Source: an optimization exercise on an open RTL-to-GDS flow (aim: small area, a short achievable clock period and few clock cycles). Production flows keep margins and buffers that such runs may drop.
Where RTL was checked, it was by simulation tests only, not by an equivalence proof against the original.
The series may have gaps, and a smaller design here may also do less where the tests do not look.
Function not checked in runs 10 and 12 to 14: the RTL went through the layout flow alone.

==> run_1/m1.png <==
Supply wires on this layer in grey.
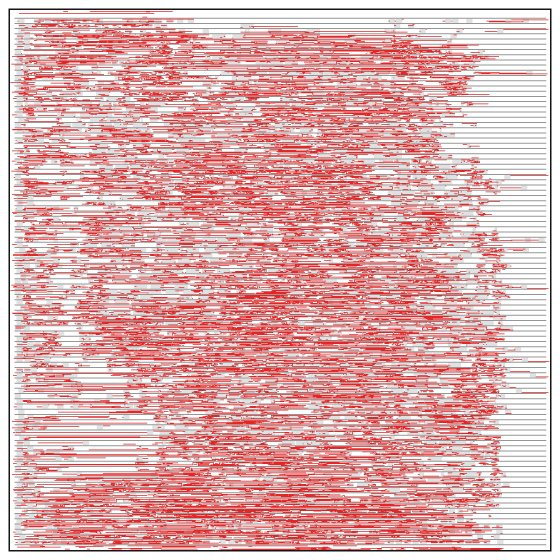
==> run_1/m2.png <==
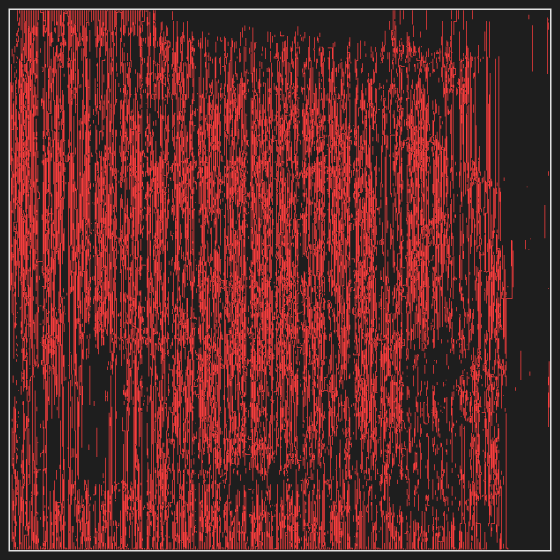
==> run_1/m3.png <==
Bar = 100 um.
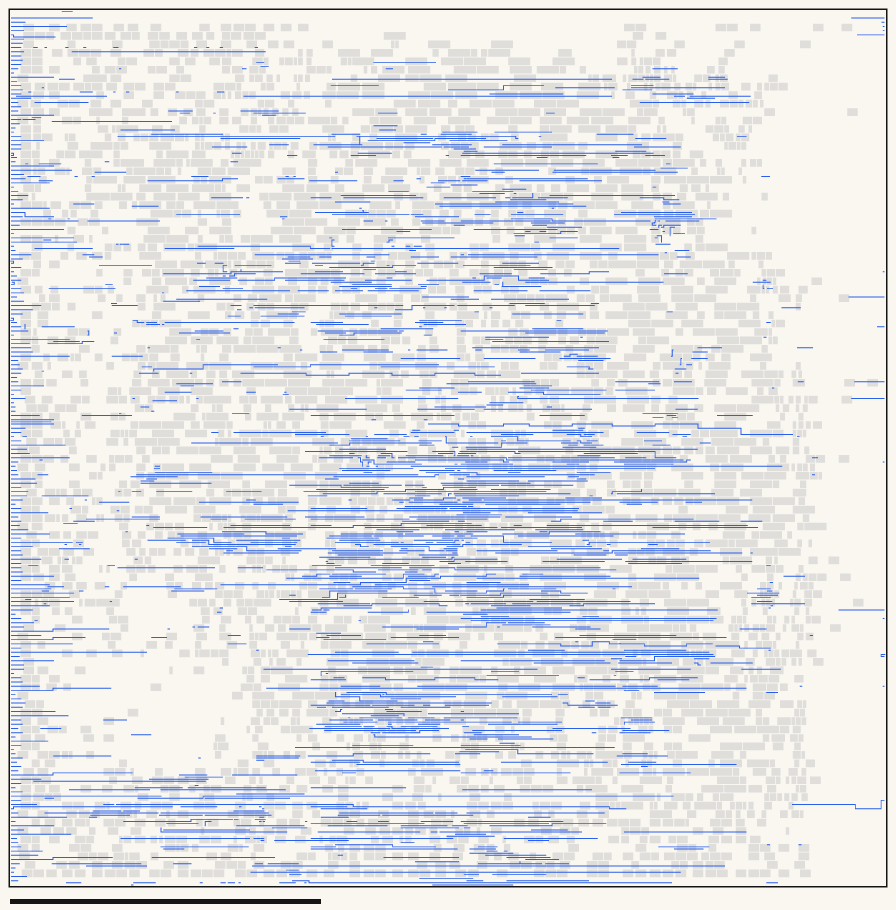
## flow/design.v in outline (module list and top-level ports)
// module produto_escalar: 1406 lines
// module produto_escalar_fa: 7 lines
module produto_escalar (
    input  logic         clk_i,
    input  logic         rst_i,
    input  logic         iniciar,
    input  logic [31:0]  a0, a1, a2, a3, a4, a5, a6, a7,
    input  logic [31:0]  b0, b1, b2, b3, b4, b5, b6, b7,
    output logic [63:0]  resultado,
    output logic         concluido
);
  // ...
==> flow/run.sh <==
#!/bin/bash
# synth_recipe.tcl (not shown) runs the flow's synth.tcl, then flattens the netlist and writes it again
# the make line also repeats each setting of config.mk as NAME=value (left out here)
make -C /OpenROAD-flow-scripts/flow DESIGN_CONFIG=/design/flow/config.mk WORK_HOME=/design/flow/orfs CLKGATE_MAP_FILE= SYNTH_SCRIPT=/design/flow/synth_recipe.tcl finish
==> flow/config.mk <==
export PLATFORM = sky130hd
export DESIGN_NAME = produto_escalar
export DESIGN_NICKNAME = produto_escalar
export VERILOG_FILES = /design/flow/design.v
export SDC_FILE = /design/flow/constraint.sdc
export NUM_CORES = 4
export LEC_CHECK = 0
export ABC_CLOCK_PERIOD_IN_PS = 4000
export CAP_MARGIN = 20
export CORE_MARGIN = 2
export CORE_UTILIZATION = 40
export SLEW_MARGIN = 20
export SYNTH_HIERARCHICAL = 1
export SYNTH_MINIMUM_KEEP_SIZE = 0
==> flow/constraint.sdc <==
create_clock -name core_clock -period 11.5 [get_ports {clk_i}]
set_input_delay 2.3000 -clock core_clock [delete_from_list [all_inputs] [get_ports {clk_i}]]
set_output_delay 2.3000 -clock core_clock [all_outputs]
set_load 0.01 [all_outputs]
==> results.py, run 1 <==
metrics = {
    "yosys": {
        "yosysUniqueCellTypes": 65,
        "synth_top_flop_cell": "dfxtp_1",
        "synth_edf_count": 0,
        "synth.area.top_cells": "fa_1 37%, xnor2_1 16%, a22oi_1 14%",
        "synth_top_cell_area_share_pct": 37.4,
        "ys_warn_count": 7,
        "synth-seq-area-share_pct": 7.79,
    },
    "global_route": {
        "grt_max_degree": 70,
        "grt_antenna_before_repair": 15,
        "first_global_vias": 30500,
        "grt_pass1_wl_mm": 221,
    },
    "timing": {
        "fin_tns_setup_ns": 0,
        "setup_viol": 0,
        "fin_crit_sh_pct": 78.7,
        "min_period_ns": 9.05,
        "worst_pin_slew_ns": 1.19,
        "hold_viol_final": 0,
        "rsz0062_at_grt": "false",
    },
    "critical_path": {
        "ff2ff_path_depth": 18,
        "crit_type": "input port to register",
        "startpoint_type": "input port",
        "critPathRequiredTime_ns": 11.88,
    },
    "final_layout": {
        "area_growth_pct": 23.8,
        "mostFrequentLayoutCells": "595 x a22oi_1, 579 x clkdlybuf4s50_1, 577 x fa_1",
        "largest_reg_flops": 64,
    },
    "cts": {
        "clockBufferDepth": 2,
        "clk_pin_slew_ns": 0.07,
        "cts.root.buffer_cell": "clkbuf_16",
        "post_cts_resized": 0,
        "cts_tree": "built",
        "htreeDepth": 4,
    },
    "placement": {
        "gp_congestion": 0.988,
    },
    "worst_hold_path": {
        "hold_path_depth": 2,
    },
    "status": {
        "status": "complete, no violations",
    },
    "floorplanning": {
        "pin_count": 580,
    },
}
Testbench counts for the RTL of run 1, summed over its fixed seeds: cycles 21,600.
About m1.png:
- main direction: horizontal
- nets with wire on the layer: 4205
- wire length on this layer: 56.7 mm
- longest straight run: 118 um
M1 GR Usage: 50.3%
final WL: 153 mm
Via Count: 29800

About m2.png:
- main direction: vertical
- wire length on this layer: 68.1 mm
- longest straight run: 165 um
M2 GR Usage: 59.5%

About m3.png:
- share of all routed wire: 12%
- wire length on this layer: 19000 um
- main direction: horizontal
- nets with wire on the layer: 736
met3 usage: 10.9%

## run 1: critical path, cell delays in order
cell,delay [ns]
clkdlybuf4s50_1,0.40
a22oi_1,0.49
nand4_1,0.70
or3_1,0.59
a21oi_2,0.86
a22oi_1,0.25
xnor2_1,0.23
fa_1,0.47
fa_1,0.46
fa_1,0.46
fa_1,0.46
fa_1,0.49
fa_1,0.40
fa_1,0.42
fa_1,0.43
## run 1: per-layer routing
layer	GRT usage, %	vias up	wire [um]
met3	10.9	391	19000
li1	-	12100	-
met5	0	-	79
met4	21.0	12	9620
met2	59.5	2345	68100
met1	50.3	14900	56700
## run 1: Yosys cell counts, types with 7 or more instances
cell type / n
a21oi_1: 99
or3b_1: 8
a21o_1: 7
xnor2_1: 561
nor2_1: 83
a222oi_1: 64
xor2_1: 25
nand2b_1: 8
clkbuf_1: 232
nor2b_1: 12
o21ai_0: 64
and2_1: 126
nand3_1: 20
inv_1: 30
a31oi_1: 15
nand4_1: 74
buf_2: 81
nand3b_1: 11
nor3_1: 42
ha_1: 47
fa_1: 577
a22oi_1: 595
o21bai_1: 17
buf_1: 16
a21oi_2: 9
nand2_1: 142
dfxtp_1: 120
buf_4: 15
## run 1: layout make-up
type / count / area [um2] / share of cell area [%]
multi-input combinational: 2720 / 27100 / 71.0
timing repair buffer: 694 / 6670 / 17.5
sequential: 120 / 2410 / 6.31
tap: 1030 / 1290 / 3.37
clock buffer: 18 / 429 / 1.12
clock inverter: 14 / 143 / 0.373
inverter: 30 / 113 / 0.295
antenna: 8 / 20.0 / 0.0524
## run 1: kinds of logic after synthesis
| group | synth area share (%) |
|---|---|
| mux | 0.0325 |
| xor+xnor | 16.6 |
| flops | 7.79 |
| other cells | 0.0243 |
| fa+ha+maj | 39.4 |
| simple gates | 9.37 |
| buf+inv | 5.06 |
| compound gates | 21.7 |
## run 1: per-stage QoR
stage / std cells / util [%] / worst slack (ns) / cell area (um2)
after floorplan: 3214 / - / 3.74 / 31000
after global placement: 4594 / 49.4 / 2.13 / 37600
after detailed placement: 4594 / 49.4 / 2.13 / 37600
after CTS: 4626 / 50.1 / 2.67 / 38200
after global routing: 4632 / 50.1 / 2.31 / 38200
final: 4634 / 50.1 / 2.45 / 38200
==> inputs of run 2 (changes only) <==
--- a/flow/config.mk
+++ b/flow/config.mk
@@ -7,3 +7,2 @@
 export LEC_CHECK = 0
-export ABC_CLOCK_PERIOD_IN_PS = 4000
 export CAP_MARGIN = 20
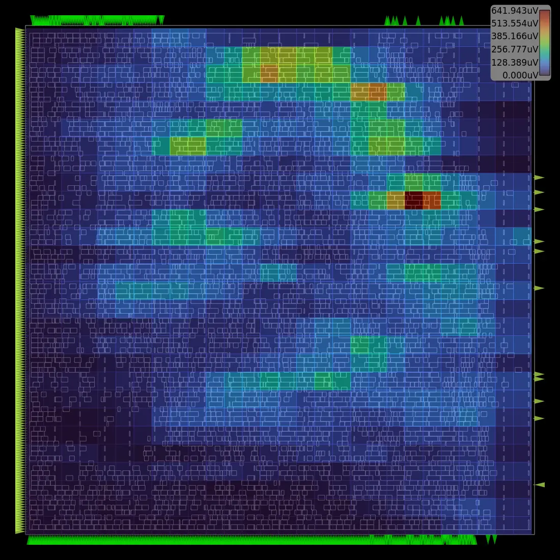
(run_2/ir_map.png)

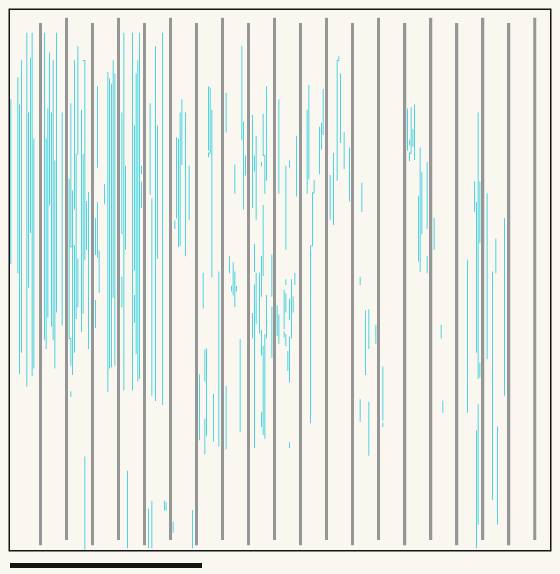
(run_2/m4.png)
Bar = 100 um. Supply wires on this layer in grey.
- share of all routed wire: 6.3%
- longest straight run: 194 um
- nets with wire on the layer: 151
- main direction: vertical
- wire length on this layer: 9620 um

==> run 2 against run 1 <==
Compared with the run above:
- still clean
- final area is the same
- utilization is the same
- non-clock buffer count is the same
- clock skew is the same
- critical path depth is the same
- count of clock-buffer cells in the layout is the same
- critical path type unchanged
- highest routed layer unchanged
==> results.py, run 2 <==
metrics = {
    "yosys": {
        "synth_compound_area_share_pct": 21.7,
        "ys_top_cells_by_count": "595 x a22oi_1, 577 x fa_1, 561 x xnor2_1",
        "synth-xor-area-share_pct": 16.6,
        "synth-simple-area-share_pct": 9.37,
        "synth.area.mux_share_pct": 0.0324,
        "synth_top_flop_cell": "dfxtp_1",
        "synth-seq-area-share_pct": 7.79,
        "synth_top_family_by_area": "adder cells",
        "synthAdderAreaFrac_pct": 39.4,
        "yosysUniqueCellTypes": 65,
        "synth.area.top_cells": "fa_1 37%, xnor2_1 16%, a22oi_1 14%",
        "synth_edf_count": 0,
        "synth_top_cell_area_share_pct": 37.4,
        "ys_warn_count": 7,
        "yosysMostFrequentCell": "a22oi_1",
    },
    "placement": {
        "placed_cell_area_um2": 37600,
        "gp_congestion": 0.988,
    },
    "final_layout": {
        "largest_reg_flops": 64,
        "mostFrequentLayoutCells": "595 x a22oi_1, 579 x clkdlybuf4s50_1, 577 x fa_1",
    },
    "detailed_routing": {
        "finalWirelength_mm": 153,
        "num_vias": 29800,
    },
    "timing": {
        "min_period_ns": 9.05,
        "fin_crit_sh_pct": 78.7,
        "rsz0062_at_grt": "false",
        "fin_tns_setup_ns": 0,
        "worst_pin_slew_ns": 1.19,
        "hold_viol_final": 0,
        "setup_viol": 0,
    },
    "global_route": {
        "grt_antenna_before_repair": 15,
        "grt_pass1_wl_mm": 221,
        "grt_max_degree": 70,
    },
    "critical_path": {
        "critPathRequiredTime_ns": 11.88,
        "path_common_cell": "fa_1",
        "ff2ff_path_depth": 18,
        "crit_chain": "clkdlybuf4s50_1, a22oi_1, nand4_1, or3_1, a21oi_2, a22oi_1, xnor2_1, fa_1, fa_1, fa_1, fa_1, fa_1, fa_1, fa_1, fa_1",
        "max_stage_delay_ns": 0.86,
        "startpoint_type": "input port",
        "worst_path_max_delay_cell": "a21oi_2",
        "crit_type": "input port to register",
    },
    "cts": {
        "cts_tree": "built",
        "post_cts_resized": 0,
        "htreeDepth": 4,
        "clk_pin_slew_ns": 0.07,
        "cts.root.buffer_cell": "clkbuf_16",
    },
    "floorplanning": {
        "pin_count": 580,
    },
    "status": {
        "status": "complete, no violations",
    },
}
run 2: cell counts after synthesis:
Identical to the previous run, type by type.
run 2: layout make-up:
| cell class | count | area [um2] | area share [%] |
|---|---|---|---|
| inverter | 30 | 113 | 0.295 |
| antenna | 8 | 20.0 | 0.0524 |
| timing repair buffer | 694 | 6670 | 17.5 |
| tap | 1030 | 1290 | 3.37 |
| sequential | 120 | 2410 | 6.31 |
| clock buffer | 18 | 429 | 1.12 |
| clock inverter | 14 | 143 | 0.373 |
| multi-input combinational | 2720 | 27100 | 71.0 |
run 2: metal layers:
layer	GRT usage, %	part of all wire [%]	vias up
met5	0	0.051	-
met4	21.0	6.3	12
met2	59.5	44	2345
li1	-	-	12100
met3	10.9	12	391
met1	50.3	37	14900
run 2: logic make-up (layout without fill, tap and decap cells):
kind of cell / Yosys count / after routing
adders and majority gates: 624 / 624
and+or+nand+nor: 553 / 553
xor gates and xnor gates: 586 / 586
muxes: 1 / 1
buffers and inverters: 374 / 756
DFF: 120 / 120
AOI/OAI and AO/OA: 922 / 922
other: 2 / 42
run 2: metrics by stage:
| stage | instances | setup WS, ns |
|---|---|---|
| 4_1_cts | 4626 | 2.67 |
| 3_5_place_dp | 4594 | 2.13 |
| 3_3_place_gp | 4594 | 2.13 |
| 2_1_floorplan | 3214 | 3.74 |
| 5_1_grt | 4632 | 2.31 |
| 6_report | 4634 | 2.45 |
run 2: critical path: cells and delay by family:
family          cells  cell delay (ns)
fa+ha+maj           8             3.59
simple gates        2             1.29
buf+inv             1             0.40
xor+xnor            1             0.23
compound gates      3             1.60
## Run 3: large edit since run 2, in outline
flow/design.v: 1413 -> 1406 lines; modules unchanged: 0
  produto_escalar: edited, 1406 -> 1406 lines
  removed: produto_escalar_fa
--- a/flow/config.mk
+++ b/flow/config.mk
@@ -10,4 +10,2 @@
 export CORE_UTILIZATION = 40
 export SLEW_MARGIN = 20
-export SYNTH_HIERARCHICAL = 1
-export SYNTH_MINIMUM_KEEP_SIZE = 0
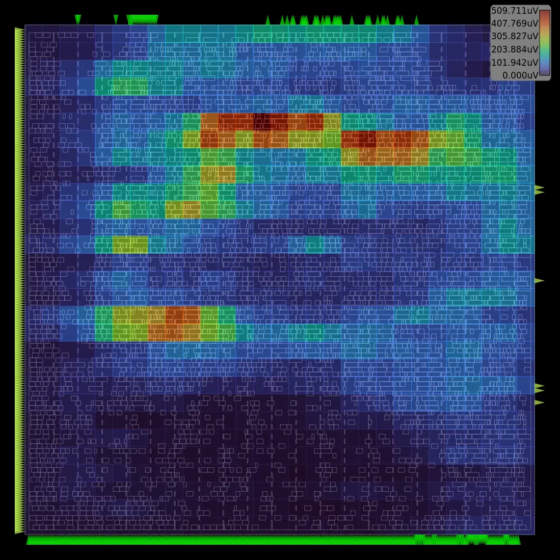
(run_3/ir_map.png)

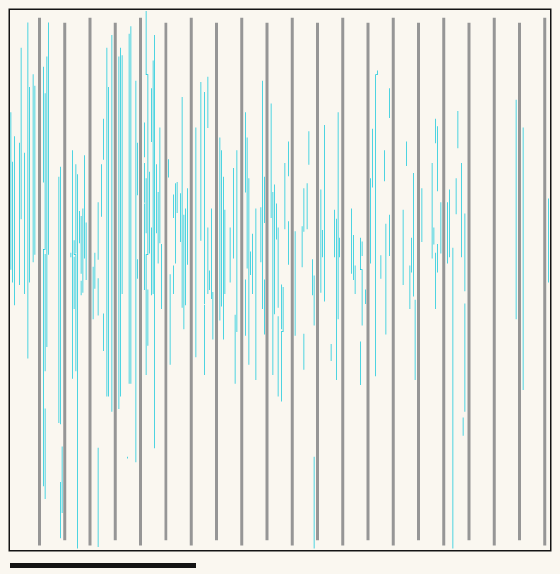
(run_3/m4.png)
Bar = 100 um. Supply wires on this layer in grey.
- wire length on this layer: 10400 um
- nets with wire on the layer: 126
- share of all routed wire: 6.3%
- main direction: vertical
Via Count: 31200
final WL: 165 mm

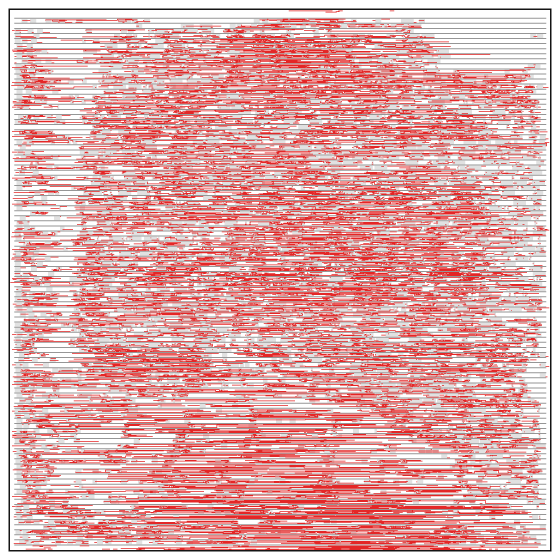
(run_3/m1.png)
Supply wires on this layer in grey.
- main direction: horizontal
- share of all routed wire: 39%
- nets with wire on the layer: 4747
- wire length on this layer: 64.7 mm
M1 GR Usage: 50.5%

==> run 3 against run 2 <==
Compared with the run above:
- fmax is 0.13% lower
- critical endpoint is now acc_s[39]$_DFF_P_
- sequential cell count stayed put
- setup slack worse by 0.012 ns
- die area is 6.0% higher
- via count up 4.9%
- non-clock buffer count grew 19
- largest cell class unchanged
- clock skew is 0.011 ns lower
==> results.py, run 3 <==
metrics = {
    "yosys": {
        "ys_warn_count": 1,
        "synth_top_family_by_area": "adder cells",
        "synth-seq-area-share_pct": 7.34,
        "synth_edf_count": 0,
        "synth.area.top_cells": "fa_1 34%, xnor2_1 15%, a22oi_1 14%",
        "synth_top_cell_area_share_pct": 34.2,
        "yosysUniqueCellTypes": 73,
        "synth.area.mux_share_pct": 0.218,
        "synth_compound_area_share_pct": 21.1,
        "synth_top_flop_cell": "dfxtp_1",
        "yosysMostFrequentCell": "a22oi_1",
    },
    "worst_hold_path": {
        "hold_path_depth": 2,
    },
    "cts": {
        "clockBufferDepth": 2,
        "post_cts_resized": 0,
        "cts.root.buffer_cell": "clkbuf_16",
        "htreeDepth": 4,
        "clk_pin_slew_ns": 0.07,
        "cts_tree": "built",
    },
    "critical_path": {
        "worst-path-buf-inv": 4,
        "max_stage_delay_ns": 1.02,
        "startpoint_type": "input port",
        "path_common_cell": "fa_1",
        "cpLargestDelayFamily": "adder cells",
        "worst_path_max_delay_cell": "a222oi_1",
        "crit_type": "input port to register",
        "ff2ff_path_depth": 20,
    },
    "floorplanning": {
        "pin_count": 580,
    },
    "timing": {
        "fin_crit_sh_pct": 78.8,
        "fin_tns_setup_ns": 0,
        "setup_viol": 0,
        "rsz0062_at_grt": "false",
        "hold_viol_final": 0,
        "worst_slack_ns": 2.44,
        "worst_pin_slew_ns": 1.19,
    },
    "global_route": {
        "grt_antenna_before_repair": 15,
        "grt_max_degree": 60,
    },
    "placement": {
        "gp_congestion": 1.05,
        "dp_worst_setup_slack_ns": 2.10,
        "placed_cell_area_um2": 39300,
        "dp_cells": 5144,
    },
    "final_layout": {
        "mostFrequentLayoutCells": "596 x a22oi_1, 579 x clkdlybuf4s50_1, 568 x inv_1",
        "layout.cells.non_filler": 5188,
        "seqCellArea_um2": 2410,
        "multiInputGateArea_um2": 26600,
        "area_growth_pct": 21.9,
        "final_cell_area_um2": 39900,
        "largest_reg_flops": 64,
    },
    "status": {
        "status": "complete, no violations",
    },
}
Testbench counts for the RTL of run 3, summed over its fixed seeds: cycles 21,600.
run 3: cell count changes after synthesis, sizes merged, moves of 18 or more:
cell    before  now
buf        112  179
fa         577  559
o211ai       3   22
o21ai       66   89
and2       126   42
clkbuf     232  156
inv         30  575
nor3        42    9
a21oi      108   77
nand2      142  217
run 3: cell families (layout without fill, tap and decap cells):
kind of cell,after synthesis,after routing
other,0,12
AO/OA/AOI/OAI,935,935
flip-flops,120,120
adder cells (fa/ha/maj),606,606
AND/OR/NAND/NOR,529,529
buffers and inverters,917,1327
XOR/XNOR,592,592
multiplexers,7,7
run 3: routing by layer:
layer / GRT usage, % / up-vias / routed length (um)
met4: 22.1 / 4 / 10400
met2: 60.3 / 2015 / 72800
met3: 8.96 / 397 / 16800
li1: - / 13200 / -
met5: 0 / - / 22
met1: 50.5 / 15600 / 64700
run 3: metrics by stage:
| step | hold slack, ns | util [%] |
|---|---|---|
| after global placement | 0.491 | 48.7 |
| after detailed placement | 0.496 | 48.7 |
| final | 0.505 | 49.4 |
| after global routing | 0.568 | 49.4 |
| after CTS | 0.506 | 49.3 |
| after floorplan | 0.463 | - |
run 3: layout make-up:
| cell class | count | share of cell area (%) |
|---|---|---|
| inverters | 582 | 5.48 |
| clock buffers | 18 | 1.08 |
| multi-input cells | 2669 | 66.6 |
| well taps | 1060 | 3.32 |
| clock inverters | 14 | 0.295 |
| diodes | 12 | 0.0753 |
| repair buffers | 713 | 17.1 |
| flip-flops and latches | 120 | 6.04 |
run 3: worst min-delay path, cell delays in order, from the launching register on:
cell and delay (ns):
dfxtp_1 0.31, nor2_1 0.10, a211oi_1 0.05
==> run_3/m2.png <==
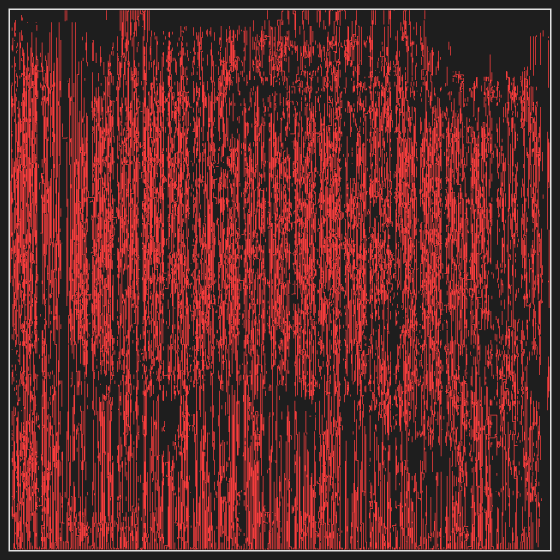

==> run 4: too many edits to list; what changed since run 3 <==
flow/design.v: 1406 -> 1485 lines; modules unchanged: 0
  produto_escalar: edited, 1406 -> 1478 lines
  produto_escalar_fa: new, 7 lines
==> module produto_escalar_fa as of run 4 <==
module produto_escalar_fa (
    input  logic a, b, c,
    output logic s, co
);
  assign s  = a ^ b ^ c;
  assign co = (a & b) | (a & c) | (b & c);
endmodule
--- a/flow/config.mk
+++ b/flow/config.mk
@@ -9,3 +9,6 @@
 export CORE_MARGIN = 2
 export CORE_UTILIZATION = 40
+export SETUP_SLACK_MARGIN = 5
 export SLEW_MARGIN = 20
+export SYNTH_HIERARCHICAL = 1
+export SYNTH_MINIMUM_KEEP_SIZE = 0
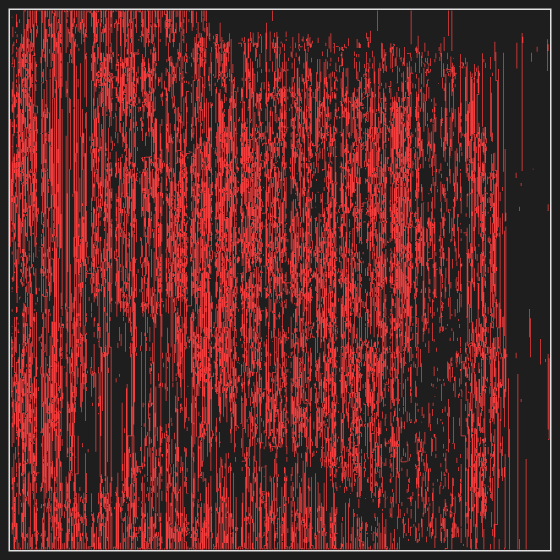
(run_4/m2.png)
- wire length on this layer: 70.3 mm
- share of all routed wire: 45%
- main direction: vertical
- longest straight run: 197 um
final WL: 158 mm
M2 GR Usage: 56.4%
Via Count: 30400

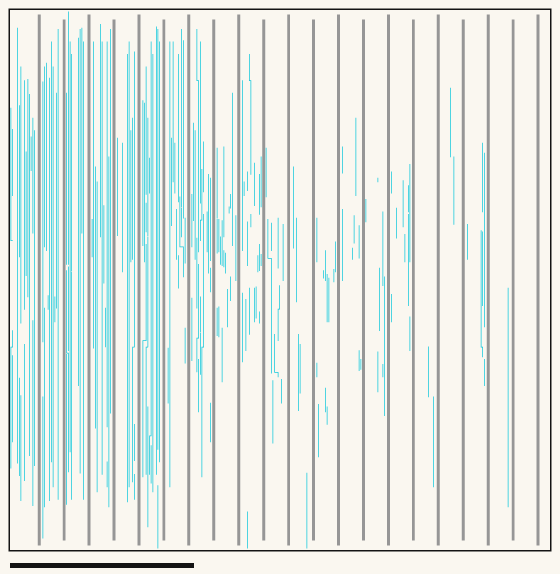
(run_4/m4.png)
Bar = 100 um. Supply wires on this layer in grey.
- share of all routed wire: 8.8%
- wire length on this layer: 13900 um
- longest straight run: 256 um
- main direction: vertical

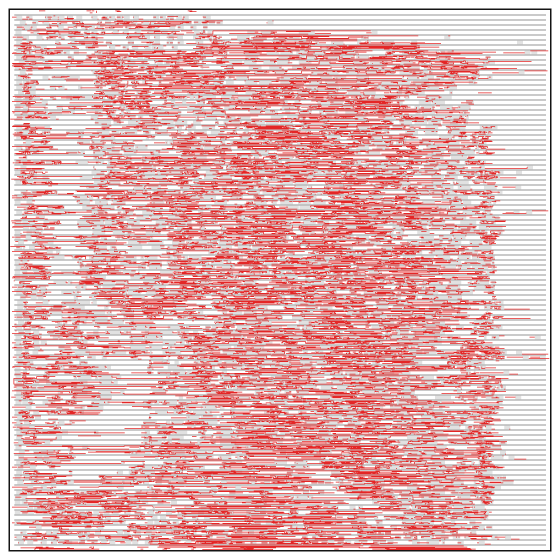
(run_4/m1.png)
Supply wires on this layer in grey.
- longest straight run: 111 um
- share of all routed wire: 36%
- wire length on this layer: 56.9 mm
- nets with wire on the layer: 4354
- main direction: horizontal
M1 GR Usage: 43.7%

==> run 4 against run 3 <==
Compared with the run above:
- register-to-register slack better by 3.3 ns
- via count is 2.5% lower
- cell count is 7.3% lower
- first-iteration DRC count is 0.71% higher
- final area is 3.4% higher
- fmax is 41% higher
- non-clock buffer count is 38 lower
- largest cell class unchanged
==> results.py, run 4 <==
metrics = {
    "status": {
        "status": "complete, no violations",
    },
    "timing": {
        "fin_crit_sh_pct": 56.1,
        "worst_pin_slew_ns": 1.20,
        "fin_tns_setup_ns": 0,
        "rsz0062_at_grt": "true",
        "hold_viol_final": 0,
        "min_period_ns": 6.45,
        "setup_viol": 0,
        "worst_slack_ns": 5.05,
        "max_freq_mhz": 155,
    },
    "cts": {
        "clockBufferDepth": 3,
        "cts_made_buffers": 28,
        "clk_latency_ns": 0.61,
        "cts.root.buffer_cell": "clkbuf_16",
        "clk_pin_slew_ns": 0.06,
        "cts_tree": "built",
        "htreeDepth": 1,
        "ctsHoldBuffers": 0,
    },
    "yosys": {
        "synth_top_cell_area_share_pct": 32.7,
        "synth_top_flop_cell": "dfxtp_1",
        "yosysUniqueCellTypes": 77,
        "ys_top_cells_by_count": "624 x a22oi_1, 549 x xnor2_1, 548 x fa_1",
        "synth.largest_area_cell": "fa_1",
        "synth-seq-area-share_pct": 13.0,
        "synth_edf_count": 0,
        "yosysMostFrequentCell": "a22oi_1",
        "ys_async_sr_fraction_pct": 0,
        "ys_warn_count": 7,
        "synth.area.top_cells": "fa_1 33%, xnor2_1 14%, a22oi_1 14%",
    },
    "floorplanning": {
        "pin_count": 580,
        "chipWidth_um": 294,
        "die_area_um2": 86300,
        "start_util_pct": 40.3,
    },
    "detailed_routing": {
        "routed_via_density": 6.33,
        "drtIter0Drc": 3828,
    },
    "final_layout": {
        "drive_above_1_share_pct": 6.72,
        "nNetsFinal": 4884,
        "mostFrequentLayoutCells": "624 x a22oi_1, 574 x clkdlybuf4s50_1, 549 x xnor2_1",
        "area_growth_pct": 22.8,
    },
    "critical_path": {
        "startpoint_type": "register",
        "max_stage_delay_ns": 0.57,
        "crit_type": "register to primary output",
        "critPathRequiredTime_ns": 9.20,
        "worst_path_max_delay_cell": "clkdlybuf4s50_1",
        "crit_chain": "ha_1, a211oi_1, nor2_1, a2111o_1, o211ai_2, o211a_4, o41ai_4, a311oi_4, o21ai_1, xor2_1, clkdlybuf4s50_1",
        "ff2ff_path_depth": 9,
    },
    "placement": {
        "gp_congestion": 0.959,
        "dp_worst_setup_slack_ns": 4.96,
        "port_buffers": 579,
    },
    "global_route": {
        "first_global_vias": 31900,
        "grt_pass1_wl_mm": 226,
        "grt_max_degree": 67,
        "grt_antenna_before_repair": 15,
    },
    "worst_hold_path": {
        "hold_path_depth": 1,
        "hold_path.class": "register to register",
    },
}
Testbench counts for the RTL of run 4, summed over its fixed seeds: cycles 24,000.
run 4: area by class of cell:
cell class,instances,area (um2),area share [%]
Inverter,45,169,0.410
Clock buffer,42,855,2.07
Multi-Input combinational cell,2734,27800,67.4
Clock inverter,7,63.8,0.155
Antenna cell,8,20.0,0.0485
Sequential cell,218,4420,10.7
Timing Repair Buffer,675,6550,15.9
Tap cell,1080,1350,3.28
run 4: kinds of logic (layout without fill, tap and decap cells):
family	count (synthesis)	in the layout	share of synthesized area, %
AO/OA/AOI/OAI	965	965	21.4
XOR/XNOR	604	604	15.8
adder cells (fa/ha/maj)	667	667	37.1
buffers and inverters	417	769	4.73
flip-flops	218	218	13.0
other	0	8	0
AND/OR/NAND/NOR	498	498	8.06
run 4: repair_timing:
item,4_1_cts,5_1_grt
pin swaps,4,5
buffers inserted,4,2
resized for setup,20,20
setup endpoints to repair,20,18
run 4: stage by stage:
stage | instances | utilization [%] | area (um2) | hold WS (ns)
floorplan | 3369 | - | 33600 | 0.453
global placement | 4746 | 48.0 | 40100 | 0.460
detailed placement | 4746 | 48.0 | 40100 | 0.464
CTS | 4799 | 49.3 | 41100 | 0.474
global route | 4808 | 49.4 | 41200 | 0.494
finish | 4809 | 49.4 | 41200 | 0.475
run 4: layer usage:
| layer | global-route usage (%) | routed length (um) | vias up |
|---|---|---|---|
| li1 | - | - | 12600 |
| met1 | 43.7 | 56900 | 15200 |
| met2 | 56.4 | 70300 | 2184 |
| met3 | 8.36 | 16500 | 444 |
| met4 | 26.0 | 13900 | 2 |
| met5 | 0 | 13 | - |
run 4: worst max-delay path: cells and delay by family, from the launching register on:
family                     cells  cell delay, ns
adders and majority gates      1            0.36
xor gates and xnor gates       1            0.17
buffers and inverters          1            0.57
DFF                            1            0.31
and+or+nand+nor                1            0.15
AOI/OAI and AO/OA              7            2.00
==> run_4/ir_map.png <==
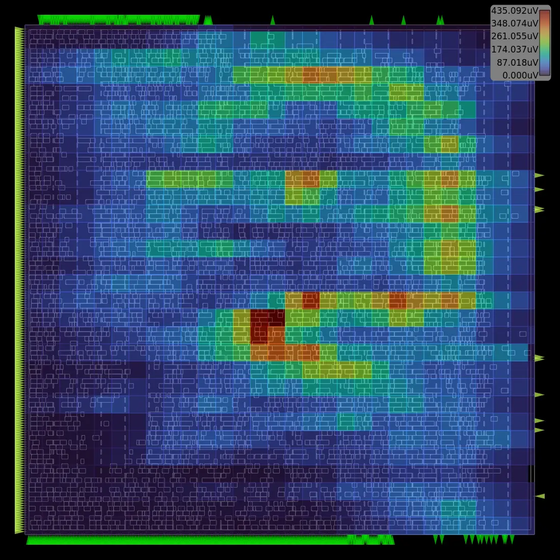

==> inputs of run 5 (changes only) <==
--- a/flow/config.mk
+++ b/flow/config.mk
@@ -10,3 +10,2 @@
 export CORE_UTILIZATION = 40
-export SETUP_SLACK_MARGIN = 5
 export SLEW_MARGIN = 20
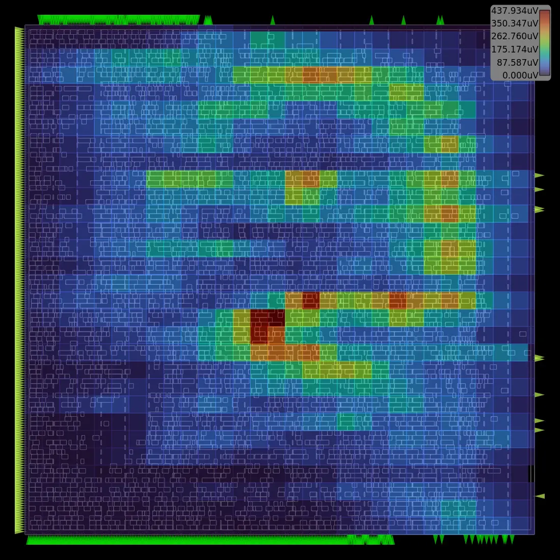
(run_5/ir_map.png)

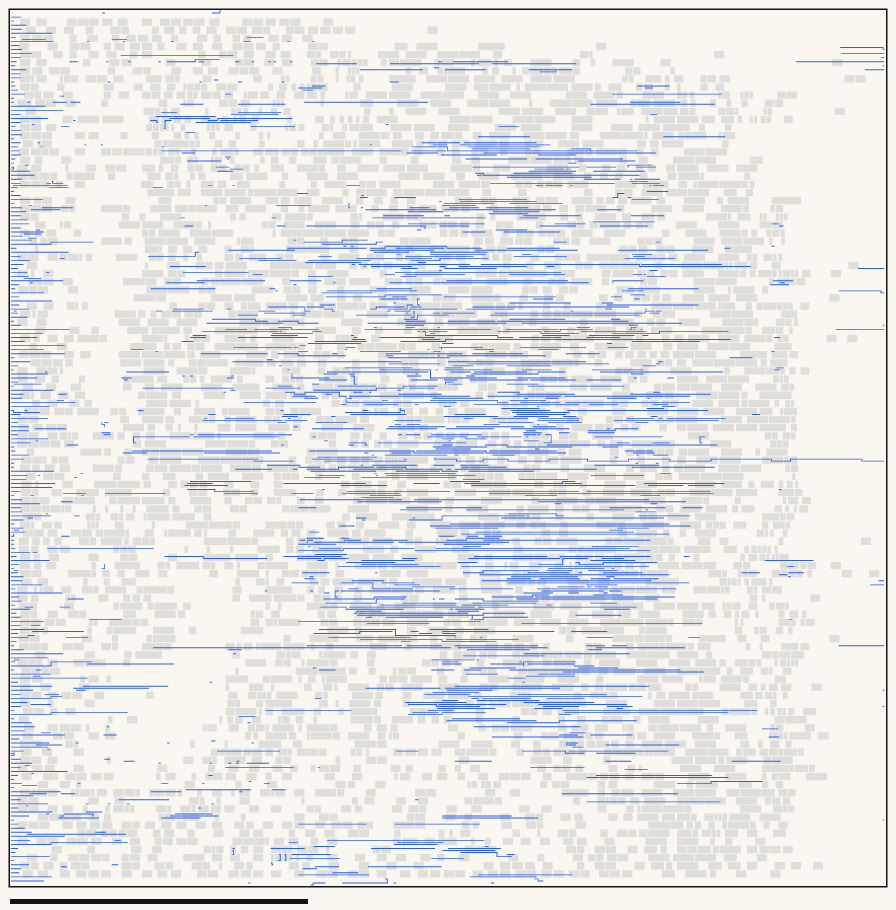
(run_5/m3.png)
Bar = 100 um.
- wire length on this layer: 16200 um
- share of all routed wire: 10%
met3 usage: 8.16%
Via Count: 30400

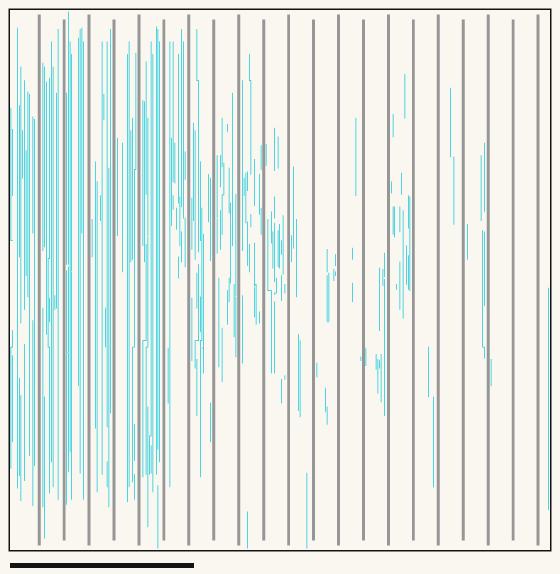
(run_5/m4.png)
Bar = 100 um. Supply wires on this layer in grey.
- wire length on this layer: 13500 um
- longest straight run: 256 um
- main direction: vertical
final WL: 157 mm

==> run 5 against run 4 <==
Compared with the run above:
- register-to-register slack about the same
- global-route usage is 0.056 points lower
- critical path type unchanged
- utilization fell by 0.31 points
- clock skew shrank 0.0017 ns
- sequential cell count unchanged
- first-iteration DRC count down 0.73%
- via count is 0.11% lower
- critical path depth increased by 1
- non-clock buffer count decreased by 6
- still clean on timing, DRC and antenna
- critical endpoint is now resultado[54]
- synthesized cell count stayed put
==> results.py, run 5 <==
metrics = {
    "cts": {
        "htreeDepth": 1,
        "cts.root.buffer_cell": "clkbuf_16",
        "cts_tree": "built",
        "post_cts_resized": 0,
        "postCtsSetupBuffers": 0,
        "ctsHoldBuffers": 0,
        "clk_pin_slew_ns": 0.06,
        "clockBufferDepth": 3,
    },
    "critical_path": {
        "startpoint_type": "register",
        "cpLargestDelayFamily": "compound AO/OA/AOI/OAI gates",
        "crit_type": "register to primary output",
        "crit_chain": "ha_1, fa_1, a21oi_1, o21ai_1, o21a_1, o21bai_1, a2111oi_2, o21ai_0, a21oi_1, a21oi_1, xnor2_1, clkdlybuf4s50_1",
        "path_common_cell": "a21oi_1",
        "worst-path-buf-inv": 1,
        "critPathRequiredTime_ns": 9.20,
        "max_stage_delay_ns": 0.95,
        "ff2ff_path_depth": 8,
        "cp.depth": 12,
    },
    "placement": {
        "port_buffers": 579,
        "gp_congestion": 0.959,
    },
    "yosys": {
        "ys_async_sr_fraction_pct": 0,
        "ys_top_cells_by_count": "624 x a22oi_1, 549 x xnor2_1, 548 x fa_1",
        "ys_warn_count": 7,
        "synth_top_flop_cell": "dfxtp_1",
        "synth.largest_area_cell": "fa_1",
        "yosysMostFrequentCell": "a22oi_1",
        "synth_edf_count": 0,
        "yosysUniqueCellTypes": 77,
        "synth-seq-area-share_pct": 13.0,
        "synth.area.top_cells": "fa_1 33%, xnor2_1 14%, a22oi_1 14%",
    },
    "timing": {
        "fin_crit_sh_pct": 64.0,
        "worst_pin_slew_ns": 1.23,
        "max_freq_mhz": 136,
        "fin_tns_setup_ns": 0,
        "worst_slack_ns": 4.14,
        "setup_viol": 0,
        "min_period_ns": 7.36,
    },
    "global_route": {
        "grt_max_degree": 67,
        "first_global_vias": 31900,
        "grt_antenna_before_repair": 14,
    },
    "floorplanning": {
        "die_area_um2": 86300,
        "chipWidth_um": 294,
        "start_util_pct": 40.3,
        "pin_count": 580,
    },
    "detailed_routing": {
        "drtIter0Drc": 3800,
    },
    "worst_hold_path": {
        "hold_path_depth": 1,
        "hold_path.class": "register to register",
    },
    "final_layout": {
        "nNetsFinal": 4878,
        "drive_above_1_share_pct": 5.92,
        "mostFrequentLayoutCells": "624 x a22oi_1, 579 x clkdlybuf4s50_1, 549 x xnor2_1",
        "final_cell_area_um2": 41000,
    },
    "status": {
        "status": "complete, no violations",
    },
}
## run 5: cell counts after synthesis
Identical to the previous run, type by type.
## run 5: per-stage QoR
stage / cells / util, %
after floorplan: 3369 / -
after global placement: 4746 / 48.0
after detailed placement: 4746 / 48.0
after CTS: 4795 / 49.1
after global routing: 4802 / 49.1
final: 4803 / 49.1
## run 5: metal layers
metal  GRT usage [%]  routed length [um]  vias up
met5               0                   0        -
met4            25.9               13500        0
met1            43.7               56900    15100
met2            56.5               70600     2187
li1                -                   -    12600
met3            8.16               16200      465
## run 5: cells by family after synthesis
logic type	count (synthesis)	share of synthesized area [%]
AND/OR/NAND/NOR	498	8.06
buffers and inverters	417	4.73
adder cells (fa/ha/maj)	667	37.1
XOR/XNOR	604	15.8
flip-flops	218	13.0
AO/OA/AOI/OAI	965	21.4
## run 5: area by class of cell
cell class	count	area [um2]
Multi-Input combinational cell	2734	27600
Tap cell	1080	1350
Antenna cell	8	20.0
Sequential cell	218	4420
Clock buffer	42	855
Clock inverter	7	63.8
Fill cell	7732	42400
Timing Repair Buffer	669	6470
Inverter	45	169
==> run_5/m2.png <==
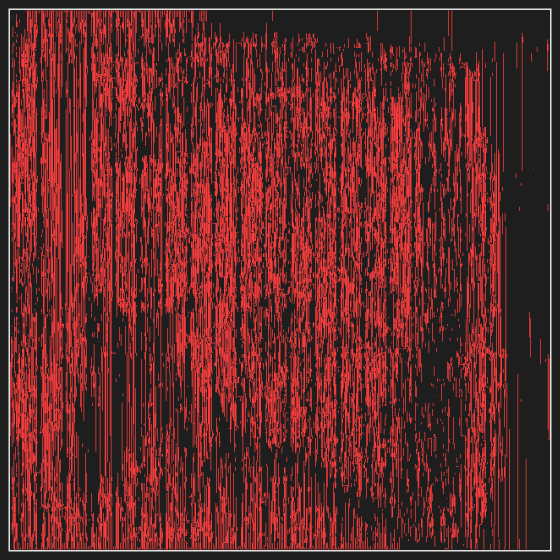

==> inputs of run 6 (changes only) <==
==> flow/flow/run.sh (new file) <==
#!/bin/bash
set -e
echo 'export BUFFER_PORTS_ARGS = -buffer_cell sky130_fd_sc_hd__buf_1' >> config.mk
bash standard.sh > standard.log 2>&1
==> flow/standard.sh (new file) <==
#!/bin/bash
# synth_recipe.tcl (not shown) runs the flow's synth.tcl, then flattens the netlist and writes it again
# the make line also repeats each setting of config.mk as NAME=value (left out here)
make -C /OpenROAD-flow-scripts/flow DESIGN_CONFIG=/design/flow/config.mk WORK_HOME=/design/flow/orfs CLKGATE_MAP_FILE= SYNTH_SCRIPT=/design/flow/synth_recipe.tcl "${@:-finish}"
--- a/flow/config.mk
+++ b/flow/config.mk
@@ -13 +13,2 @@
 export SYNTH_MINIMUM_KEEP_SIZE = 0
+export BUFFER_PORTS_ARGS = -buffer_cell sky130_fd_sc_hd__buf_1
removed: flow/run.sh
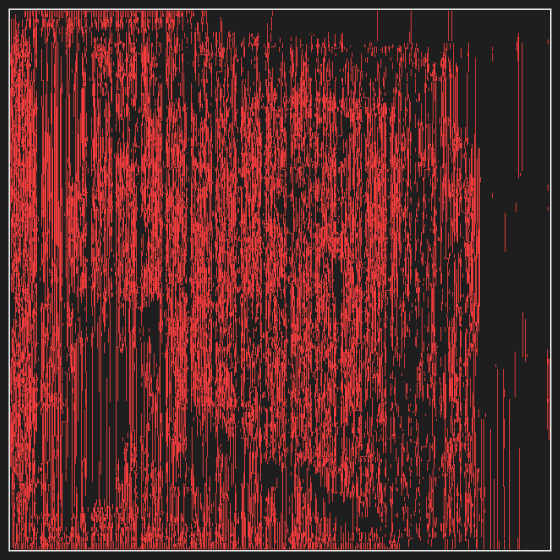
(run_6/m2.png)
- wire length on this layer: 68.3 mm
- nets with wire on the layer: 4099
- main direction: vertical
- share of all routed wire: 43%
Via Count: 30700
final WL: 158 mm

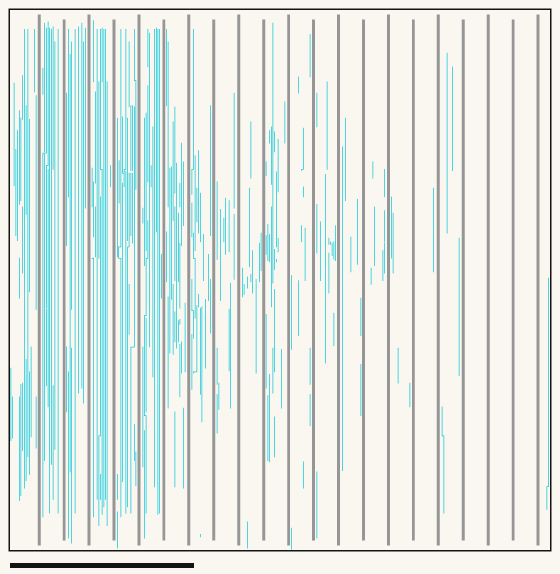
(run_6/m4.png)
Bar = 100 um. Supply wires on this layer in grey.
- wire length on this layer: 15300 um
- share of all routed wire: 9.7%

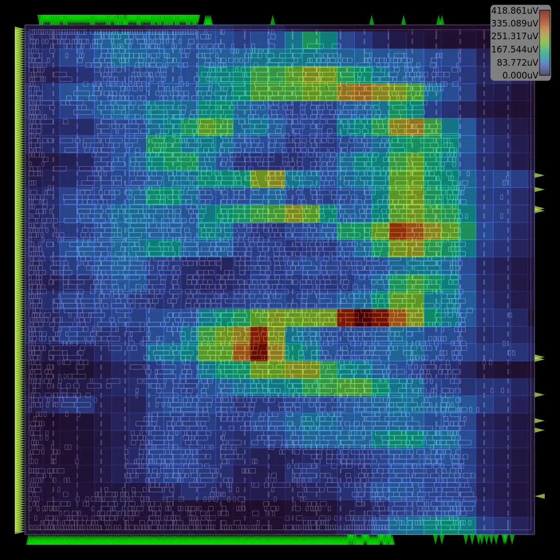
(run_6/ir_map.png)

==> run 6 against run 5 <==
Compared with the run above:
- still clean
- critical path depth shrank 1
- setup slack gained 0.44 ns
- worst hold slack gained 0.053 ns
- clock skew shrank 0.015 ns
- final area shrank 8.5%
- count of clock-buffer cells in the layout shrank 6
- global-route usage grew 0.31 points
- utilization shrank 4.2 points
- wire length grew 0.26%
- critical path type unchanged
- highest routed layer is now met5
==> results.py, run 6 <==
metrics = {
    "status": {
        "status": "complete, no violations",
    },
    "floorplanning": {
        "start_util_pct": 40.3,
        "die_area_um2": 86300,
        "pin_count": 580,
    },
    "global_route": {
        "grt_antenna_before_repair": 17,
        "first_global_vias": 31700,
        "grt_pass1_wl_mm": 226,
        "grt_max_degree": 67,
    },
    "timing": {
        "fin_crit_sh_pct": 60.2,
        "max_freq_mhz": 144,
        "hold_viol_final": 0,
        "setup_viol": 0,
        "fin_tns_setup_ns": 0,
        "min_period_ns": 6.93,
        "hold-worst-slack_ns": 0.529,
    },
    "yosys": {
        "synth-seq-area-share_pct": 13.0,
        "synth_top_cell_area_share_pct": 32.7,
        "ys_top_cells_by_count": "624 x a22oi_1, 549 x xnor2_1, 548 x fa_1",
        "synth.area.top_cells": "fa_1 33%, xnor2_1 14%, a22oi_1 14%",
        "yosysUniqueCellTypes": 77,
        "synth_top_flop_cell": "dfxtp_1",
        "synth.largest_area_cell": "fa_1",
        "ys_async_sr_fraction_pct": 0,
    },
    "cts": {
        "post_cts_resized": 0,
        "htreeDepth": 1,
        "ctsHoldBuffers": 0,
        "clk_pin_slew_ns": 0.07,
        "cts_made_buffers": 28,
        "clockBufferDepth": 3,
        "clk_latency_ns": 0.61,
    },
    "final_layout": {
        "nNetsFinal": 4883,
        "layout.cells.non_filler": 4812,
        "area_growth_pct": 11.7,
    },
    "critical_path": {
        "startpoint_type": "register",
        "ff2ff_path_depth": 8,
        "critPathRequiredTime_ns": 9.20,
    },
    "worst_hold_path": {
        "hold_path_depth": 2,
    },
    "placement": {
        "dp_cells": 4747,
    },
    "detailed_routing": {
        "routed_via_density": 6.38,
    },
}
## run 6: cell counts after synthesis
Identical to the previous run, type by type.
## run 6: metal layers
metal	share of wire (%)	global-route usage, %	vias up
met5	0.032	0	-
met4	9.7	29.9	6
met3	12	11.5	521
met2	43	54.2	2345
met1	35	42.8	15200
li1	-	-	12700
## run 6: layout make-up
cell class / count / area (um2)
inverter: 45 / 169
fill: 8023 / 45900
clock inverter: 15 / 249
multi-input combinational: 2734 / 27600
clock buffer: 36 / 771
timing repair buffer: 674 / 2890
tap: 1080 / 1350
antenna: 10 / 25.0
sequential: 218 / 4420
## run 6: kinds of logic (layout without fill, tap and decap cells)
family | count (synthesis) | after routing | share of synthesized area [%]
compound gates | 965 | 965 | 21.4
xor+xnor | 604 | 604 | 15.8
fa+ha+maj | 667 | 667 | 37.1
buf+inv | 417 | 770 | 4.73
flops | 218 | 218 | 13.0
other cells | 0 | 10 | 0
simple gates | 498 | 498 | 8.06
## run 6: stage by stage
| step | utilization [%] | setup WS (ns) | area, um2 |
|---|---|---|---|
| 6_report | 45.0 | 4.57 | 37500 |
| 5_1_grt | 45.0 | 4.39 | 37500 |
| 4_1_cts | 44.9 | 4.63 | 37500 |
| 3_5_place_dp | 43.7 | 5.31 | 36400 |
| 3_3_place_gp | 43.7 | 5.30 | 36400 |
| 2_1_floorplan | - | 6.44 | 33600 |
## run 6: worst max-delay path, stage by stage (launching register included)
cell and delay, ns:
dfxtp_1 0.31, ha_1 0.25, fa_1 0.42, a21oi_1 0.24
o21ai_1 0.15, o21a_1 0.23, o21bai_1 0.32, a2111oi_2 0.20
o21ai_0 0.87, a21oi_1 0.41, o311a_1 0.48, buf_1 0.14
==> run_6/m3.png <==
Bar = 100 um.
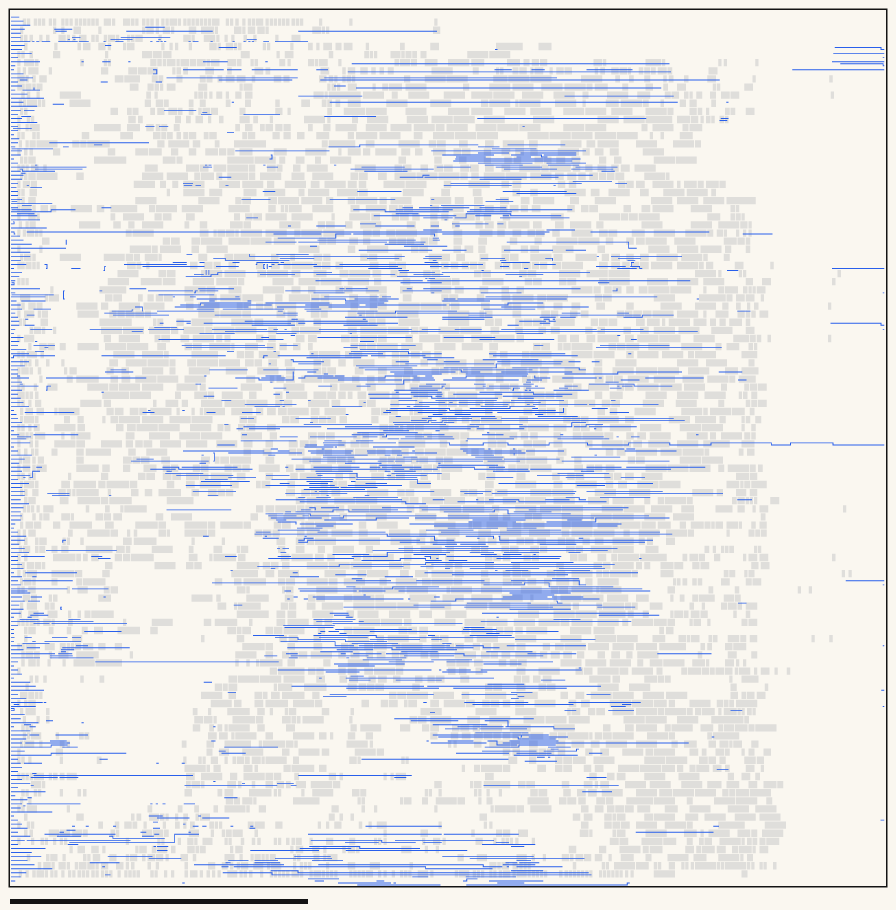

==> inputs of run 7 (changes only) <==
==> flow/flow/run.sh (replaced) <==
#!/bin/bash
set -e
echo 'export BUFFER_PORTS_ARGS = -buffer_cell sky130_fd_sc_hd__buf_1' >> config.mk
bash standard.sh SETUP_SLACK_MARGIN=7 ABC_CLOCK_PERIOD_IN_PS=1500 finish > standard.log 2>&1
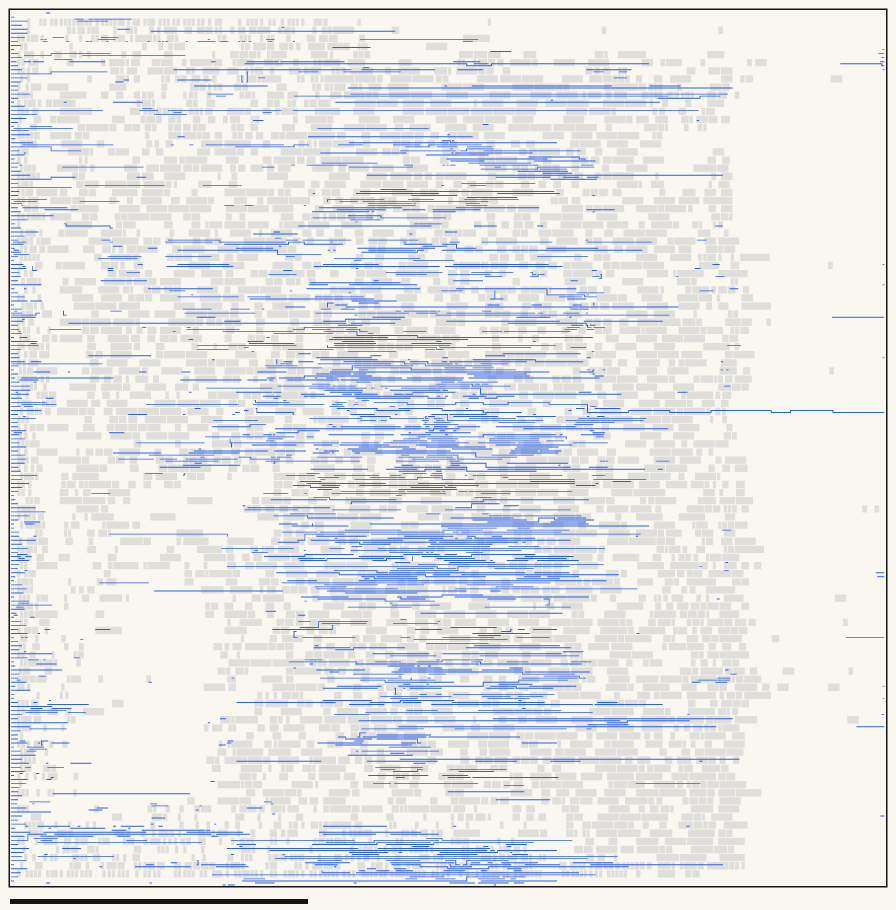
(run_7/m3.png)
Bar = 100 um.
- share of all routed wire: 12%
- nets with wire on the layer: 677
- longest straight run: 136 um
- wire length on this layer: 18000 um
final WL: 156 mm
met3 usage: 11.4%
Via Count: 31100

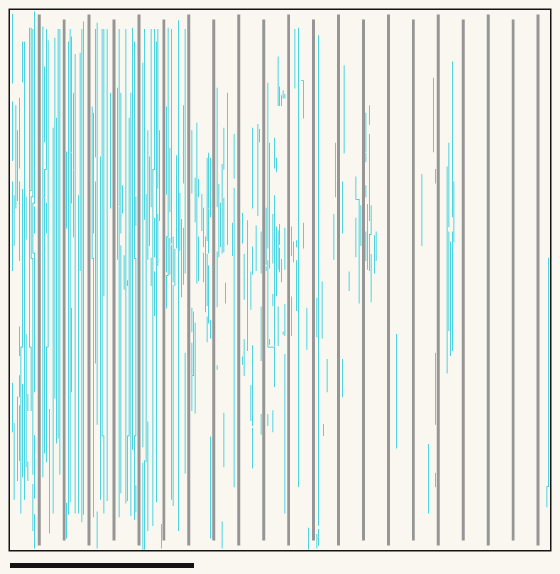
(run_7/m4.png)
Bar = 100 um. Supply wires on this layer in grey.
- wire length on this layer: 16600 um
- main direction: vertical
- longest straight run: 277 um

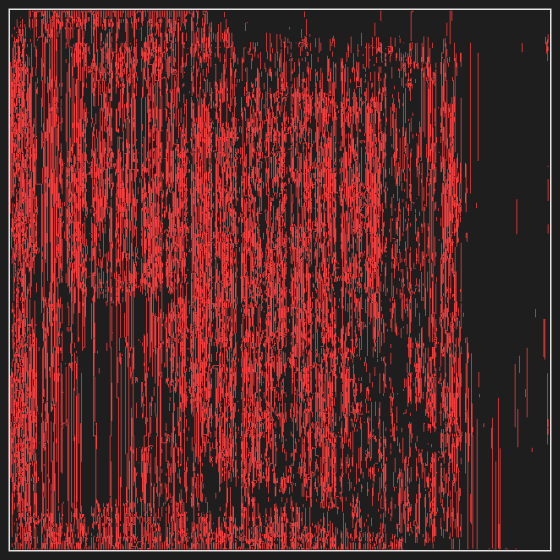
(run_7/m2.png)
- share of all routed wire: 43%
- nets with wire on the layer: 4219
- longest straight run: 214 um
- wire length on this layer: 66.6 mm
- main direction: vertical
M2 GR Usage: 52.9%

==> run 7 against run 6 <==
Compared with the run above:
- global-route usage fell by 0.76 points
- critical path type unchanged
- count of clock-buffer cells in the layout is 3 lower
- largest cell class unchanged
- first-iteration DRC count rose by 1.1%
==> results.py, run 7 <==
metrics = {
    "final_layout": {
        "area_growth_pct": 17.7,
        "layout.cells.non_filler": 4870,
        "mostFrequentLayoutCells": "622 x a22oi_1, 547 x fa_1, 534 x xnor2_1",
        "drive_above_1_share_pct": 13.5,
        "nNetsFinal": 4945,
    },
    "critical_path": {
        "critPathRequiredTime_ns": 9.20,
        "crit_type": "register to primary output",
        "worst_path_max_delay_cell": "fa_2",
        "path_common_cell": "buf_6",
        "max_stage_delay_ns": 0.37,
        "cp.depth": 16,
        "ff2ff_path_depth": 8,
        "cpLargestDelayFamily": "compound AO/OA/AOI/OAI gates",
        "worst-path-buf-inv": 5,
    },
    "timing": {
        "rsz0062_at_grt": "true",
        "max_freq_mhz": 167,
        "min_period_ns": 5.99,
        "worst_pin_slew_ns": 1.29,
        "fin_tns_setup_ns": 0,
    },
    "worst_hold_path": {
        "hold_path_depth": 2,
        "hold_path.class": "register to register",
    },
    "global_route": {
        "grt_antenna_before_repair": 5,
        "busiest_layer": "met2",
        "first_global_vias": 32200,
        "grt.met1_usage_pct": 41.4,
    },
    "detailed_routing": {
        "drtIter0Drc": 4077,
    },
    "placement": {
        "dp_worst_setup_slack_ns": 5.69,
    },
    "floorplanning": {
        "chipWidth_um": 294,
        "pin_count": 580,
        "start_util_pct": 40.3,
        "die_area_um2": 86300,
    },
    "status": {
        "status": "complete, no violations",
    },
    "cts": {
        "htreeDepth": 1,
        "clockBufferDepth": 3,
        "clk_latency_ns": 0.61,
        "cts_made_buffers": 28,
        "clk_pin_slew_ns": 0.06,
        "cts.root.buffer_cell": "clkbuf_16",
    },
    "yosys": {
        "yosysMostFrequentCell": "a22oi_1",
        "synth_top_flop_cell": "dfxtp_1",
        "ys_warn_count": 7,
        "ys_async_sr_fraction_pct": 0,
        "yosysUniqueCellTypes": 77,
        "synth.largest_area_cell": "fa_1",
        "synth.area.top_cells": "fa_1 33%, xnor2_1 14%, a22oi_1 14%",
        "synth_top_cell_area_share_pct": 32.7,
        "synth-seq-area-share_pct": 13.0,
        "synth_edf_count": 0,
    },
}
## run 7: worst register-to-register path: cells and delay by family (launching register included)
kind	cells	cell delay (ns)
adders and majority gates	6	3.10
buffers and inverters	1	0.23
DFF	1	0.43
and+or+nand+nor	1	0.55
## run 7: layer usage
| layer | up-vias | routed length (um) | share of wire, % |
|---|---|---|---|
| li1 | 12800 | - | - |
| met1 | 15500 | 54200 | 35 |
| met2 | 2289 | 66600 | 43 |
| met3 | 561 | 18000 | 12 |
| met4 | 0 | 16600 | 11 |
| met5 | - | 0 | 0 |
## run 7: what timing repair did
item / CTS / global route
resized for setup: 167 / 151
setup buffers: 35 / 33
pin swaps: 46 / 69
gates cloned: 0 / 0
endpoints found under the setup margin: 86 / 86
## run 7: layout make-up
cell class	count	area, um2
well taps	1080	1350
clock inverters	16	185
clock buffers	33	749
repair buffers	736	3700
fillers	7794	43900
flip-flops and latches	218	4470
multi-input cells	2734	28900
diodes	8	20.0
inverters	45	169
## run 7: stage by stage
stage	utilization [%]	hold slack, ns	cell area [um2]
after floorplan	-	0.453	33900
after global placement	44.0	0.476	36700
after detailed placement	44.0	0.491	36700
after CTS	46.2	0.504	38600
after global routing	47.4	0.551	39500
final	47.4	0.496	39500
## run 7: kinds of logic (layout without fill, tap and decap cells)
family	count (synthesis)	after routing	share of synthesized area [%]
DFF	218	218	13.0
buffers and inverters	417	830	4.73
adders and majority gates	667	667	37.1
AOI/OAI and AO/OA	965	965	21.4
and+or+nand+nor	498	498	8.06
xor gates and xnor gates	604	604	15.8
other	0	8	0
==> inputs of run 8 (changes only) <==
==> flow/flow/run.sh (replaced) <==
#!/bin/bash
set -e
echo 'export BUFFER_PORTS_ARGS = -buffer_cell sky130_fd_sc_hd__buf_1' >> config.mk
bash standard.sh SETUP_SLACK_MARGIN=7 finish > standard.log 2>&1
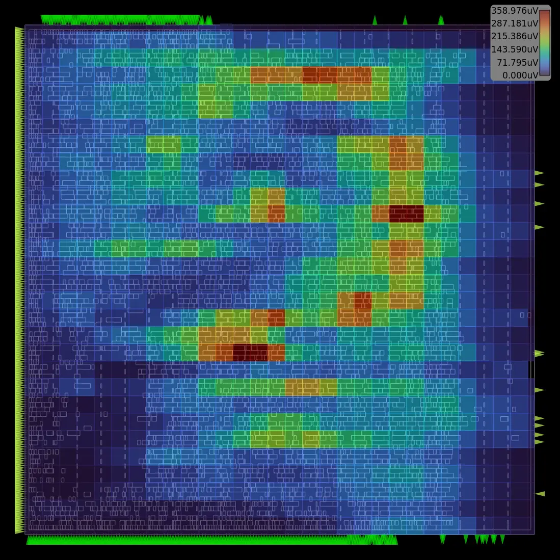
(run_8/ir_map.png)

==> run 8 against run 7 <==
Compared with the run above:
- cell count unchanged
- still clean
- sequential share of layout area unchanged
- critical path type unchanged
- count of clock-buffer cells in the layout unchanged
- fmax unchanged
==> results.py, run 8 <==
metrics = {
    "status": {
        "status": "complete, no violations",
    },
    "detailed_routing": {
        "finalWirelength_mm": 156,
        "routed_via_density": 6.39,
        "num_vias": 31100,
    },
    "cts": {
        "clockBufferDepth": 3,
        "cts.root.buffer_cell": "clkbuf_16",
        "clk_latency_ns": 0.61,
        "htreeDepth": 1,
        "cts_tree": "built",
    },
    "floorplanning": {
        "start_util_pct": 40.3,
        "pin_count": 580,
        "die_area_um2": 86300,
        "chipWidth_um": 294,
    },
    "critical_path": {
        "worst_path_max_delay_cell": "fa_2",
        "crit_chain": "ha_4, fa_2, a21oi_2, o21ai_2, o21a_2, buf_4, buf_6, o21bai_4, a2111oi_4, buf_6, buf_6, o21ai_4, a21oi_4, a21oi_2, xnor2_2, buf_2",
        "path_common_cell": "buf_6",
        "ff2ff_path_depth": 8,
        "startpoint_type": "register",
        "cp.depth": 16,
        "cpLargestDelayFamily": "compound AO/OA/AOI/OAI gates",
        "critPathRequiredTime_ns": 9.20,
        "max_stage_delay_ns": 0.37,
    },
    "yosys": {
        "synth_edf_count": 0,
        "ys_warn_count": 7,
        "yosysMostFrequentCell": "a22oi_1",
        "ys_top_cells_by_count": "624 x a22oi_1, 549 x xnor2_1, 548 x fa_1",
        "yosysUniqueCellTypes": 77,
        "synth-simple-area-share_pct": 8.06,
        "synth.area.top_cells": "fa_1 33%, xnor2_1 14%, a22oi_1 14%",
        "synth_top_flop_cell": "dfxtp_1",
        "synthAdderAreaFrac_pct": 37.1,
        "synth-xor-area-share_pct": 15.8,
        "ys_async_sr_fraction_pct": 0,
        "synth.area.mux_share_pct": 0,
        "synth_compound_area_share_pct": 21.4,
    },
    "worst_hold_path": {
        "hold_path.class": "register to register",
        "hold_path_depth": 2,
    },
    "global_route": {
        "first_global_vias": 32200,
        "grt_pass1_wl_mm": 223,
    },
    "final_layout": {
        "area_growth_pct": 17.7,
        "fin_util_pct": 47.4,
        "n_fill_cell": 7794,
        "nNetsFinal": 4945,
        "drive_above_1_share_pct": 13.5,
    },
    "timing": {
        "min_period_ns": 5.99,
        "max_freq_mhz": 167,
        "hold_viol_final": 0,
        "setup_viol": 0,
        "worst_slack_ns": 5.51,
        "rsz0062_at_grt": "true",
        "fin_crit_sh_pct": 52.1,
    },
    "placement": {
        "gp_congestion": 0.978,
        "port_buffers": 579,
    },
}
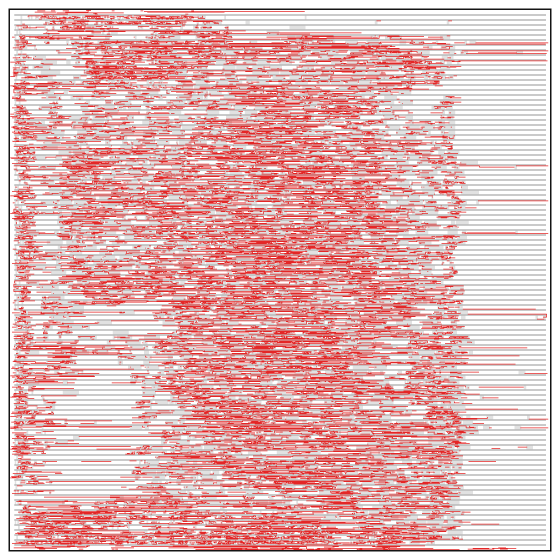
(run_8/m1.png)
Supply wires on this layer in grey.
- main direction: horizontal
- longest straight run: 115 um
M1 GR Usage: 41.4%

-- run 8: final cells by class --
class,count,area (um2),area share (%)
flip-flops and latches,218,4470,11.3
well taps,1080,1350,3.42
diodes,8,20.0,0.0506
clock inverters,16,185,0.468
repair buffers,736,3700,9.37
clock buffers,33,749,1.90
multi-input cells,2734,28900,73.1
inverters,45,169,0.427
-- run 8: through the flow --
stage | hold WS, ns | area [um2] | cells
after detailed placement | 0.491 | 36700 | 4742
after global routing | 0.551 | 39500 | 4864
after floorplan | 0.453 | 33900 | 3369
after CTS | 0.504 | 38600 | 4826
final | 0.496 | 39500 | 4870
after global placement | 0.476 | 36700 | 4742
-- run 8: logic make-up after synthesis --
group / Yosys count
adders and majority gates: 667
buffers and inverters: 417
AOI/OAI and AO/OA: 965
DFF: 218
xor gates and xnor gates: 604
and+or+nand+nor: 498
-- run 8: timing repair --
item | in CTS | in global routing
hold buffers | 0 | 0
setup buffers | 35 | 33
resized for setup | 167 | 151
setup endpoints to repair | 86 | 86
gates cloned | 0 | 0
pin swaps | 46 | 69
-- run 8: worst min-delay path, delay by kind of cell (launching register included) --
| kind | cells | cell delay [ns] |
|---|---|---|
| AO/OA/AOI/OAI | 1 | 0.06 |
| flip-flops | 1 | 0.32 |
| AND/OR/NAND/NOR | 1 | 0.08 |
-- run 8: routing by layer --
metal	up-vias	track usage [%]	wire length [um]
met4	0	30.8	16600
met1	15500	41.4	54200
met5	-	0	0
li1	12800	-	-
met3	561	11.4	18000
met2	2289	52.9	66600
==> inputs of run 9 (changes only) <==
--- a/flow/design.v
+++ b/flow/design.v
@@ -10,3 +10,3 @@
   logic        iniciar_prev;
-  logic [8:1]  fase;           
+  logic [9:1]  fase;           
   logic [31:0] a_r;
@@ -20,3 +20,3 @@
       iniciar_prev <= 1'b0;
-      fase         <= 8'd0;
+      fase         <= 9'd0;
       concluido    <= 1'b0;
@@ -24,5 +24,5 @@
       iniciar_prev <= iniciar;
-      fase         <= {fase[7:1], inicio};
+      fase         <= {fase[8:1], inicio};
       if (inicio)       concluido <= 1'b0;
-      else if (fase[8]) concluido <= 1'b1;
+      else if (fase[9]) concluido <= 1'b1;
     end
@@ -1475,4 +1475,4 @@
     acc_c <= nxt_c;
+    resultado <= acc_s + acc_c;
   end
-  assign resultado = acc_s + acc_c;
 endmodule
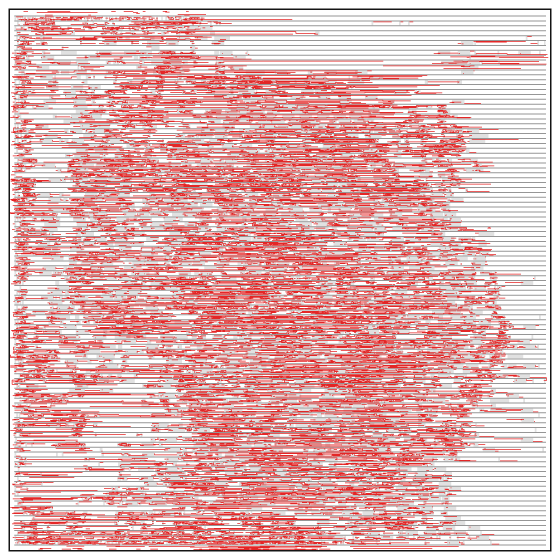
(run_9/m1.png)
Supply wires on this layer in grey.
- wire length on this layer: 57.3 mm
- nets with wire on the layer: 4455
- main direction: horizontal
M1 GR Usage: 42.7%
final WL: 163 mm

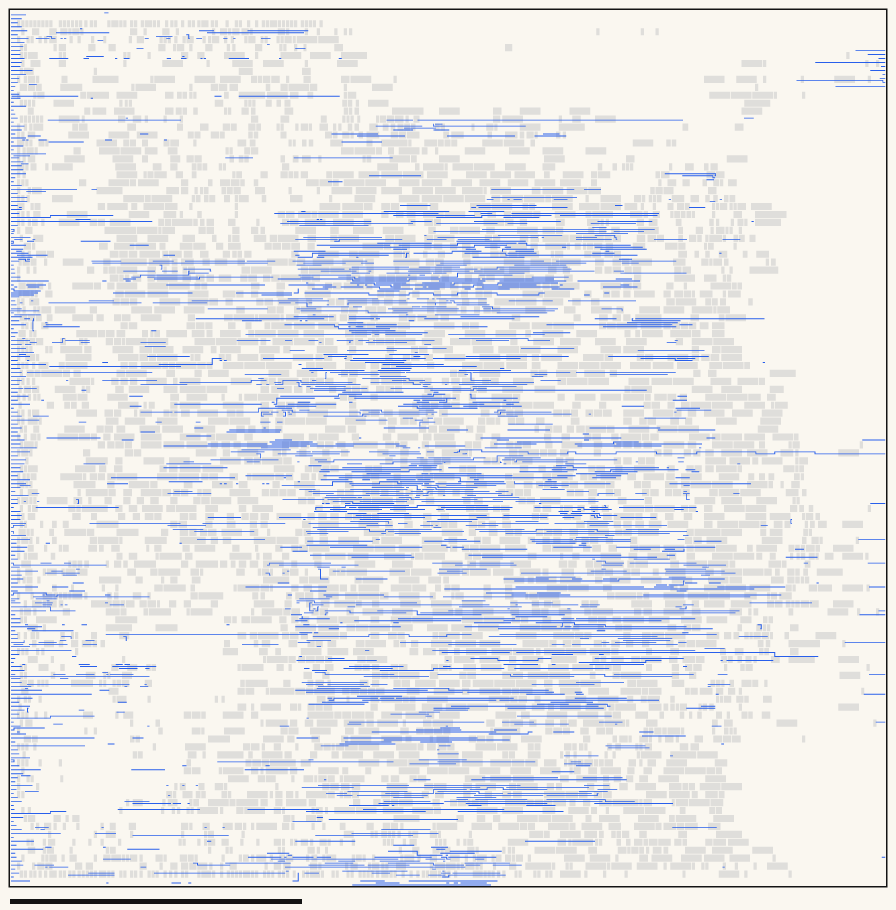
(run_9/m3.png)
Bar = 100 um.
- share of all routed wire: 11%
- wire length on this layer: 18500 um
- longest straight run: 108 um
- nets with wire on the layer: 697
- main direction: horizontal
met3 usage: 9.80%
Via Count: 31900

==> run 9 against run 8 <==
Compared with the run above:
- sequential share of layout area increased by 3.2 points
- still clean on timing, DRC and antenna
- area after synthesis up 4.2%
- clock skew increased by 0.023 ns
- worst hold slack got worse by 0.014 ns
- wire length up 4.7%
- utilization shrank 2.0 points
- die area grew 4.2%
- register-to-register slack improved by 0.06 ns
- highest routed layer unchanged
- setup slack gained 1.6 ns
==> results.py, run 9 <==
metrics = {
    "critical_path": {
        "startpoint_type": "register",
        "worst-path-buf-inv": 1,
        "worst_path_max_delay_cell": "fa_1",
        "cpLargestDelayFamily": "adder cells",
        "ff2ff_path_depth": 9,
        "cp.depth": 9,
        "max_stage_delay_ns": 0.56,
        "crit_type": "register to register",
    },
    "yosys": {
        "synth_top_family_by_area": "adder cells",
        "synth.area.mux_share_pct": 0.0286,
        "synth.area.top_cells": "fa_1 31%, dfxtp_1 16%, xnor2_1 14%",
        "synth_compound_area_share_pct": 20.3,
        "synth-simple-area-share_pct": 8.24,
        "ys_async_sr_fraction_pct": 0,
        "ys_warn_count": 7,
        "synth_top_cell_area_share_pct": 31.3,
        "synthAdderAreaFrac_pct": 35.6,
        "yosysMostFrequentCell": "a22oi_1",
        "yosysUniqueCellTypes": 67,
        "ys_top_cells_by_count": "624 x a22oi_1, 548 x fa_1, 546 x xnor2_1",
        "synth_edf_count": 0,
    },
    "placement": {
        "port_buffers": 579,
        "gp_congestion": 0.965,
        "dp_worst_setup_slack_ns": 6.68,
        "dp_cells": 4956,
    },
    "timing": {
        "hold_viol_final": 0,
        "rsz0062_at_grt": "true",
        "worst_pin_slew_ns": 1.10,
        "max_freq_mhz": 227,
        "min_period_ns": 4.41,
        "hold-worst-slack_ns": 0.481,
        "worst_slack_ns": 7.09,
    },
    "cts": {
        "clockBufferDepth": 3,
        "ctsHoldBuffers": 0,
        "clk_pin_slew_ns": 0.06,
        "cts_made_buffers": 39,
        "htreeDepth": 2,
        "clk_latency_ns": 0.60,
    },
    "detailed_routing": {
        "drtIter0Drc": 4150,
        "routed_via_density": 6.33,
    },
    "floorplanning": {
        "pin_count": 580,
        "chipWidth_um": 300,
        "start_util_pct": 40.4,
    },
    "worst_hold_path": {
        "hold_path_depth": 1,
        "hold_path.class": "register to register",
    },
    "global_route": {
        "grt_pass1_wl_mm": 233,
    },
    "final_layout": {
        "drive_above_1_share_pct": 5.87,
        "mostFrequentLayoutCells": "624 x a22oi_1, 579 x buf_1, 548 x fa_1",
        "area_growth_pct": 12.5,
        "layout.cells.non_filler": 5037,
        "nNetsFinal": 5026,
    },
    "status": {
        "status": "complete, no violations",
    },
}
Testbench counts for the RTL of run 9, summed over its fixed seeds: cycles 26,400.
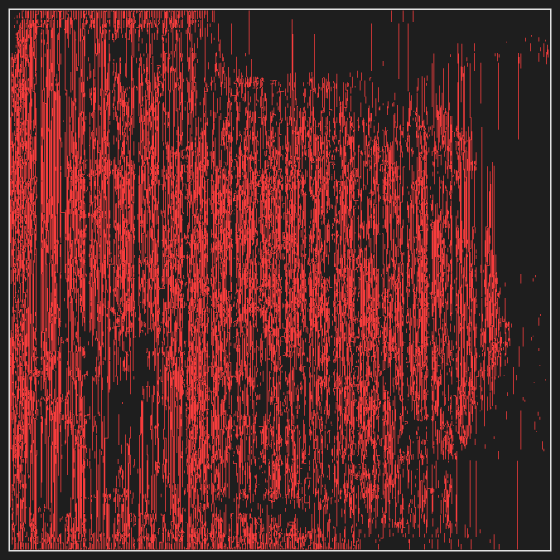
(run_9/m2.png)
- share of all routed wire: 44%
- main direction: vertical
- wire length on this layer: 71.0 mm
- longest straight run: 231 um
M2 GR Usage: 54.2%

[run 9: cell types whose count changed after synthesis, sizes merged, moves of 7 or more]
cell,change
nor2,+8
a21oi,+8
nand4,+7
nor3,+10
dfxtp,+65
nand2,+33
o21bai,+9
inv,+9
a21o,-15
[run 9: cell type report]
class,instances,area [um2]
fillers,8472,47400
multi-input cells,2791,27700
flip-flops and latches,283,5720
repair buffers,675,2910
well taps,1155,1450
clock buffers,56,1150
inverters,54,203
clock inverters,11,168
diodes,12,30.0
[run 9: per-stage QoR]
stage          utilization (%)  area [um2]
6_report                  45.4       39400
2_1_floorplan                -       35000
5_1_grt                   45.4       39400
4_1_cts                   45.3       39300
3_5_place_dp              43.8       38000
3_3_place_gp              43.8       38000
[run 9: logic make-up (layout without fill, tap and decap cells)]
family	count (synthesis)	count (layout)
compound gates	975	975
xor+xnor	600	600
fa+ha+maj	667	667
buf+inv	430	796
flops	283	283
mux	1	1
other cells	0	12
simple gates	548	548
[run 9: what timing repair did]
item / CTS / global route
gates resized for setup: 3 / 6
setup endpoints to repair: 16 / 19
gates cloned: 0 / 0
hold endpoints to repair: 0 / 0
setup buffers: 0 / 0
[run 9: layer usage]
| layer | up-vias | part of all wire [%] | GRT usage, % |
|---|---|---|---|
| met3 | 590 | 11 | 9.80 |
| li1 | 13100 | - | - |
| met5 | - | 0 | 0.212 |
| met4 | 0 | 9.8 | 29.2 |
| met1 | 15700 | 35 | 42.7 |
| met2 | 2493 | 44 | 54.2 |
==> run_9/ir_map.png <==
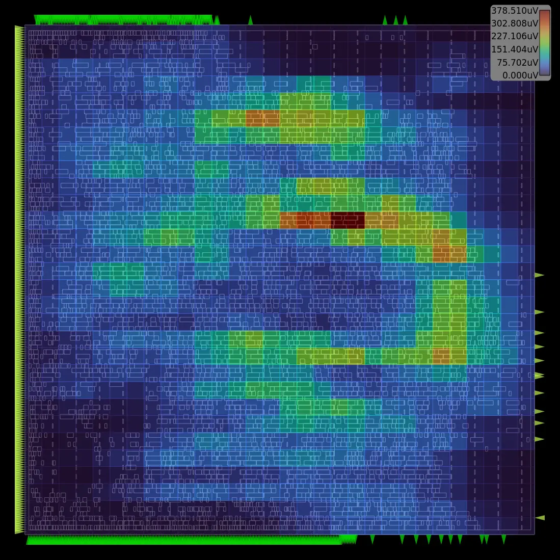

==> inputs of run 10 (changes only) <==
--- a/flow/design.v
+++ b/flow/design.v
@@ -10,3 +10,3 @@
   logic        iniciar_prev;
-  logic [9:1]  fase;           
+  logic [8:1]  fase;           
   logic [31:0] a_r;
@@ -20,3 +20,3 @@
       iniciar_prev <= 1'b0;
-      fase         <= 9'd0;
+      fase         <= 8'd0;
       concluido    <= 1'b0;
@@ -24,5 +24,5 @@
       iniciar_prev <= iniciar;
-      fase         <= {fase[8:1], inicio};
+      fase         <= {fase[7:1], inicio};
       if (inicio)       concluido <= 1'b0;
-      else if (fase[9]) concluido <= 1'b1;
+      else if (fase[8]) concluido <= 1'b1;
     end
@@ -1475,4 +1475,25 @@
     acc_c <= nxt_c;
-    resultado <= acc_s + acc_c;
   end
+  produto_escalar_add64 u_soma (.x(acc_s), .y(acc_c), .s(resultado));
+endmodule
+module produto_escalar_add64 (
+    input  logic [63:0] x, y,
+    output logic [63:0] s
+);
+  logic [63:0] g [0:6];
+  logic [63:0] p [0:6];
+  assign g[0] = x & y;
+  assign p[0] = x ^ y;
+  for (genvar l = 0; l < 6; l++) begin : nivel
+    for (genvar i = 0; i < 64; i++) begin : bit_
+      if (i >= (1 << l)) begin : comb
+        assign g[l+1][i] = g[l][i] | (p[l][i] & g[l][i - (1 << l)]);
+        assign p[l+1][i] = p[l][i] & p[l][i - (1 << l)];
+      end else begin : pass
+        assign g[l+1][i] = g[l][i];
+        assign p[l+1][i] = p[l][i];
+      end
+    end
+  end
+  assign s = p[0] ^ {g[6][62:0], 1'b0};
 endmodule
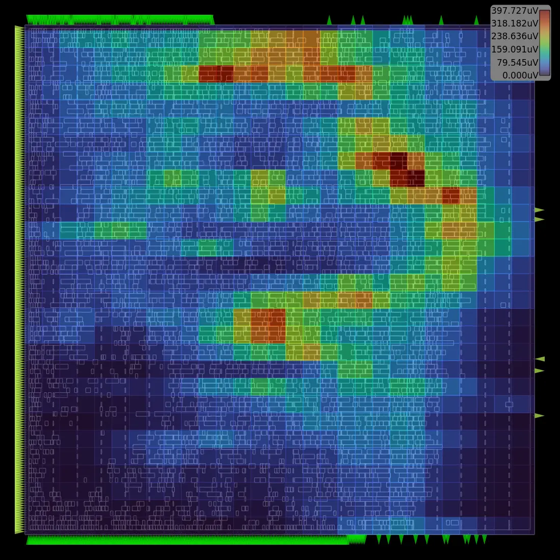
(run_10/ir_map.png)

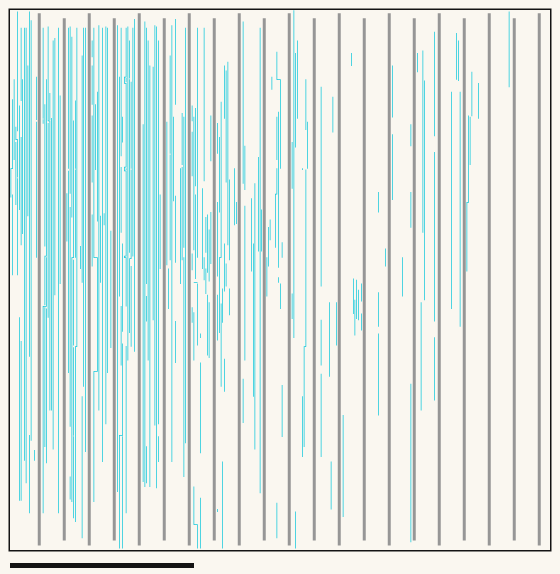
(run_10/m4.png)
Bar = 100 um. Supply wires on this layer in grey.
- longest straight run: 263 um
- nets with wire on the layer: 177
- main direction: vertical
final WL: 163 mm
Via Count: 31100

==> run 10 against run 9 <==
Compared with the run above:
- still clean on timing, DRC and antenna
- die area down 4.5%
- fmax down 28%
- setup slack worse by 1.7 ns
- wire length down 0.20%
- global-route usage up 1.7 points
- critical path type is now register to primary output
- highest routed layer is now met5
==> results.py, run 10 <==
metrics = {
    "status": {
        "status": "complete, no violations",
    },
    "yosys": {
        "synth-seq-area-share_pct": 13.1,
        "ys_top_cells_by_count": "564 x xnor2_1, 560 x a22oi_1, 548 x fa_1",
        "synth_top_flop_cell": "dfxtp_1",
        "ys_warn_count": 10,
        "synth_top_cell_area_share_pct": 32.8,
        "yosysUniqueCellTypes": 67,
        "yosysMostFrequentCell": "xnor2_1",
        "synth_edf_count": 0,
    },
    "global_route": {
        "grt_pass1_wl_mm": 232,
        "grt_max_degree": 107,
        "grt_antenna_before_repair": 27,
        "first_global_vias": 31700,
    },
    "cts": {
        "clockBufferDepth": 3,
        "clk_pin_slew_ns": 0.06,
        "clk_latency_ns": 0.63,
        "cts_tree": "built",
        "htreeDepth": 1,
    },
    "worst_hold_path": {
        "hold_path_depth": 1,
    },
    "timing": {
        "worst_slack_ns": 5.41,
        "rsz0062_at_grt": "true",
        "fin_crit_sh_pct": 53.0,
        "worst_pin_slew_ns": 1.27,
        "hold_viol_final": 0,
        "max_freq_mhz": 164,
        "fin_tns_setup_ns": 0,
    },
    "final_layout": {
        "drive_above_1_share_pct": 15.5,
        "fin_util_pct": 48.3,
        "mostFrequentLayoutCells": "555 x a22oi_1, 547 x fa_1, 545 x xnor2_1",
    },
    "critical_path": {
        "crit_type": "register to primary output",
        "ff2ff_path_depth": 9,
    },
    "detailed_routing": {
        "drtIter0Drc": 3888,
    },
    "floorplanning": {
        "chipWidth_um": 293,
        "die_area_um2": 85900,
        "pin_count": 580,
    },
    "placement": {
        "gp_congestion": 0.982,
        "dp_worst_setup_slack_ns": 5.77,
    },
}
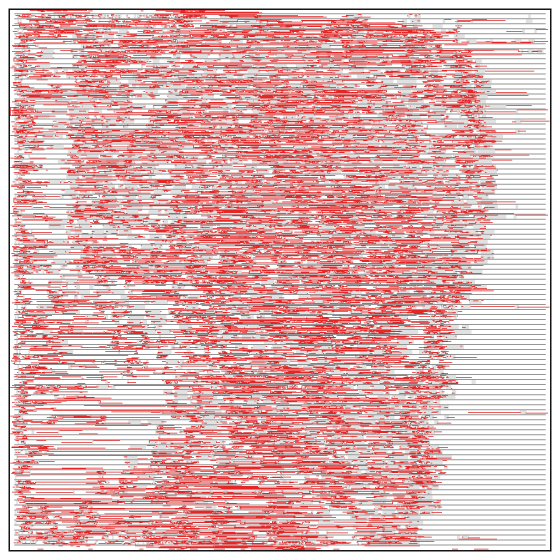
(run_10/m1.png)
Supply wires on this layer in grey.
- longest straight run: 98.9 um
- main direction: horizontal
- wire length on this layer: 57.1 mm
M1 GR Usage: 44.3%

[run 10: cells by family (layout without fill, tap and decap cells)]
group	after synthesis	count (layout)	share of synthesized area [%]
AOI/OAI and AO/OA	971	971	21.6
adders and majority gates	667	667	37.3
xor gates and xnor gates	604	604	15.8
and+or+nand+nor	476	476	7.58
buffers and inverters	409	860	4.68
DFF	218	218	13.1
other	0	16	0
[run 10: through the flow]
stage	hold slack [ns]	instance area [um2]	cells
after floorplan	0.420	33800	3345
after global placement	0.435	36600	4722
after detailed placement	0.446	36600	4722
after CTS	0.458	39200	4831
after global routing	0.475	40200	4885
final	0.469	40200	4892
[run 10: final cells by class]
cell class | instances | area, um2
well taps | 1080 | 1350
flip-flops and latches | 218 | 4490
clock inverters | 17 | 262
inverters | 43 | 161
repair buffers | 762 | 3900
clock buffers | 38 | 821
diodes | 16 | 40.0
multi-input cells | 2718 | 29100
fillers | 7740 | 43000
[run 10: what timing repair did]
item,CTS,global route
gates resized for setup,258,122
gates cloned,0,1
pin swaps,88,81
hold buffers,0,0
setup buffers,54,36
setup endpoints to repair,75,87
[run 10: critical path, stage by stage, from the launching register on]
cell and delay (ns):
dfxtp_2 0.33, ha_4 0.16, fa_2 0.37, a211oi_2 0.22, o21ai_2 0.12, o21ai_2 0.15, a211o_1 0.20, a2111o_1 0.30
a2111oi_4 0.11, buf_4 0.19, or3b_4 0.48, a31oi_2 0.27, xnor2_1 0.15, buf_2 0.16
[run 10: layer usage]
layer / wire length (um) / track usage [%] / vias up / share of wire, %
met5: 52 / 0.964 / - / 0.032
met1: 57100 / 44.3 / 15600 / 35
li1: - / - / 12800 / -
met2: 71300 / 57.2 / 2273 / 44
met3: 17400 / 10.2 / 508 / 11
met4: 16700 / 30.9 / 8 / 10
==> run_10/m2.png <==
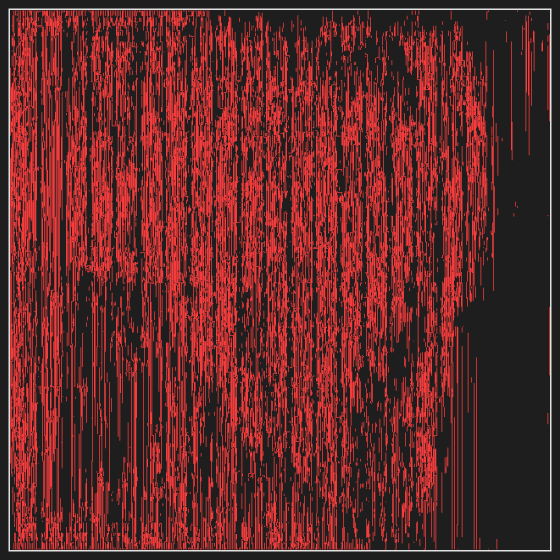

==> run 11: too many edits to list; what changed since run 10 <==
flow/design.v: 1506 -> 1551 lines; modules unchanged: 1
  produto_escalar: edited, 1478 -> 1544 lines
  removed: produto_escalar_add64
==> flow/flow/run.sh (replaced) <==
#!/bin/bash
set -e
echo 'export BUFFER_PORTS_ARGS = -buffer_cell sky130_fd_sc_hd__buf_1' >> config.mk
bash standard.sh SETUP_SLACK_MARGIN=7.5 finish > standard.log 2>&1
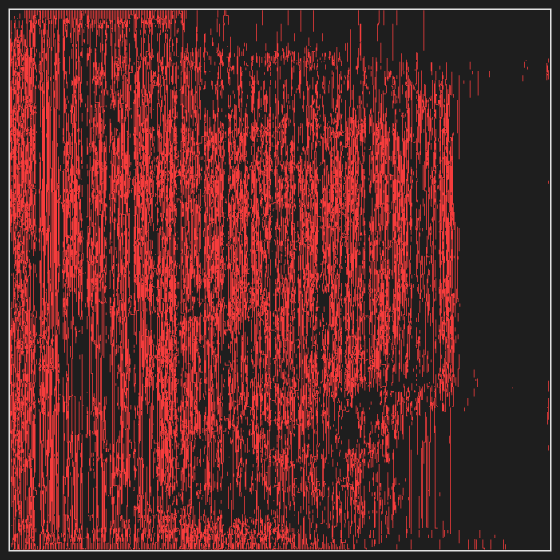
(run_11/m2.png)
- share of all routed wire: 44%
- longest straight run: 182 um
- main direction: vertical
- wire length on this layer: 71.8 mm
- nets with wire on the layer: 4468
final WL: 164 mm
M2 GR Usage: 51.5%
Via Count: 32700

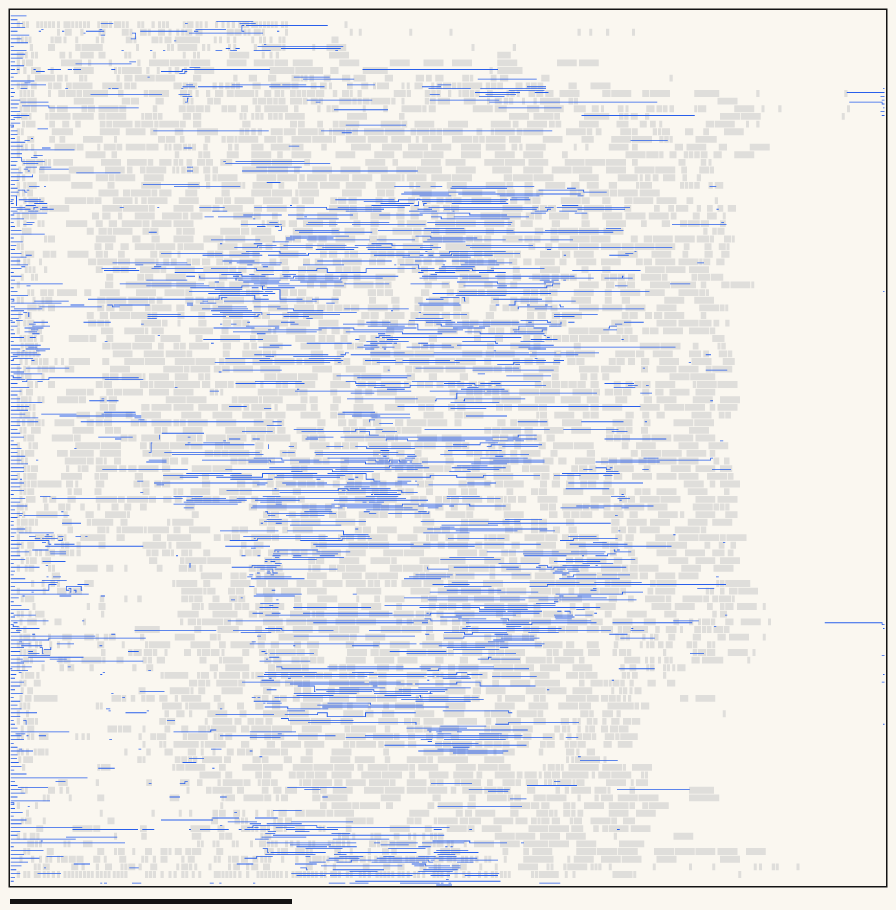
(run_11/m3.png)
Bar = 100 um.
- share of all routed wire: 11%
- main direction: horizontal
met3 usage: 8.34%

==> run 11 against run 10 <==
Compared with the run above:
- still clean on timing, DRC and antenna
- setup slack better by 2.1 ns
- sequential share of layout area is 5.4 points higher
- synthesized cell count increased by 8.4%
- worst hold slack improved by 0.012 ns
- count of clock-buffer cells in the layout increased by 18
- global-route usage is 4.1 points lower
- via count rose by 5.1%
- critical endpoint is now acc2[33]$_DFF_P_
- highest routed layer unchanged
==> results.py, run 11 <==
metrics = {
    "cts": {
        "clk_pin_slew_ns": 0.06,
        "clockBufferDepth": 3,
        "cts_tree": "built",
        "clk_latency_ns": 0.61,
    },
    "critical_path": {
        "critPathRequiredTime_ns": 11.98,
        "max_stage_delay_ns": 0.58,
        "worst_path_max_delay_cell": "fa_1",
        "startpoint_type": "register",
        "ff2ff_path_depth": 8,
    },
    "detailed_routing": {
        "routed_via_density": 6.22,
    },
    "yosys": {
        "synth_top_flop_cell": "dfxtp_1",
        "ys_async_sr_fraction_pct": 0,
        "yosysMostFrequentCell": "a22oi_1",
        "yosysUniqueCellTypes": 76,
        "synth_top_cell_area_share_pct": 32.4,
        "synth.area.top_cells": "fa_1 32%, dfxtp_1 18%, xnor2_1 13%",
    },
    "global_route": {
        "grt_max_degree": 105,
        "grt_pass1_wl_mm": 238,
    },
    "timing": {
        "hold_viol_final": 0,
        "rsz0062_at_grt": "true",
        "worst_pin_slew_ns": 1.26,
        "setup_viol": 0,
        "fin_tns_setup_ns": 0,
    },
    "final_layout": {
        "drive_above_1_share_pct": 6.57,
        "seqCellArea_um2": 7050,
    },
    "placement": {
        "port_buffers": 579,
    },
    "floorplanning": {
        "die_area_um2": 96800,
    },
    "status": {
        "status": "complete, no violations",
    },
}
Testbench counts for the RTL of run 11, summed over its fixed seeds: cycles 26,400.
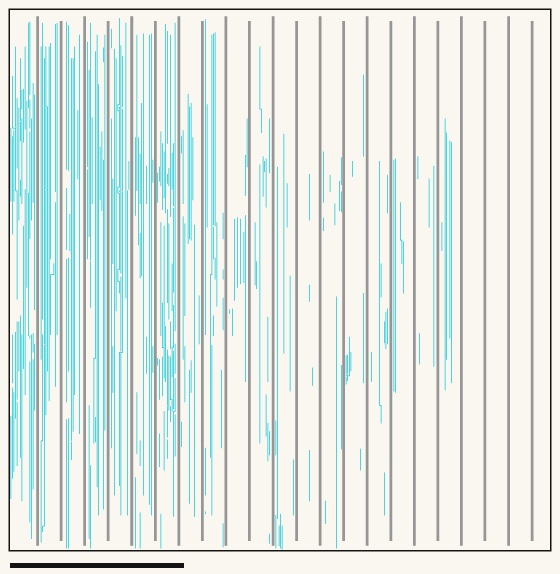
(run_11/m4.png)
Bar = 100 um. Supply wires on this layer in grey.
- nets with wire on the layer: 182
- main direction: vertical
- share of all routed wire: 10%
- wire length on this layer: 17000 um
- longest straight run: 277 um

-- run 11: cell count changes after synthesis, sizes merged, moves of 15 or more --
| cell | previous run | this run |
|---|---|---|
| a22oi | 560 | 626 |
| clkbuf | 297 | 319 |
| nand4 | 20 | 71 |
| a31o | 16 | 1 |
| a22o | 33 | 0 |
| xor2 | 40 | 58 |
| nor2b | 112 | 176 |
| xnor2 | 564 | 545 |
| dfxtp | 218 | 347 |
| nand3 | 75 | 33 |
| a221oi | 34 | 0 |
| fa | 548 | 611 |
-- run 11: routing by layer --
layer  global-route usage, %  share of wire [%]
met5                       0              0.015
met2                    51.5                 44
met1                    39.4                 35
met3                    8.34                 11
met4                    27.6                 10
-- run 11: timing repair --
| action | CTS | global route |
|---|---|---|
| pin swaps | 1 | 1 |
| setup endpoints to repair | 101 | 45 |
| gates resized for setup | 17 | 15 |
| setup buffers | 2 | 3 |
| endpoints found under the hold margin | 0 | 0 |
-- run 11: critical path: cells and delay by family (launching register included) --
| family | cells | cell delay [ns] |
|---|---|---|
| adders and majority gates | 5 | 2.55 |
| xor gates and xnor gates | 1 | 0.19 |
| buffers and inverters | 1 | 0.49 |
| AOI/OAI and AO/OA | 1 | 0.22 |
| DFF | 1 | 0.33 |
-- run 11: logic make-up (layout without fill, tap and decap cells) --
group | Yosys count | in the layout | synth area share, %
AOI/OAI and AO/OA | 950 | 950 | 18.5
adders and majority gates | 729 | 729 | 36.3
xor gates and xnor gates | 603 | 603 | 14.0
and+or+nand+nor | 561 | 561 | 8.27
buffers and inverters | 437 | 800 | 4.51
DFF | 347 | 347 | 18.4
other | 0 | 16 | 0
-- run 11: final cells by class --
cell class / instances / area share, %
clock inverters: 19 / 0.584
inverters: 54 / 0.478
repair buffers: 671 / 6.92
clock buffers: 56 / 2.79
diodes: 16 / 0.0944
flip-flops and latches: 347 / 16.6
well taps: 1254 / 3.70
multi-input cells: 2843 / 68.8
-- run 11: through the flow --
| stage | area (um2) | hold WS (ns) |
|---|---|---|
| 2_1_floorplan | 37800 | 0.439 |
| 3_3_place_gp | 40700 | 0.472 |
| 3_5_place_dp | 40700 | 0.471 |
| 4_1_cts | 42300 | 0.482 |
| 5_1_grt | 42400 | 0.496 |
| 6_report | 42400 | 0.481 |
==> run_11/m1.png <==
Supply wires on this layer in grey.
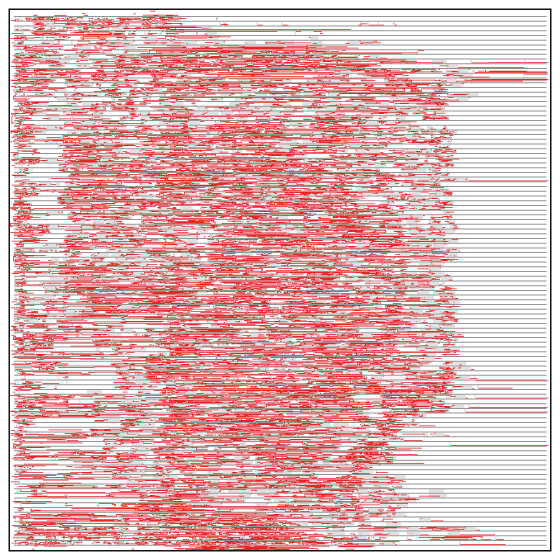

--- run 12: outline of the changes from run 11 ---
flow/design.v: 1551 -> 1560 lines; modules unchanged: 1
  produto_escalar: edited, 1544 -> 1553 lines
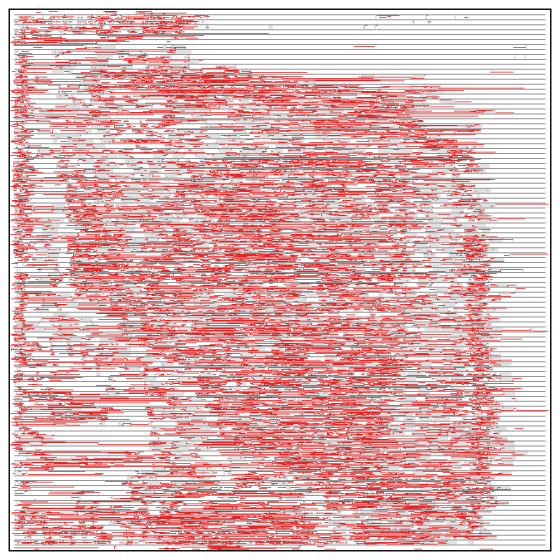
(run_12/m1.png)
Supply wires on this layer in grey.
- wire length on this layer: 54.1 mm
- main direction: horizontal
- longest straight run: 103 um
final WL: 154 mm
M1 GR Usage: 40.8%
Via Count: 30300

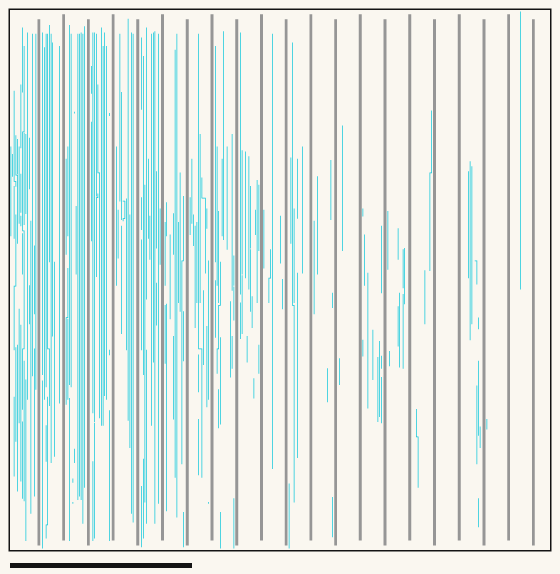
(run_12/m4.png)
Bar = 100 um. Supply wires on this layer in grey.
- nets with wire on the layer: 167
- main direction: vertical
- share of all routed wire: 11%
- wire length on this layer: 16800 um

==> run 12 against run 11 <==
Compared with the run above:
- die area shrank 9.3%
- critical endpoint is now resultado[60]$_DFF_P_
- global-route usage up 1.5 points
- register-to-register slack lost 0.38 ns
- still clean on timing, DRC and antenna
- cell count is 6.7% lower
- wire length is 5.9% lower
- utilization up 1.5 points
==> results.py, run 12 <==
metrics = {
    "final_layout": {
        "n_fill_cell": 8141,
        "largest_reg_flops": 64,
        "fin_util_pct": 46.8,
        "seqCellArea_um2": 6820,
    },
    "cts": {
        "ctsHoldBuffers": 0,
        "clk_pin_slew_ns": 0.06,
        "clk_latency_ns": 0.59,
        "cts_tree": "built",
        "cts.root.buffer_cell": "clkbuf_16",
    },
    "global_route": {
        "grt_antenna_before_repair": 21,
        "grt_max_degree": 67,
    },
    "placement": {
        "gp_congestion": 0.950,
        "port_buffers": 579,
    },
    "detailed_routing": {
        "routed_via_density": 6.17,
        "drtIter0Drc": 3902,
    },
    "yosys": {
        "yosysMostFrequentCell": "a22oi_1",
        "synth.area.top_cells": "fa_1 29%, dfxtp_1 20%, a22oi_1 14%",
        "yosysUniqueCellTypes": 68,
        "ys_warn_count": 7,
    },
    "timing": {
        "max_freq_mhz": 231,
        "worst_pin_slew_ns": 1.24,
        "rsz0062_at_grt": "true",
        "hold_viol_final": 0,
    },
    "worst_hold_path": {
        "hold_path.class": "register to register",
    },
    "status": {
        "status": "complete, no violations",
    },
    "critical_path": {
        "crit_type": "register to register",
        "ff2ff_path_depth": 14,
    },
    "floorplanning": {
        "chipWidth_um": 296,
    },
}
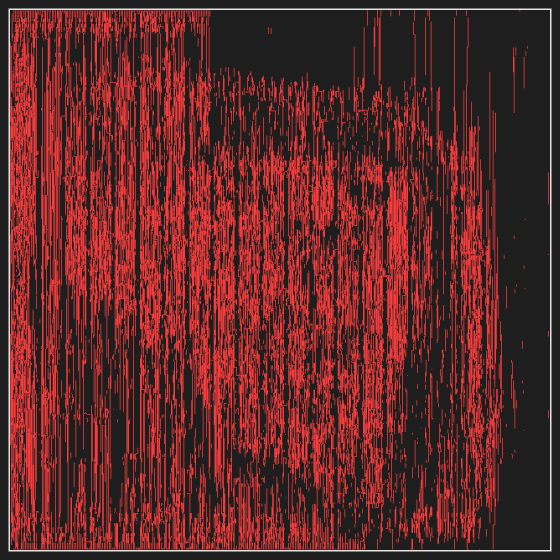
(run_12/m2.png)
- main direction: vertical
- share of all routed wire: 44%
- wire length on this layer: 67.5 mm
- longest straight run: 185 um
- nets with wire on the layer: 4103
M2 GR Usage: 52.2%

run 12: cell types whose count changed after synthesis, sizes merged, moves of 7 or more:
cell and delta:
dfxtp -11, ha -7, inv -13, nor2b -95
clkbuf -9, xor2 +15, nor2 +10, buf -7
xnor2 -13, nand2b -34, fa -117, a21o +18
run 12: cell families after synthesis:
kind of cell             synth area share (%)
XOR/XNOR                                 15.5
buffers and inverters                    4.50
flip-flops                               19.7
AO/OA/AOI/OAI                            20.8
adder cells (fa/ha/maj)                  33.0
other                                  0.0220
AND/OR/NAND/NOR                          6.58
run 12: critical path: stages (launching register included):
cell and delay (ns):
dfxtp_4 0.45, buf_12 0.16, buf_16 0.16, nor2b_1 0.08, fa_1 0.55, fa_1 0.45, ha_4 0.32, nand2_1 0.11
a21o_1 0.28, a2111oi_4 0.47, a311oi_4 0.21, a211o_4 0.39, o2111a_1 0.27, a211oi_2 0.17, xor2_1 0.17
run 12: cell type report:
cell class,count,share of cell area [%]
Sequential cell,336,17.2
Timing Repair Buffer,696,8.10
Clock inverter,19,0.453
Tap cell,1144,3.60
Inverter,41,0.387
Multi-Input combinational cell,2609,67.3
Antenna cell,12,0.0755
Clock buffer,52,2.91
run 12: per-stage QoR:
| stage | cell area [um2] | instances | worst slack, ns | hold slack, ns |
|---|---|---|---|---|
| finish | 39800 | 4909 | 7.17 | 0.461 |
| global route | 39800 | 4905 | 7.04 | 0.489 |
| CTS | 39400 | 4886 | 7.24 | 0.465 |
| detailed placement | 37200 | 4783 | 5.89 | 0.451 |
| global placement | 37200 | 4783 | 5.87 | 0.465 |
| floorplan | 34400 | 3353 | 7.51 | 0.329 |
run 12: repair_timing:
item,CTS,global route
setup buffers,29,7
endpoints found under the setup margin,48,52
pin swaps,25,10
resized for setup,108,50
gates cloned,3,0
run 12: per-layer routing:
layer / track usage [%] / wire length, um / vias up
met5: 0 / 111 / -
met3: 9.06 / 15400 / 476
met1: 40.8 / 54100 / 15100
met2: 52.2 / 67500 / 2096
li1: - / - / 12700
met4: 32.8 / 16800 / 12
==> run_12/ir_map.png <==
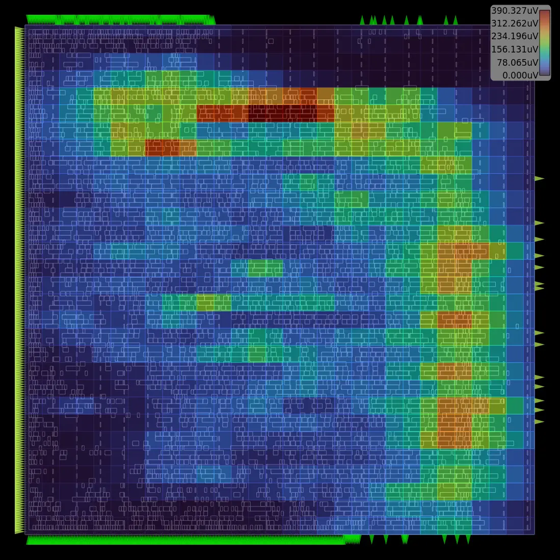

==> inputs of run 13 (changes only) <==
==> flow/flow/run.sh (replaced) <==
#!/bin/bash
set -e
echo 'export BUFFER_PORTS_ARGS = -buffer_cell sky130_fd_sc_hd__buf_1' >> config.mk
bash standard.sh SETUP_SLACK_MARGIN=7 finish > standard.log 2>&1
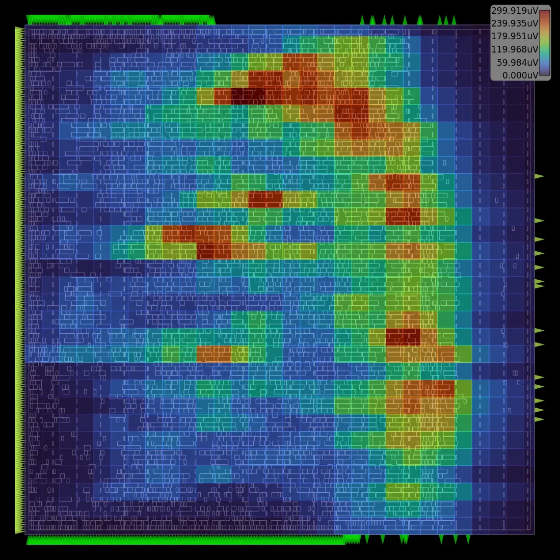
(run_13/ir_map.png)

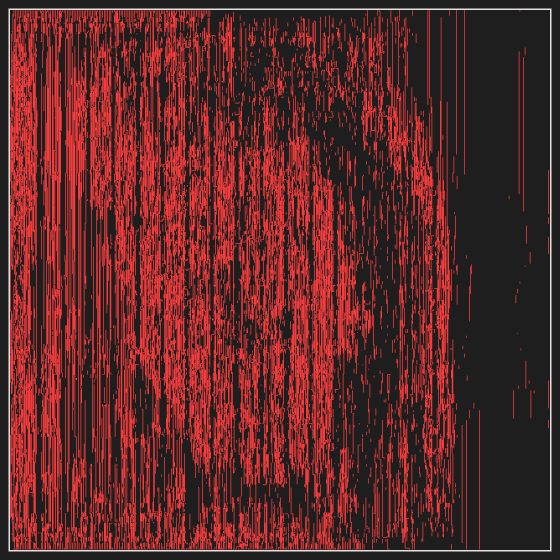
(run_13/m2.png)
- share of all routed wire: 43%
- nets with wire on the layer: 4002
- wire length on this layer: 65.4 mm
- main direction: vertical
- longest straight run: 235 um
M2 GR Usage: 51.1%
final WL: 154 mm
Via Count: 30100

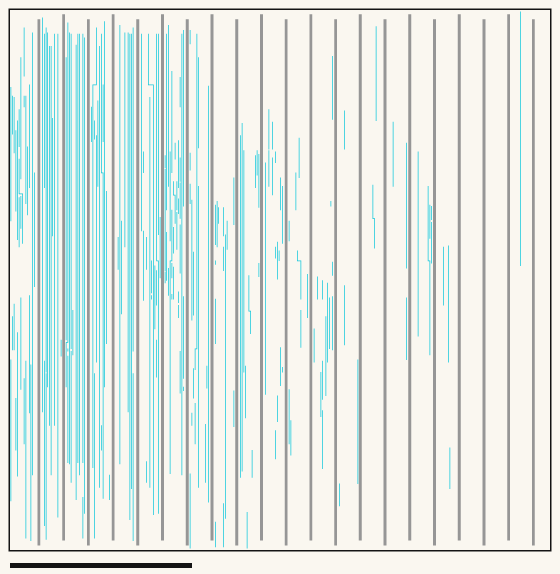
(run_13/m4.png)
Bar = 100 um. Supply wires on this layer in grey.
- nets with wire on the layer: 157
- share of all routed wire: 9.3%
- longest straight run: 267 um
- main direction: vertical

==> run 13 against run 12 <==
Compared with the run above:
- wire length fell by 0.25%
- non-clock buffer count is 37 lower
- sequential share of layout area rose by 0.43 points
- worst hold slack got worse by 0.0028 ns
- die area stayed put
- sequential cell count stayed put
- synthesized cell count unchanged
==> results.py, run 13 <==
metrics = {
    "final_layout": {
        "nNetsFinal": 4807,
        "drive_above_1_share_pct": 7.08,
        "area_growth_pct": 13.1,
        "mostFrequentLayoutCells": "625 x a22oi_1, 579 x buf_1, 532 x xnor2_1",
    },
    "global_route": {
        "grt_antenna_before_repair": 8,
        "grt_max_degree": 67,
        "grt_pass1_wl_mm": 217,
    },
    "yosys": {
        "synth_edf_count": 0,
        "yosysUniqueCellTypes": 68,
        "synth_top_flop_cell": "dfxtp_1",
        "yosysMostFrequentCell": "a22oi_1",
        "ys_top_cells_by_count": "625 x a22oi_1, 532 x xnor2_1, 494 x fa_1",
        "synth_top_cell_area_share_pct": 28.9,
        "synth.largest_area_cell": "fa_1",
        "synth.area.top_cells": "fa_1 29%, dfxtp_1 20%, a22oi_1 14%",
        "synth-seq-area-share_pct": 19.7,
    },
    "floorplanning": {
        "chipWidth_um": 296,
        "start_util_pct": 40.3,
    },
    "critical_path": {
        "critPathRequiredTime_ns": 11.96,
        "startpoint_type": "register",
    },
    "detailed_routing": {
        "routed_via_density": 6.19,
    },
    "status": {
        "status": "complete, no violations",
    },
    "cts": {
        "ctsHoldBuffers": 0,
        "htreeDepth": 2,
    },
    "timing": {
        "hold_viol_final": 0,
        "hold-worst-slack_ns": 0.459,
        "max_freq_mhz": 227,
        "fin_tns_setup_ns": 0,
    },
    "worst_hold_path": {
        "hold_path.class": "register to register",
    },
}
==> run 13: logic make-up (layout without fill, tap and decap cells) <==
logic type / after synthesis / after routing / share of synthesized area (%)
buf+inv: 408 / 772 / 4.50
simple gates: 431 / 431 / 6.58
xor+xnor: 605 / 605 / 15.5
other cells: 2 / 13 / 0.0220
fa+ha+maj: 605 / 605 / 33.0
flops: 336 / 336 / 19.7
compound gates: 958 / 958 / 20.8
==> run 13: stage by stage <==
stage	area, um2	util [%]	cells	setup slack [ns]
floorplan	34200	-	3353	7.05
global placement	37000	43.6	4771	6.49
detailed placement	37000	43.6	4771	6.47
CTS	38400	45.3	4848	6.93
global route	38700	45.6	4863	6.95
finish	38700	45.6	4864	7.10
==> run 13: area by class of cell <==
| class | count | area (um2) |
|---|---|---|
| timing repair buffer | 659 | 2860 |
| inverter | 41 | 154 |
| tap | 1144 | 1430 |
| clock inverter | 24 | 273 |
| antenna | 3 | 7.51 |
| clock buffer | 48 | 1080 |
| sequential | 336 | 6800 |
| multi-input combinational | 2609 | 26100 |
| fill | 8208 | 46200 |
==> run 13: critical path, stage by stage (launching register included) <==
cell	delay, ns
dfxtp_4	0.38
buf_4	0.14
buf_16	0.17
nor2b_1	0.09
fa_1	0.56
fa_1	0.42
ha_1	0.38
a21oi_1	0.23
o21ai_0	0.17
a21oi_1	0.34
nand4_1	0.14
buf_4	0.19
a311oi_2	0.30
a211o_1	0.32
o2111a_1	0.26
a211oi_2	0.05
xor2_1	0.15
==> run 13: layer usage <==
metal / GRT usage [%] / routed length, um / vias to the layer above
met5: 0 / 10 / -
met4: 26.6 / 14300 / 2
met3: 10.7 / 18800 / 462
met2: 51.1 / 65400 / 2199
met1: 41.8 / 55100 / 14800
li1: - / - / 12600
==> run 13: what timing repair did <==
action,CTS,global route
endpoints found under the setup margin,24,19
gates resized for setup,2,25
gates cloned,0,1
buffers inserted,5,8
pin swaps,2,8
==> run_13/m1.png <==
Supply wires on this layer in grey.
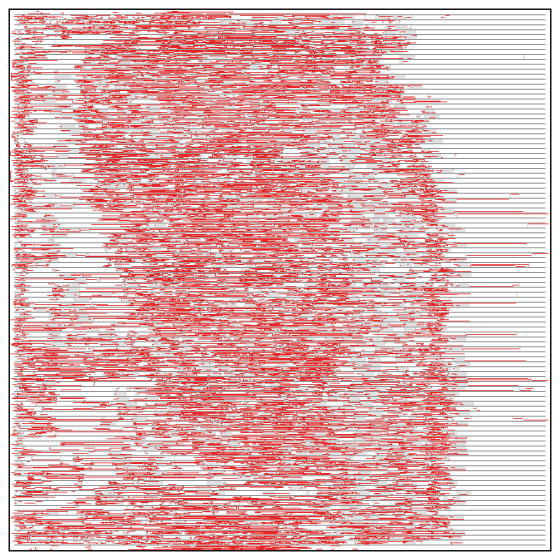

--- run 14: outline of the changes from run 13 ---
flow/design.v: 1560 -> 1955 lines; modules unchanged: 1
  produto_escalar: edited, 1553 -> 1941 lines
  produto_escalar_ha: new, 7 lines
==> module produto_escalar_ha as of run 14 <==
module produto_escalar_ha (
    input  logic a, b,
    output logic s, co
);
  assign s  = a ^ b;
  assign co = a & b;
endmodule
==> flow/flow/run.sh (replaced) <==
#!/bin/bash
set -e
echo 'export BUFFER_PORTS_ARGS = -buffer_cell sky130_fd_sc_hd__buf_1' >> config.mk
bash standard.sh SETUP_SLACK_MARGIN=7.5 finish > standard.log 2>&1
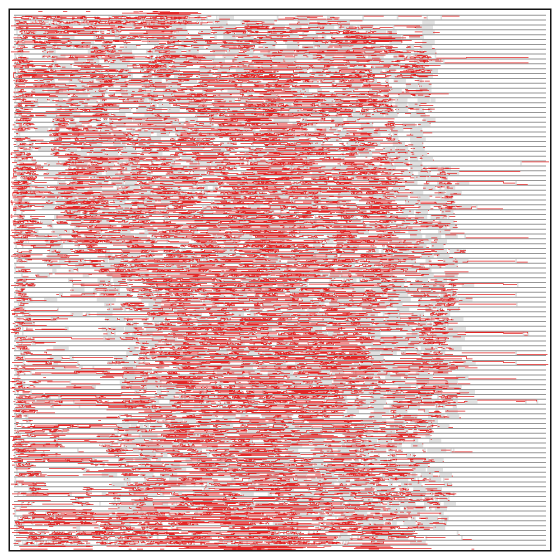
(run_14/m1.png)
Supply wires on this layer in grey.
- wire length on this layer: 57.4 mm
- nets with wire on the layer: 4966
- longest straight run: 121 um
- main direction: horizontal
- share of all routed wire: 37%
final WL: 157 mm
Via Count: 32300
M1 GR Usage: 41.1%

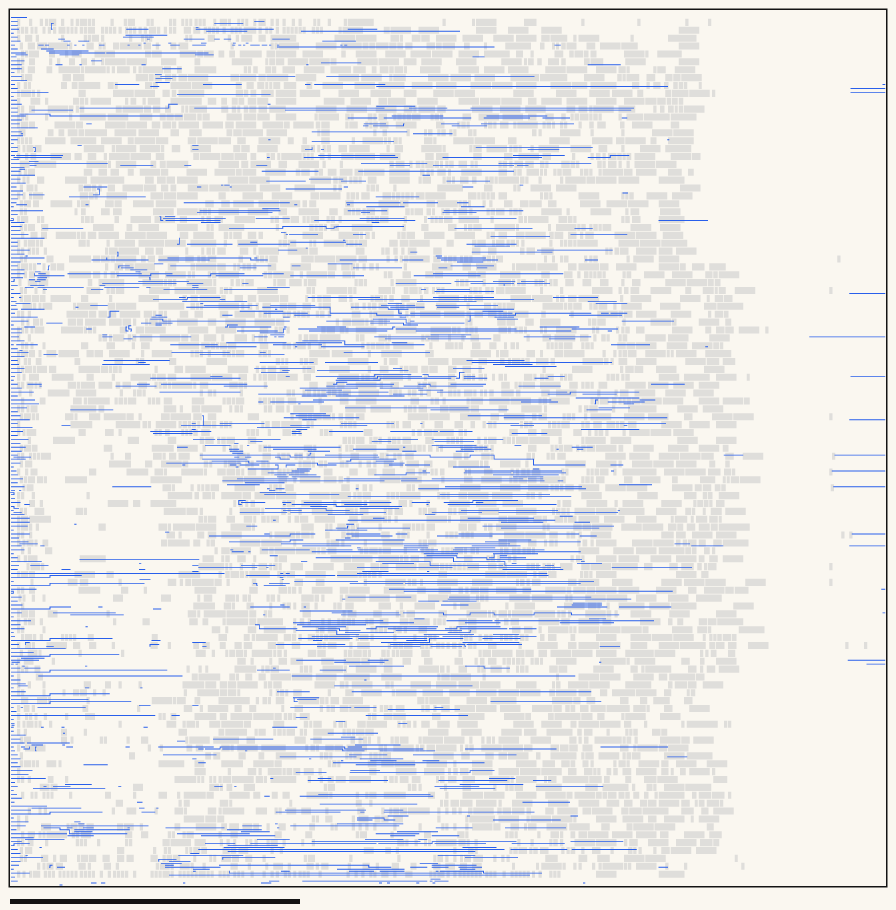
(run_14/m3.png)
Bar = 100 um.
- nets with wire on the layer: 608
- wire length on this layer: 15500 um
- main direction: horizontal
- longest straight run: 124 um
met3 usage: 8.22%

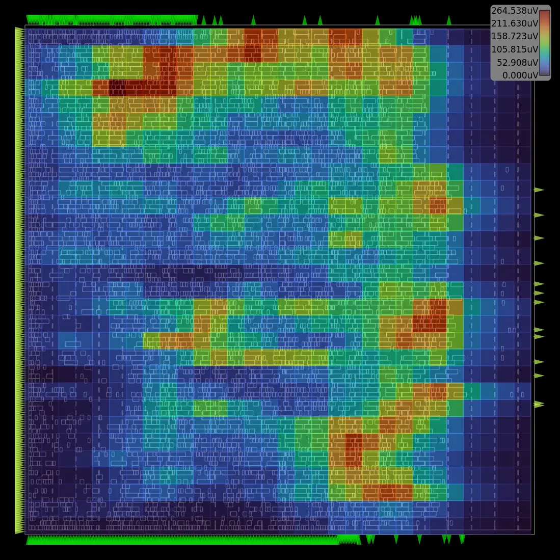
(run_14/ir_map.png)

==> run 14 against run 13 <==
Compared with the run above:
- still clean
- sequential cell count stayed put
- wire length grew 2.5%
- first-iteration DRC count decreased by 21%
- register-to-register slack improved by 0.31 ns
- non-clock buffer count is 35 higher
- synthesized cell count rose by 23%
- sequential share of layout area shrank 1.1 points
==> results.py, run 14 <==
metrics = {
    "yosys": {
        "synth.area.top_cells": "fa_1 28%, dfxtp_1 19%, xor2_1 12%",
        "ys_async_sr_fraction_pct": 0,
        "synth.area.mux_share_pct": 0,
        "yosysMostFrequentCell": "nand2_1",
        "synth_top_family_by_area": "adder cells",
        "yosysUniqueCellTypes": 54,
        "ys_warn_count": 7,
        "synth_top_cell_area_share_pct": 27.8,
        "synth.largest_area_cell": "fa_1",
        "ys_top_cells_by_count": "1034 x nand2_1, 495 x o21ai_0, 494 x fa_1",
        "synth-simple-area-share_pct": 15.5,
        "synth_compound_area_share_pct": 14.2,
        "synth-xor-area-share_pct": 15.0,
        "synth_top_flop_cell": "dfxtp_1",
        "synth-seq-area-share_pct": 18.9,
        "synth_edf_count": 0,
    },
    "final_layout": {
        "area_growth_pct": 16.0,
        "mostFrequentLayoutCells": "1032 x nand2_1, 579 x buf_1, 492 x fa_1",
        "multiInputGateArea_um2": 28000,
        "n_fill_cell": 8472,
        "drive_above_1_share_pct": 8.02,
        "seqCellArea_um2": 6810,
    },
    "timing": {
        "min_period_ns": 4.09,
        "fin_tns_setup_ns": 0,
        "hold_viol_final": 0,
        "hold-worst-slack_ns": 0.440,
        "fin_crit_sh_pct": 35.6,
        "max_freq_mhz": 244,
        "worst_pin_slew_ns": 1.29,
    },
    "critical_path": {
        "crit_type": "register to register",
        "crit_arrival_ns": 4.58,
        "critPathRequiredTime_ns": 11.99,
        "startpoint_type": "register",
        "ff2ff_path_depth": 18,
    },
    "floorplanning": {
        "start_util_pct": 40.3,
        "die_area_um2": 91300,
        "chipWidth_um": 302,
    },
    "global_route": {
        "met2_usage_pct": 50.7,
        "first_global_vias": 32200,
        "grt_max_degree": 66,
        "grt_pass1_wl_mm": 225,
    },
    "cts": {
        "clockBufferDepth": 3,
        "cts_made_buffers": 41,
        "cts_tree": "built",
        "clk_latency_ns": 0.60,
        "htreeDepth": 2,
        "clk_pin_slew_ns": 0.06,
        "ctsHoldBuffers": 0,
    },
    "worst_hold_path": {
        "hold_path_depth": 1,
    },
    "job": {
        "drv_cap": 0,
    },
    "detailed_routing": {
        "drtIter0Drc": 3428,
        "routed_via_density": 5.67,
    },
    "placement": {
        "gp_congestion": 0.941,
        "port_buffers": 579,
    },
    "status": {
        "status": "complete, no violations",
    },
}
==> run 14: cell count changes after synthesis, sizes merged, moves of 20 or more <==
cell / change
a21o: -31
a21oi: -62
clkbuf: +35
xnor2: -394
o21ai: +446
a22oi: -466
nand2: +913
nand3: -20
xor2: +396
==> run 14: worst max-delay path, cell delays in order (launching register included) <==
cell and delay, ns:
dfxtp_4 0.37, buf_12 0.15, bufbuf_16 0.29, nor2b_2 0.05
fa_1 0.56, fa_1 0.46, ha_4 0.25, a21oi_2 0.15
o21ai_1 0.11, a221oi_2 0.24, buf_4 0.19, a21oi_4 0.07
buf_12 0.15, buf_4 0.14, o21ai_4 0.13, buf_12 0.16
nand2_1 0.13, a311oi_2 0.30, nor3_1 0.06
==> run 14: layer usage <==
| layer | routed length, um | up-vias |
|---|---|---|
| met3 | 15500 | 419 |
| met1 | 57400 | 15600 |
| met5 | 32 | - |
| met4 | 16800 | 6 |
| met2 | 67500 | 1966 |
| li1 | - | 14300 |
==> run 14: logic make-up (layout without fill, tap and decap cells) <==
kind of cell,Yosys count,count (layout)
xor gates and xnor gates,607,607
buffers and inverters,423,805
AOI/OAI and AO/OA,821,821
DFF,336,336
and+or+nand+nor,1324,1324
adders and majority gates,612,612
other,2,25
==> run 14: stage by stage <==
step	instances	area [um2]	util, %	setup WS, ns
floorplan	4134	35700	-	7.47
global placement	5569	38500	43.6	6.25
detailed placement	5569	38500	43.6	6.25
CTS	5667	40800	46.2	7.43
global route	5688	41200	46.7	7.26
finish	5695	41200	46.7	7.41
==> run 14: repair_timing <==
action | 4_1_cts | 5_1_grt
buffers inserted | 20 | 10
gates resized for setup | 89 | 71
pin swaps | 31 | 16
endpoints found under the setup margin | 52 | 52
gates cloned | 3 | 2
==> run 14: area by class of cell <==
class	count	area share, %
multi-input cells	3375	67.9
flip-flops and latches	336	16.5
repair buffers	694	8.16
well taps	1165	3.53
clock buffers	50	2.74
clock inverters	25	0.749
inverters	36	0.328
diodes	14	0.0849

[re-timing with driven ports]
Ports are ideal in the flow. The routed layouts listed here were re-timed in OpenROAD. Step 1 assumes that a clkbuf_16 drives the clock port and a buf_2 every other input. Step 2, shift: input delay + t, output delay - t, t = (earliest + latest rising clock arrival at the registers) / 2. This alone moves slack from input paths to output paths. Three values: ideal, step 1, step 2; two values: the first two.
run	t (ns)	slack for setup (ns)	hold slack, ns	latest minus earliest clock arrival (ns)	slew at the worst register clock pin (ns)
run 1	0.581	2.453 / 2.491 / 1.910	0.527 / 0.527 / 0.527	0.029 / 0.028	0.09 / 0.09
run 2	0.581	2.453 / 2.491 / 1.910	0.527 / 0.527 / 0.527	0.029 / 0.028	0.09 / 0.09
run 3	0.567	2.441 / 2.484 / 1.917	0.505 / 0.505 / 0.505	0.016 / 0.016	0.07 / 0.07
run 4	0.659	5.053 / 4.984 / 5.643	0.475 / 0.475 / 0.475	0.031 / 0.032	0.07 / 0.07
run 5	0.657	4.137 / 4.071 / 4.728	0.476 / 0.476 / 0.476	0.029 / 0.030	0.07 / 0.07
run 6	0.673	4.573 / 4.505 / 5.178	0.529 / 0.529 / 0.529	0.015 / 0.015	0.07 / 0.07
run 7	0.668	5.505 / 5.434 / 6.102	0.496 / 0.496 / 0.496	0.022 / 0.022	0.07 / 0.07
run 8	0.668	5.505 / 5.434 / 6.102	0.496 / 0.496 / 0.496	0.022 / 0.022	0.07 / 0.07
run 9	0.639	7.092 / 7.092 / 6.858	0.481 / 0.481 / 0.481	0.046 / 0.045	0.07 / 0.07
run 10	0.685	5.405 / 5.329 / 6.014	0.469 / 0.469 / 0.469	0.044 / 0.043	0.07 / 0.07
run 11	0.651	7.549 / 7.549 / 7.004	0.481 / 0.481 / 0.481	0.036 / 0.037	0.07 / 0.07
run 12	0.635	7.172 / 7.172 / 6.892	0.461 / 0.461 / 0.461	0.039 / 0.039	0.06 / 0.06
run 13	0.647	7.099 / 7.099 / 6.864	0.459 / 0.459 / 0.459	0.021 / 0.021	0.07 / 0.07
run 14	0.653	7.406 / 7.406 / 7.263	0.440 / 0.440 / 0.440	0.021 / 0.021	0.07 / 0.07
After both steps every run listed still meets setup and hold. For run 11, which loses most, drivers alone change the setup slack by 0.000 ns; drivers and shift together by -0.545 ns.
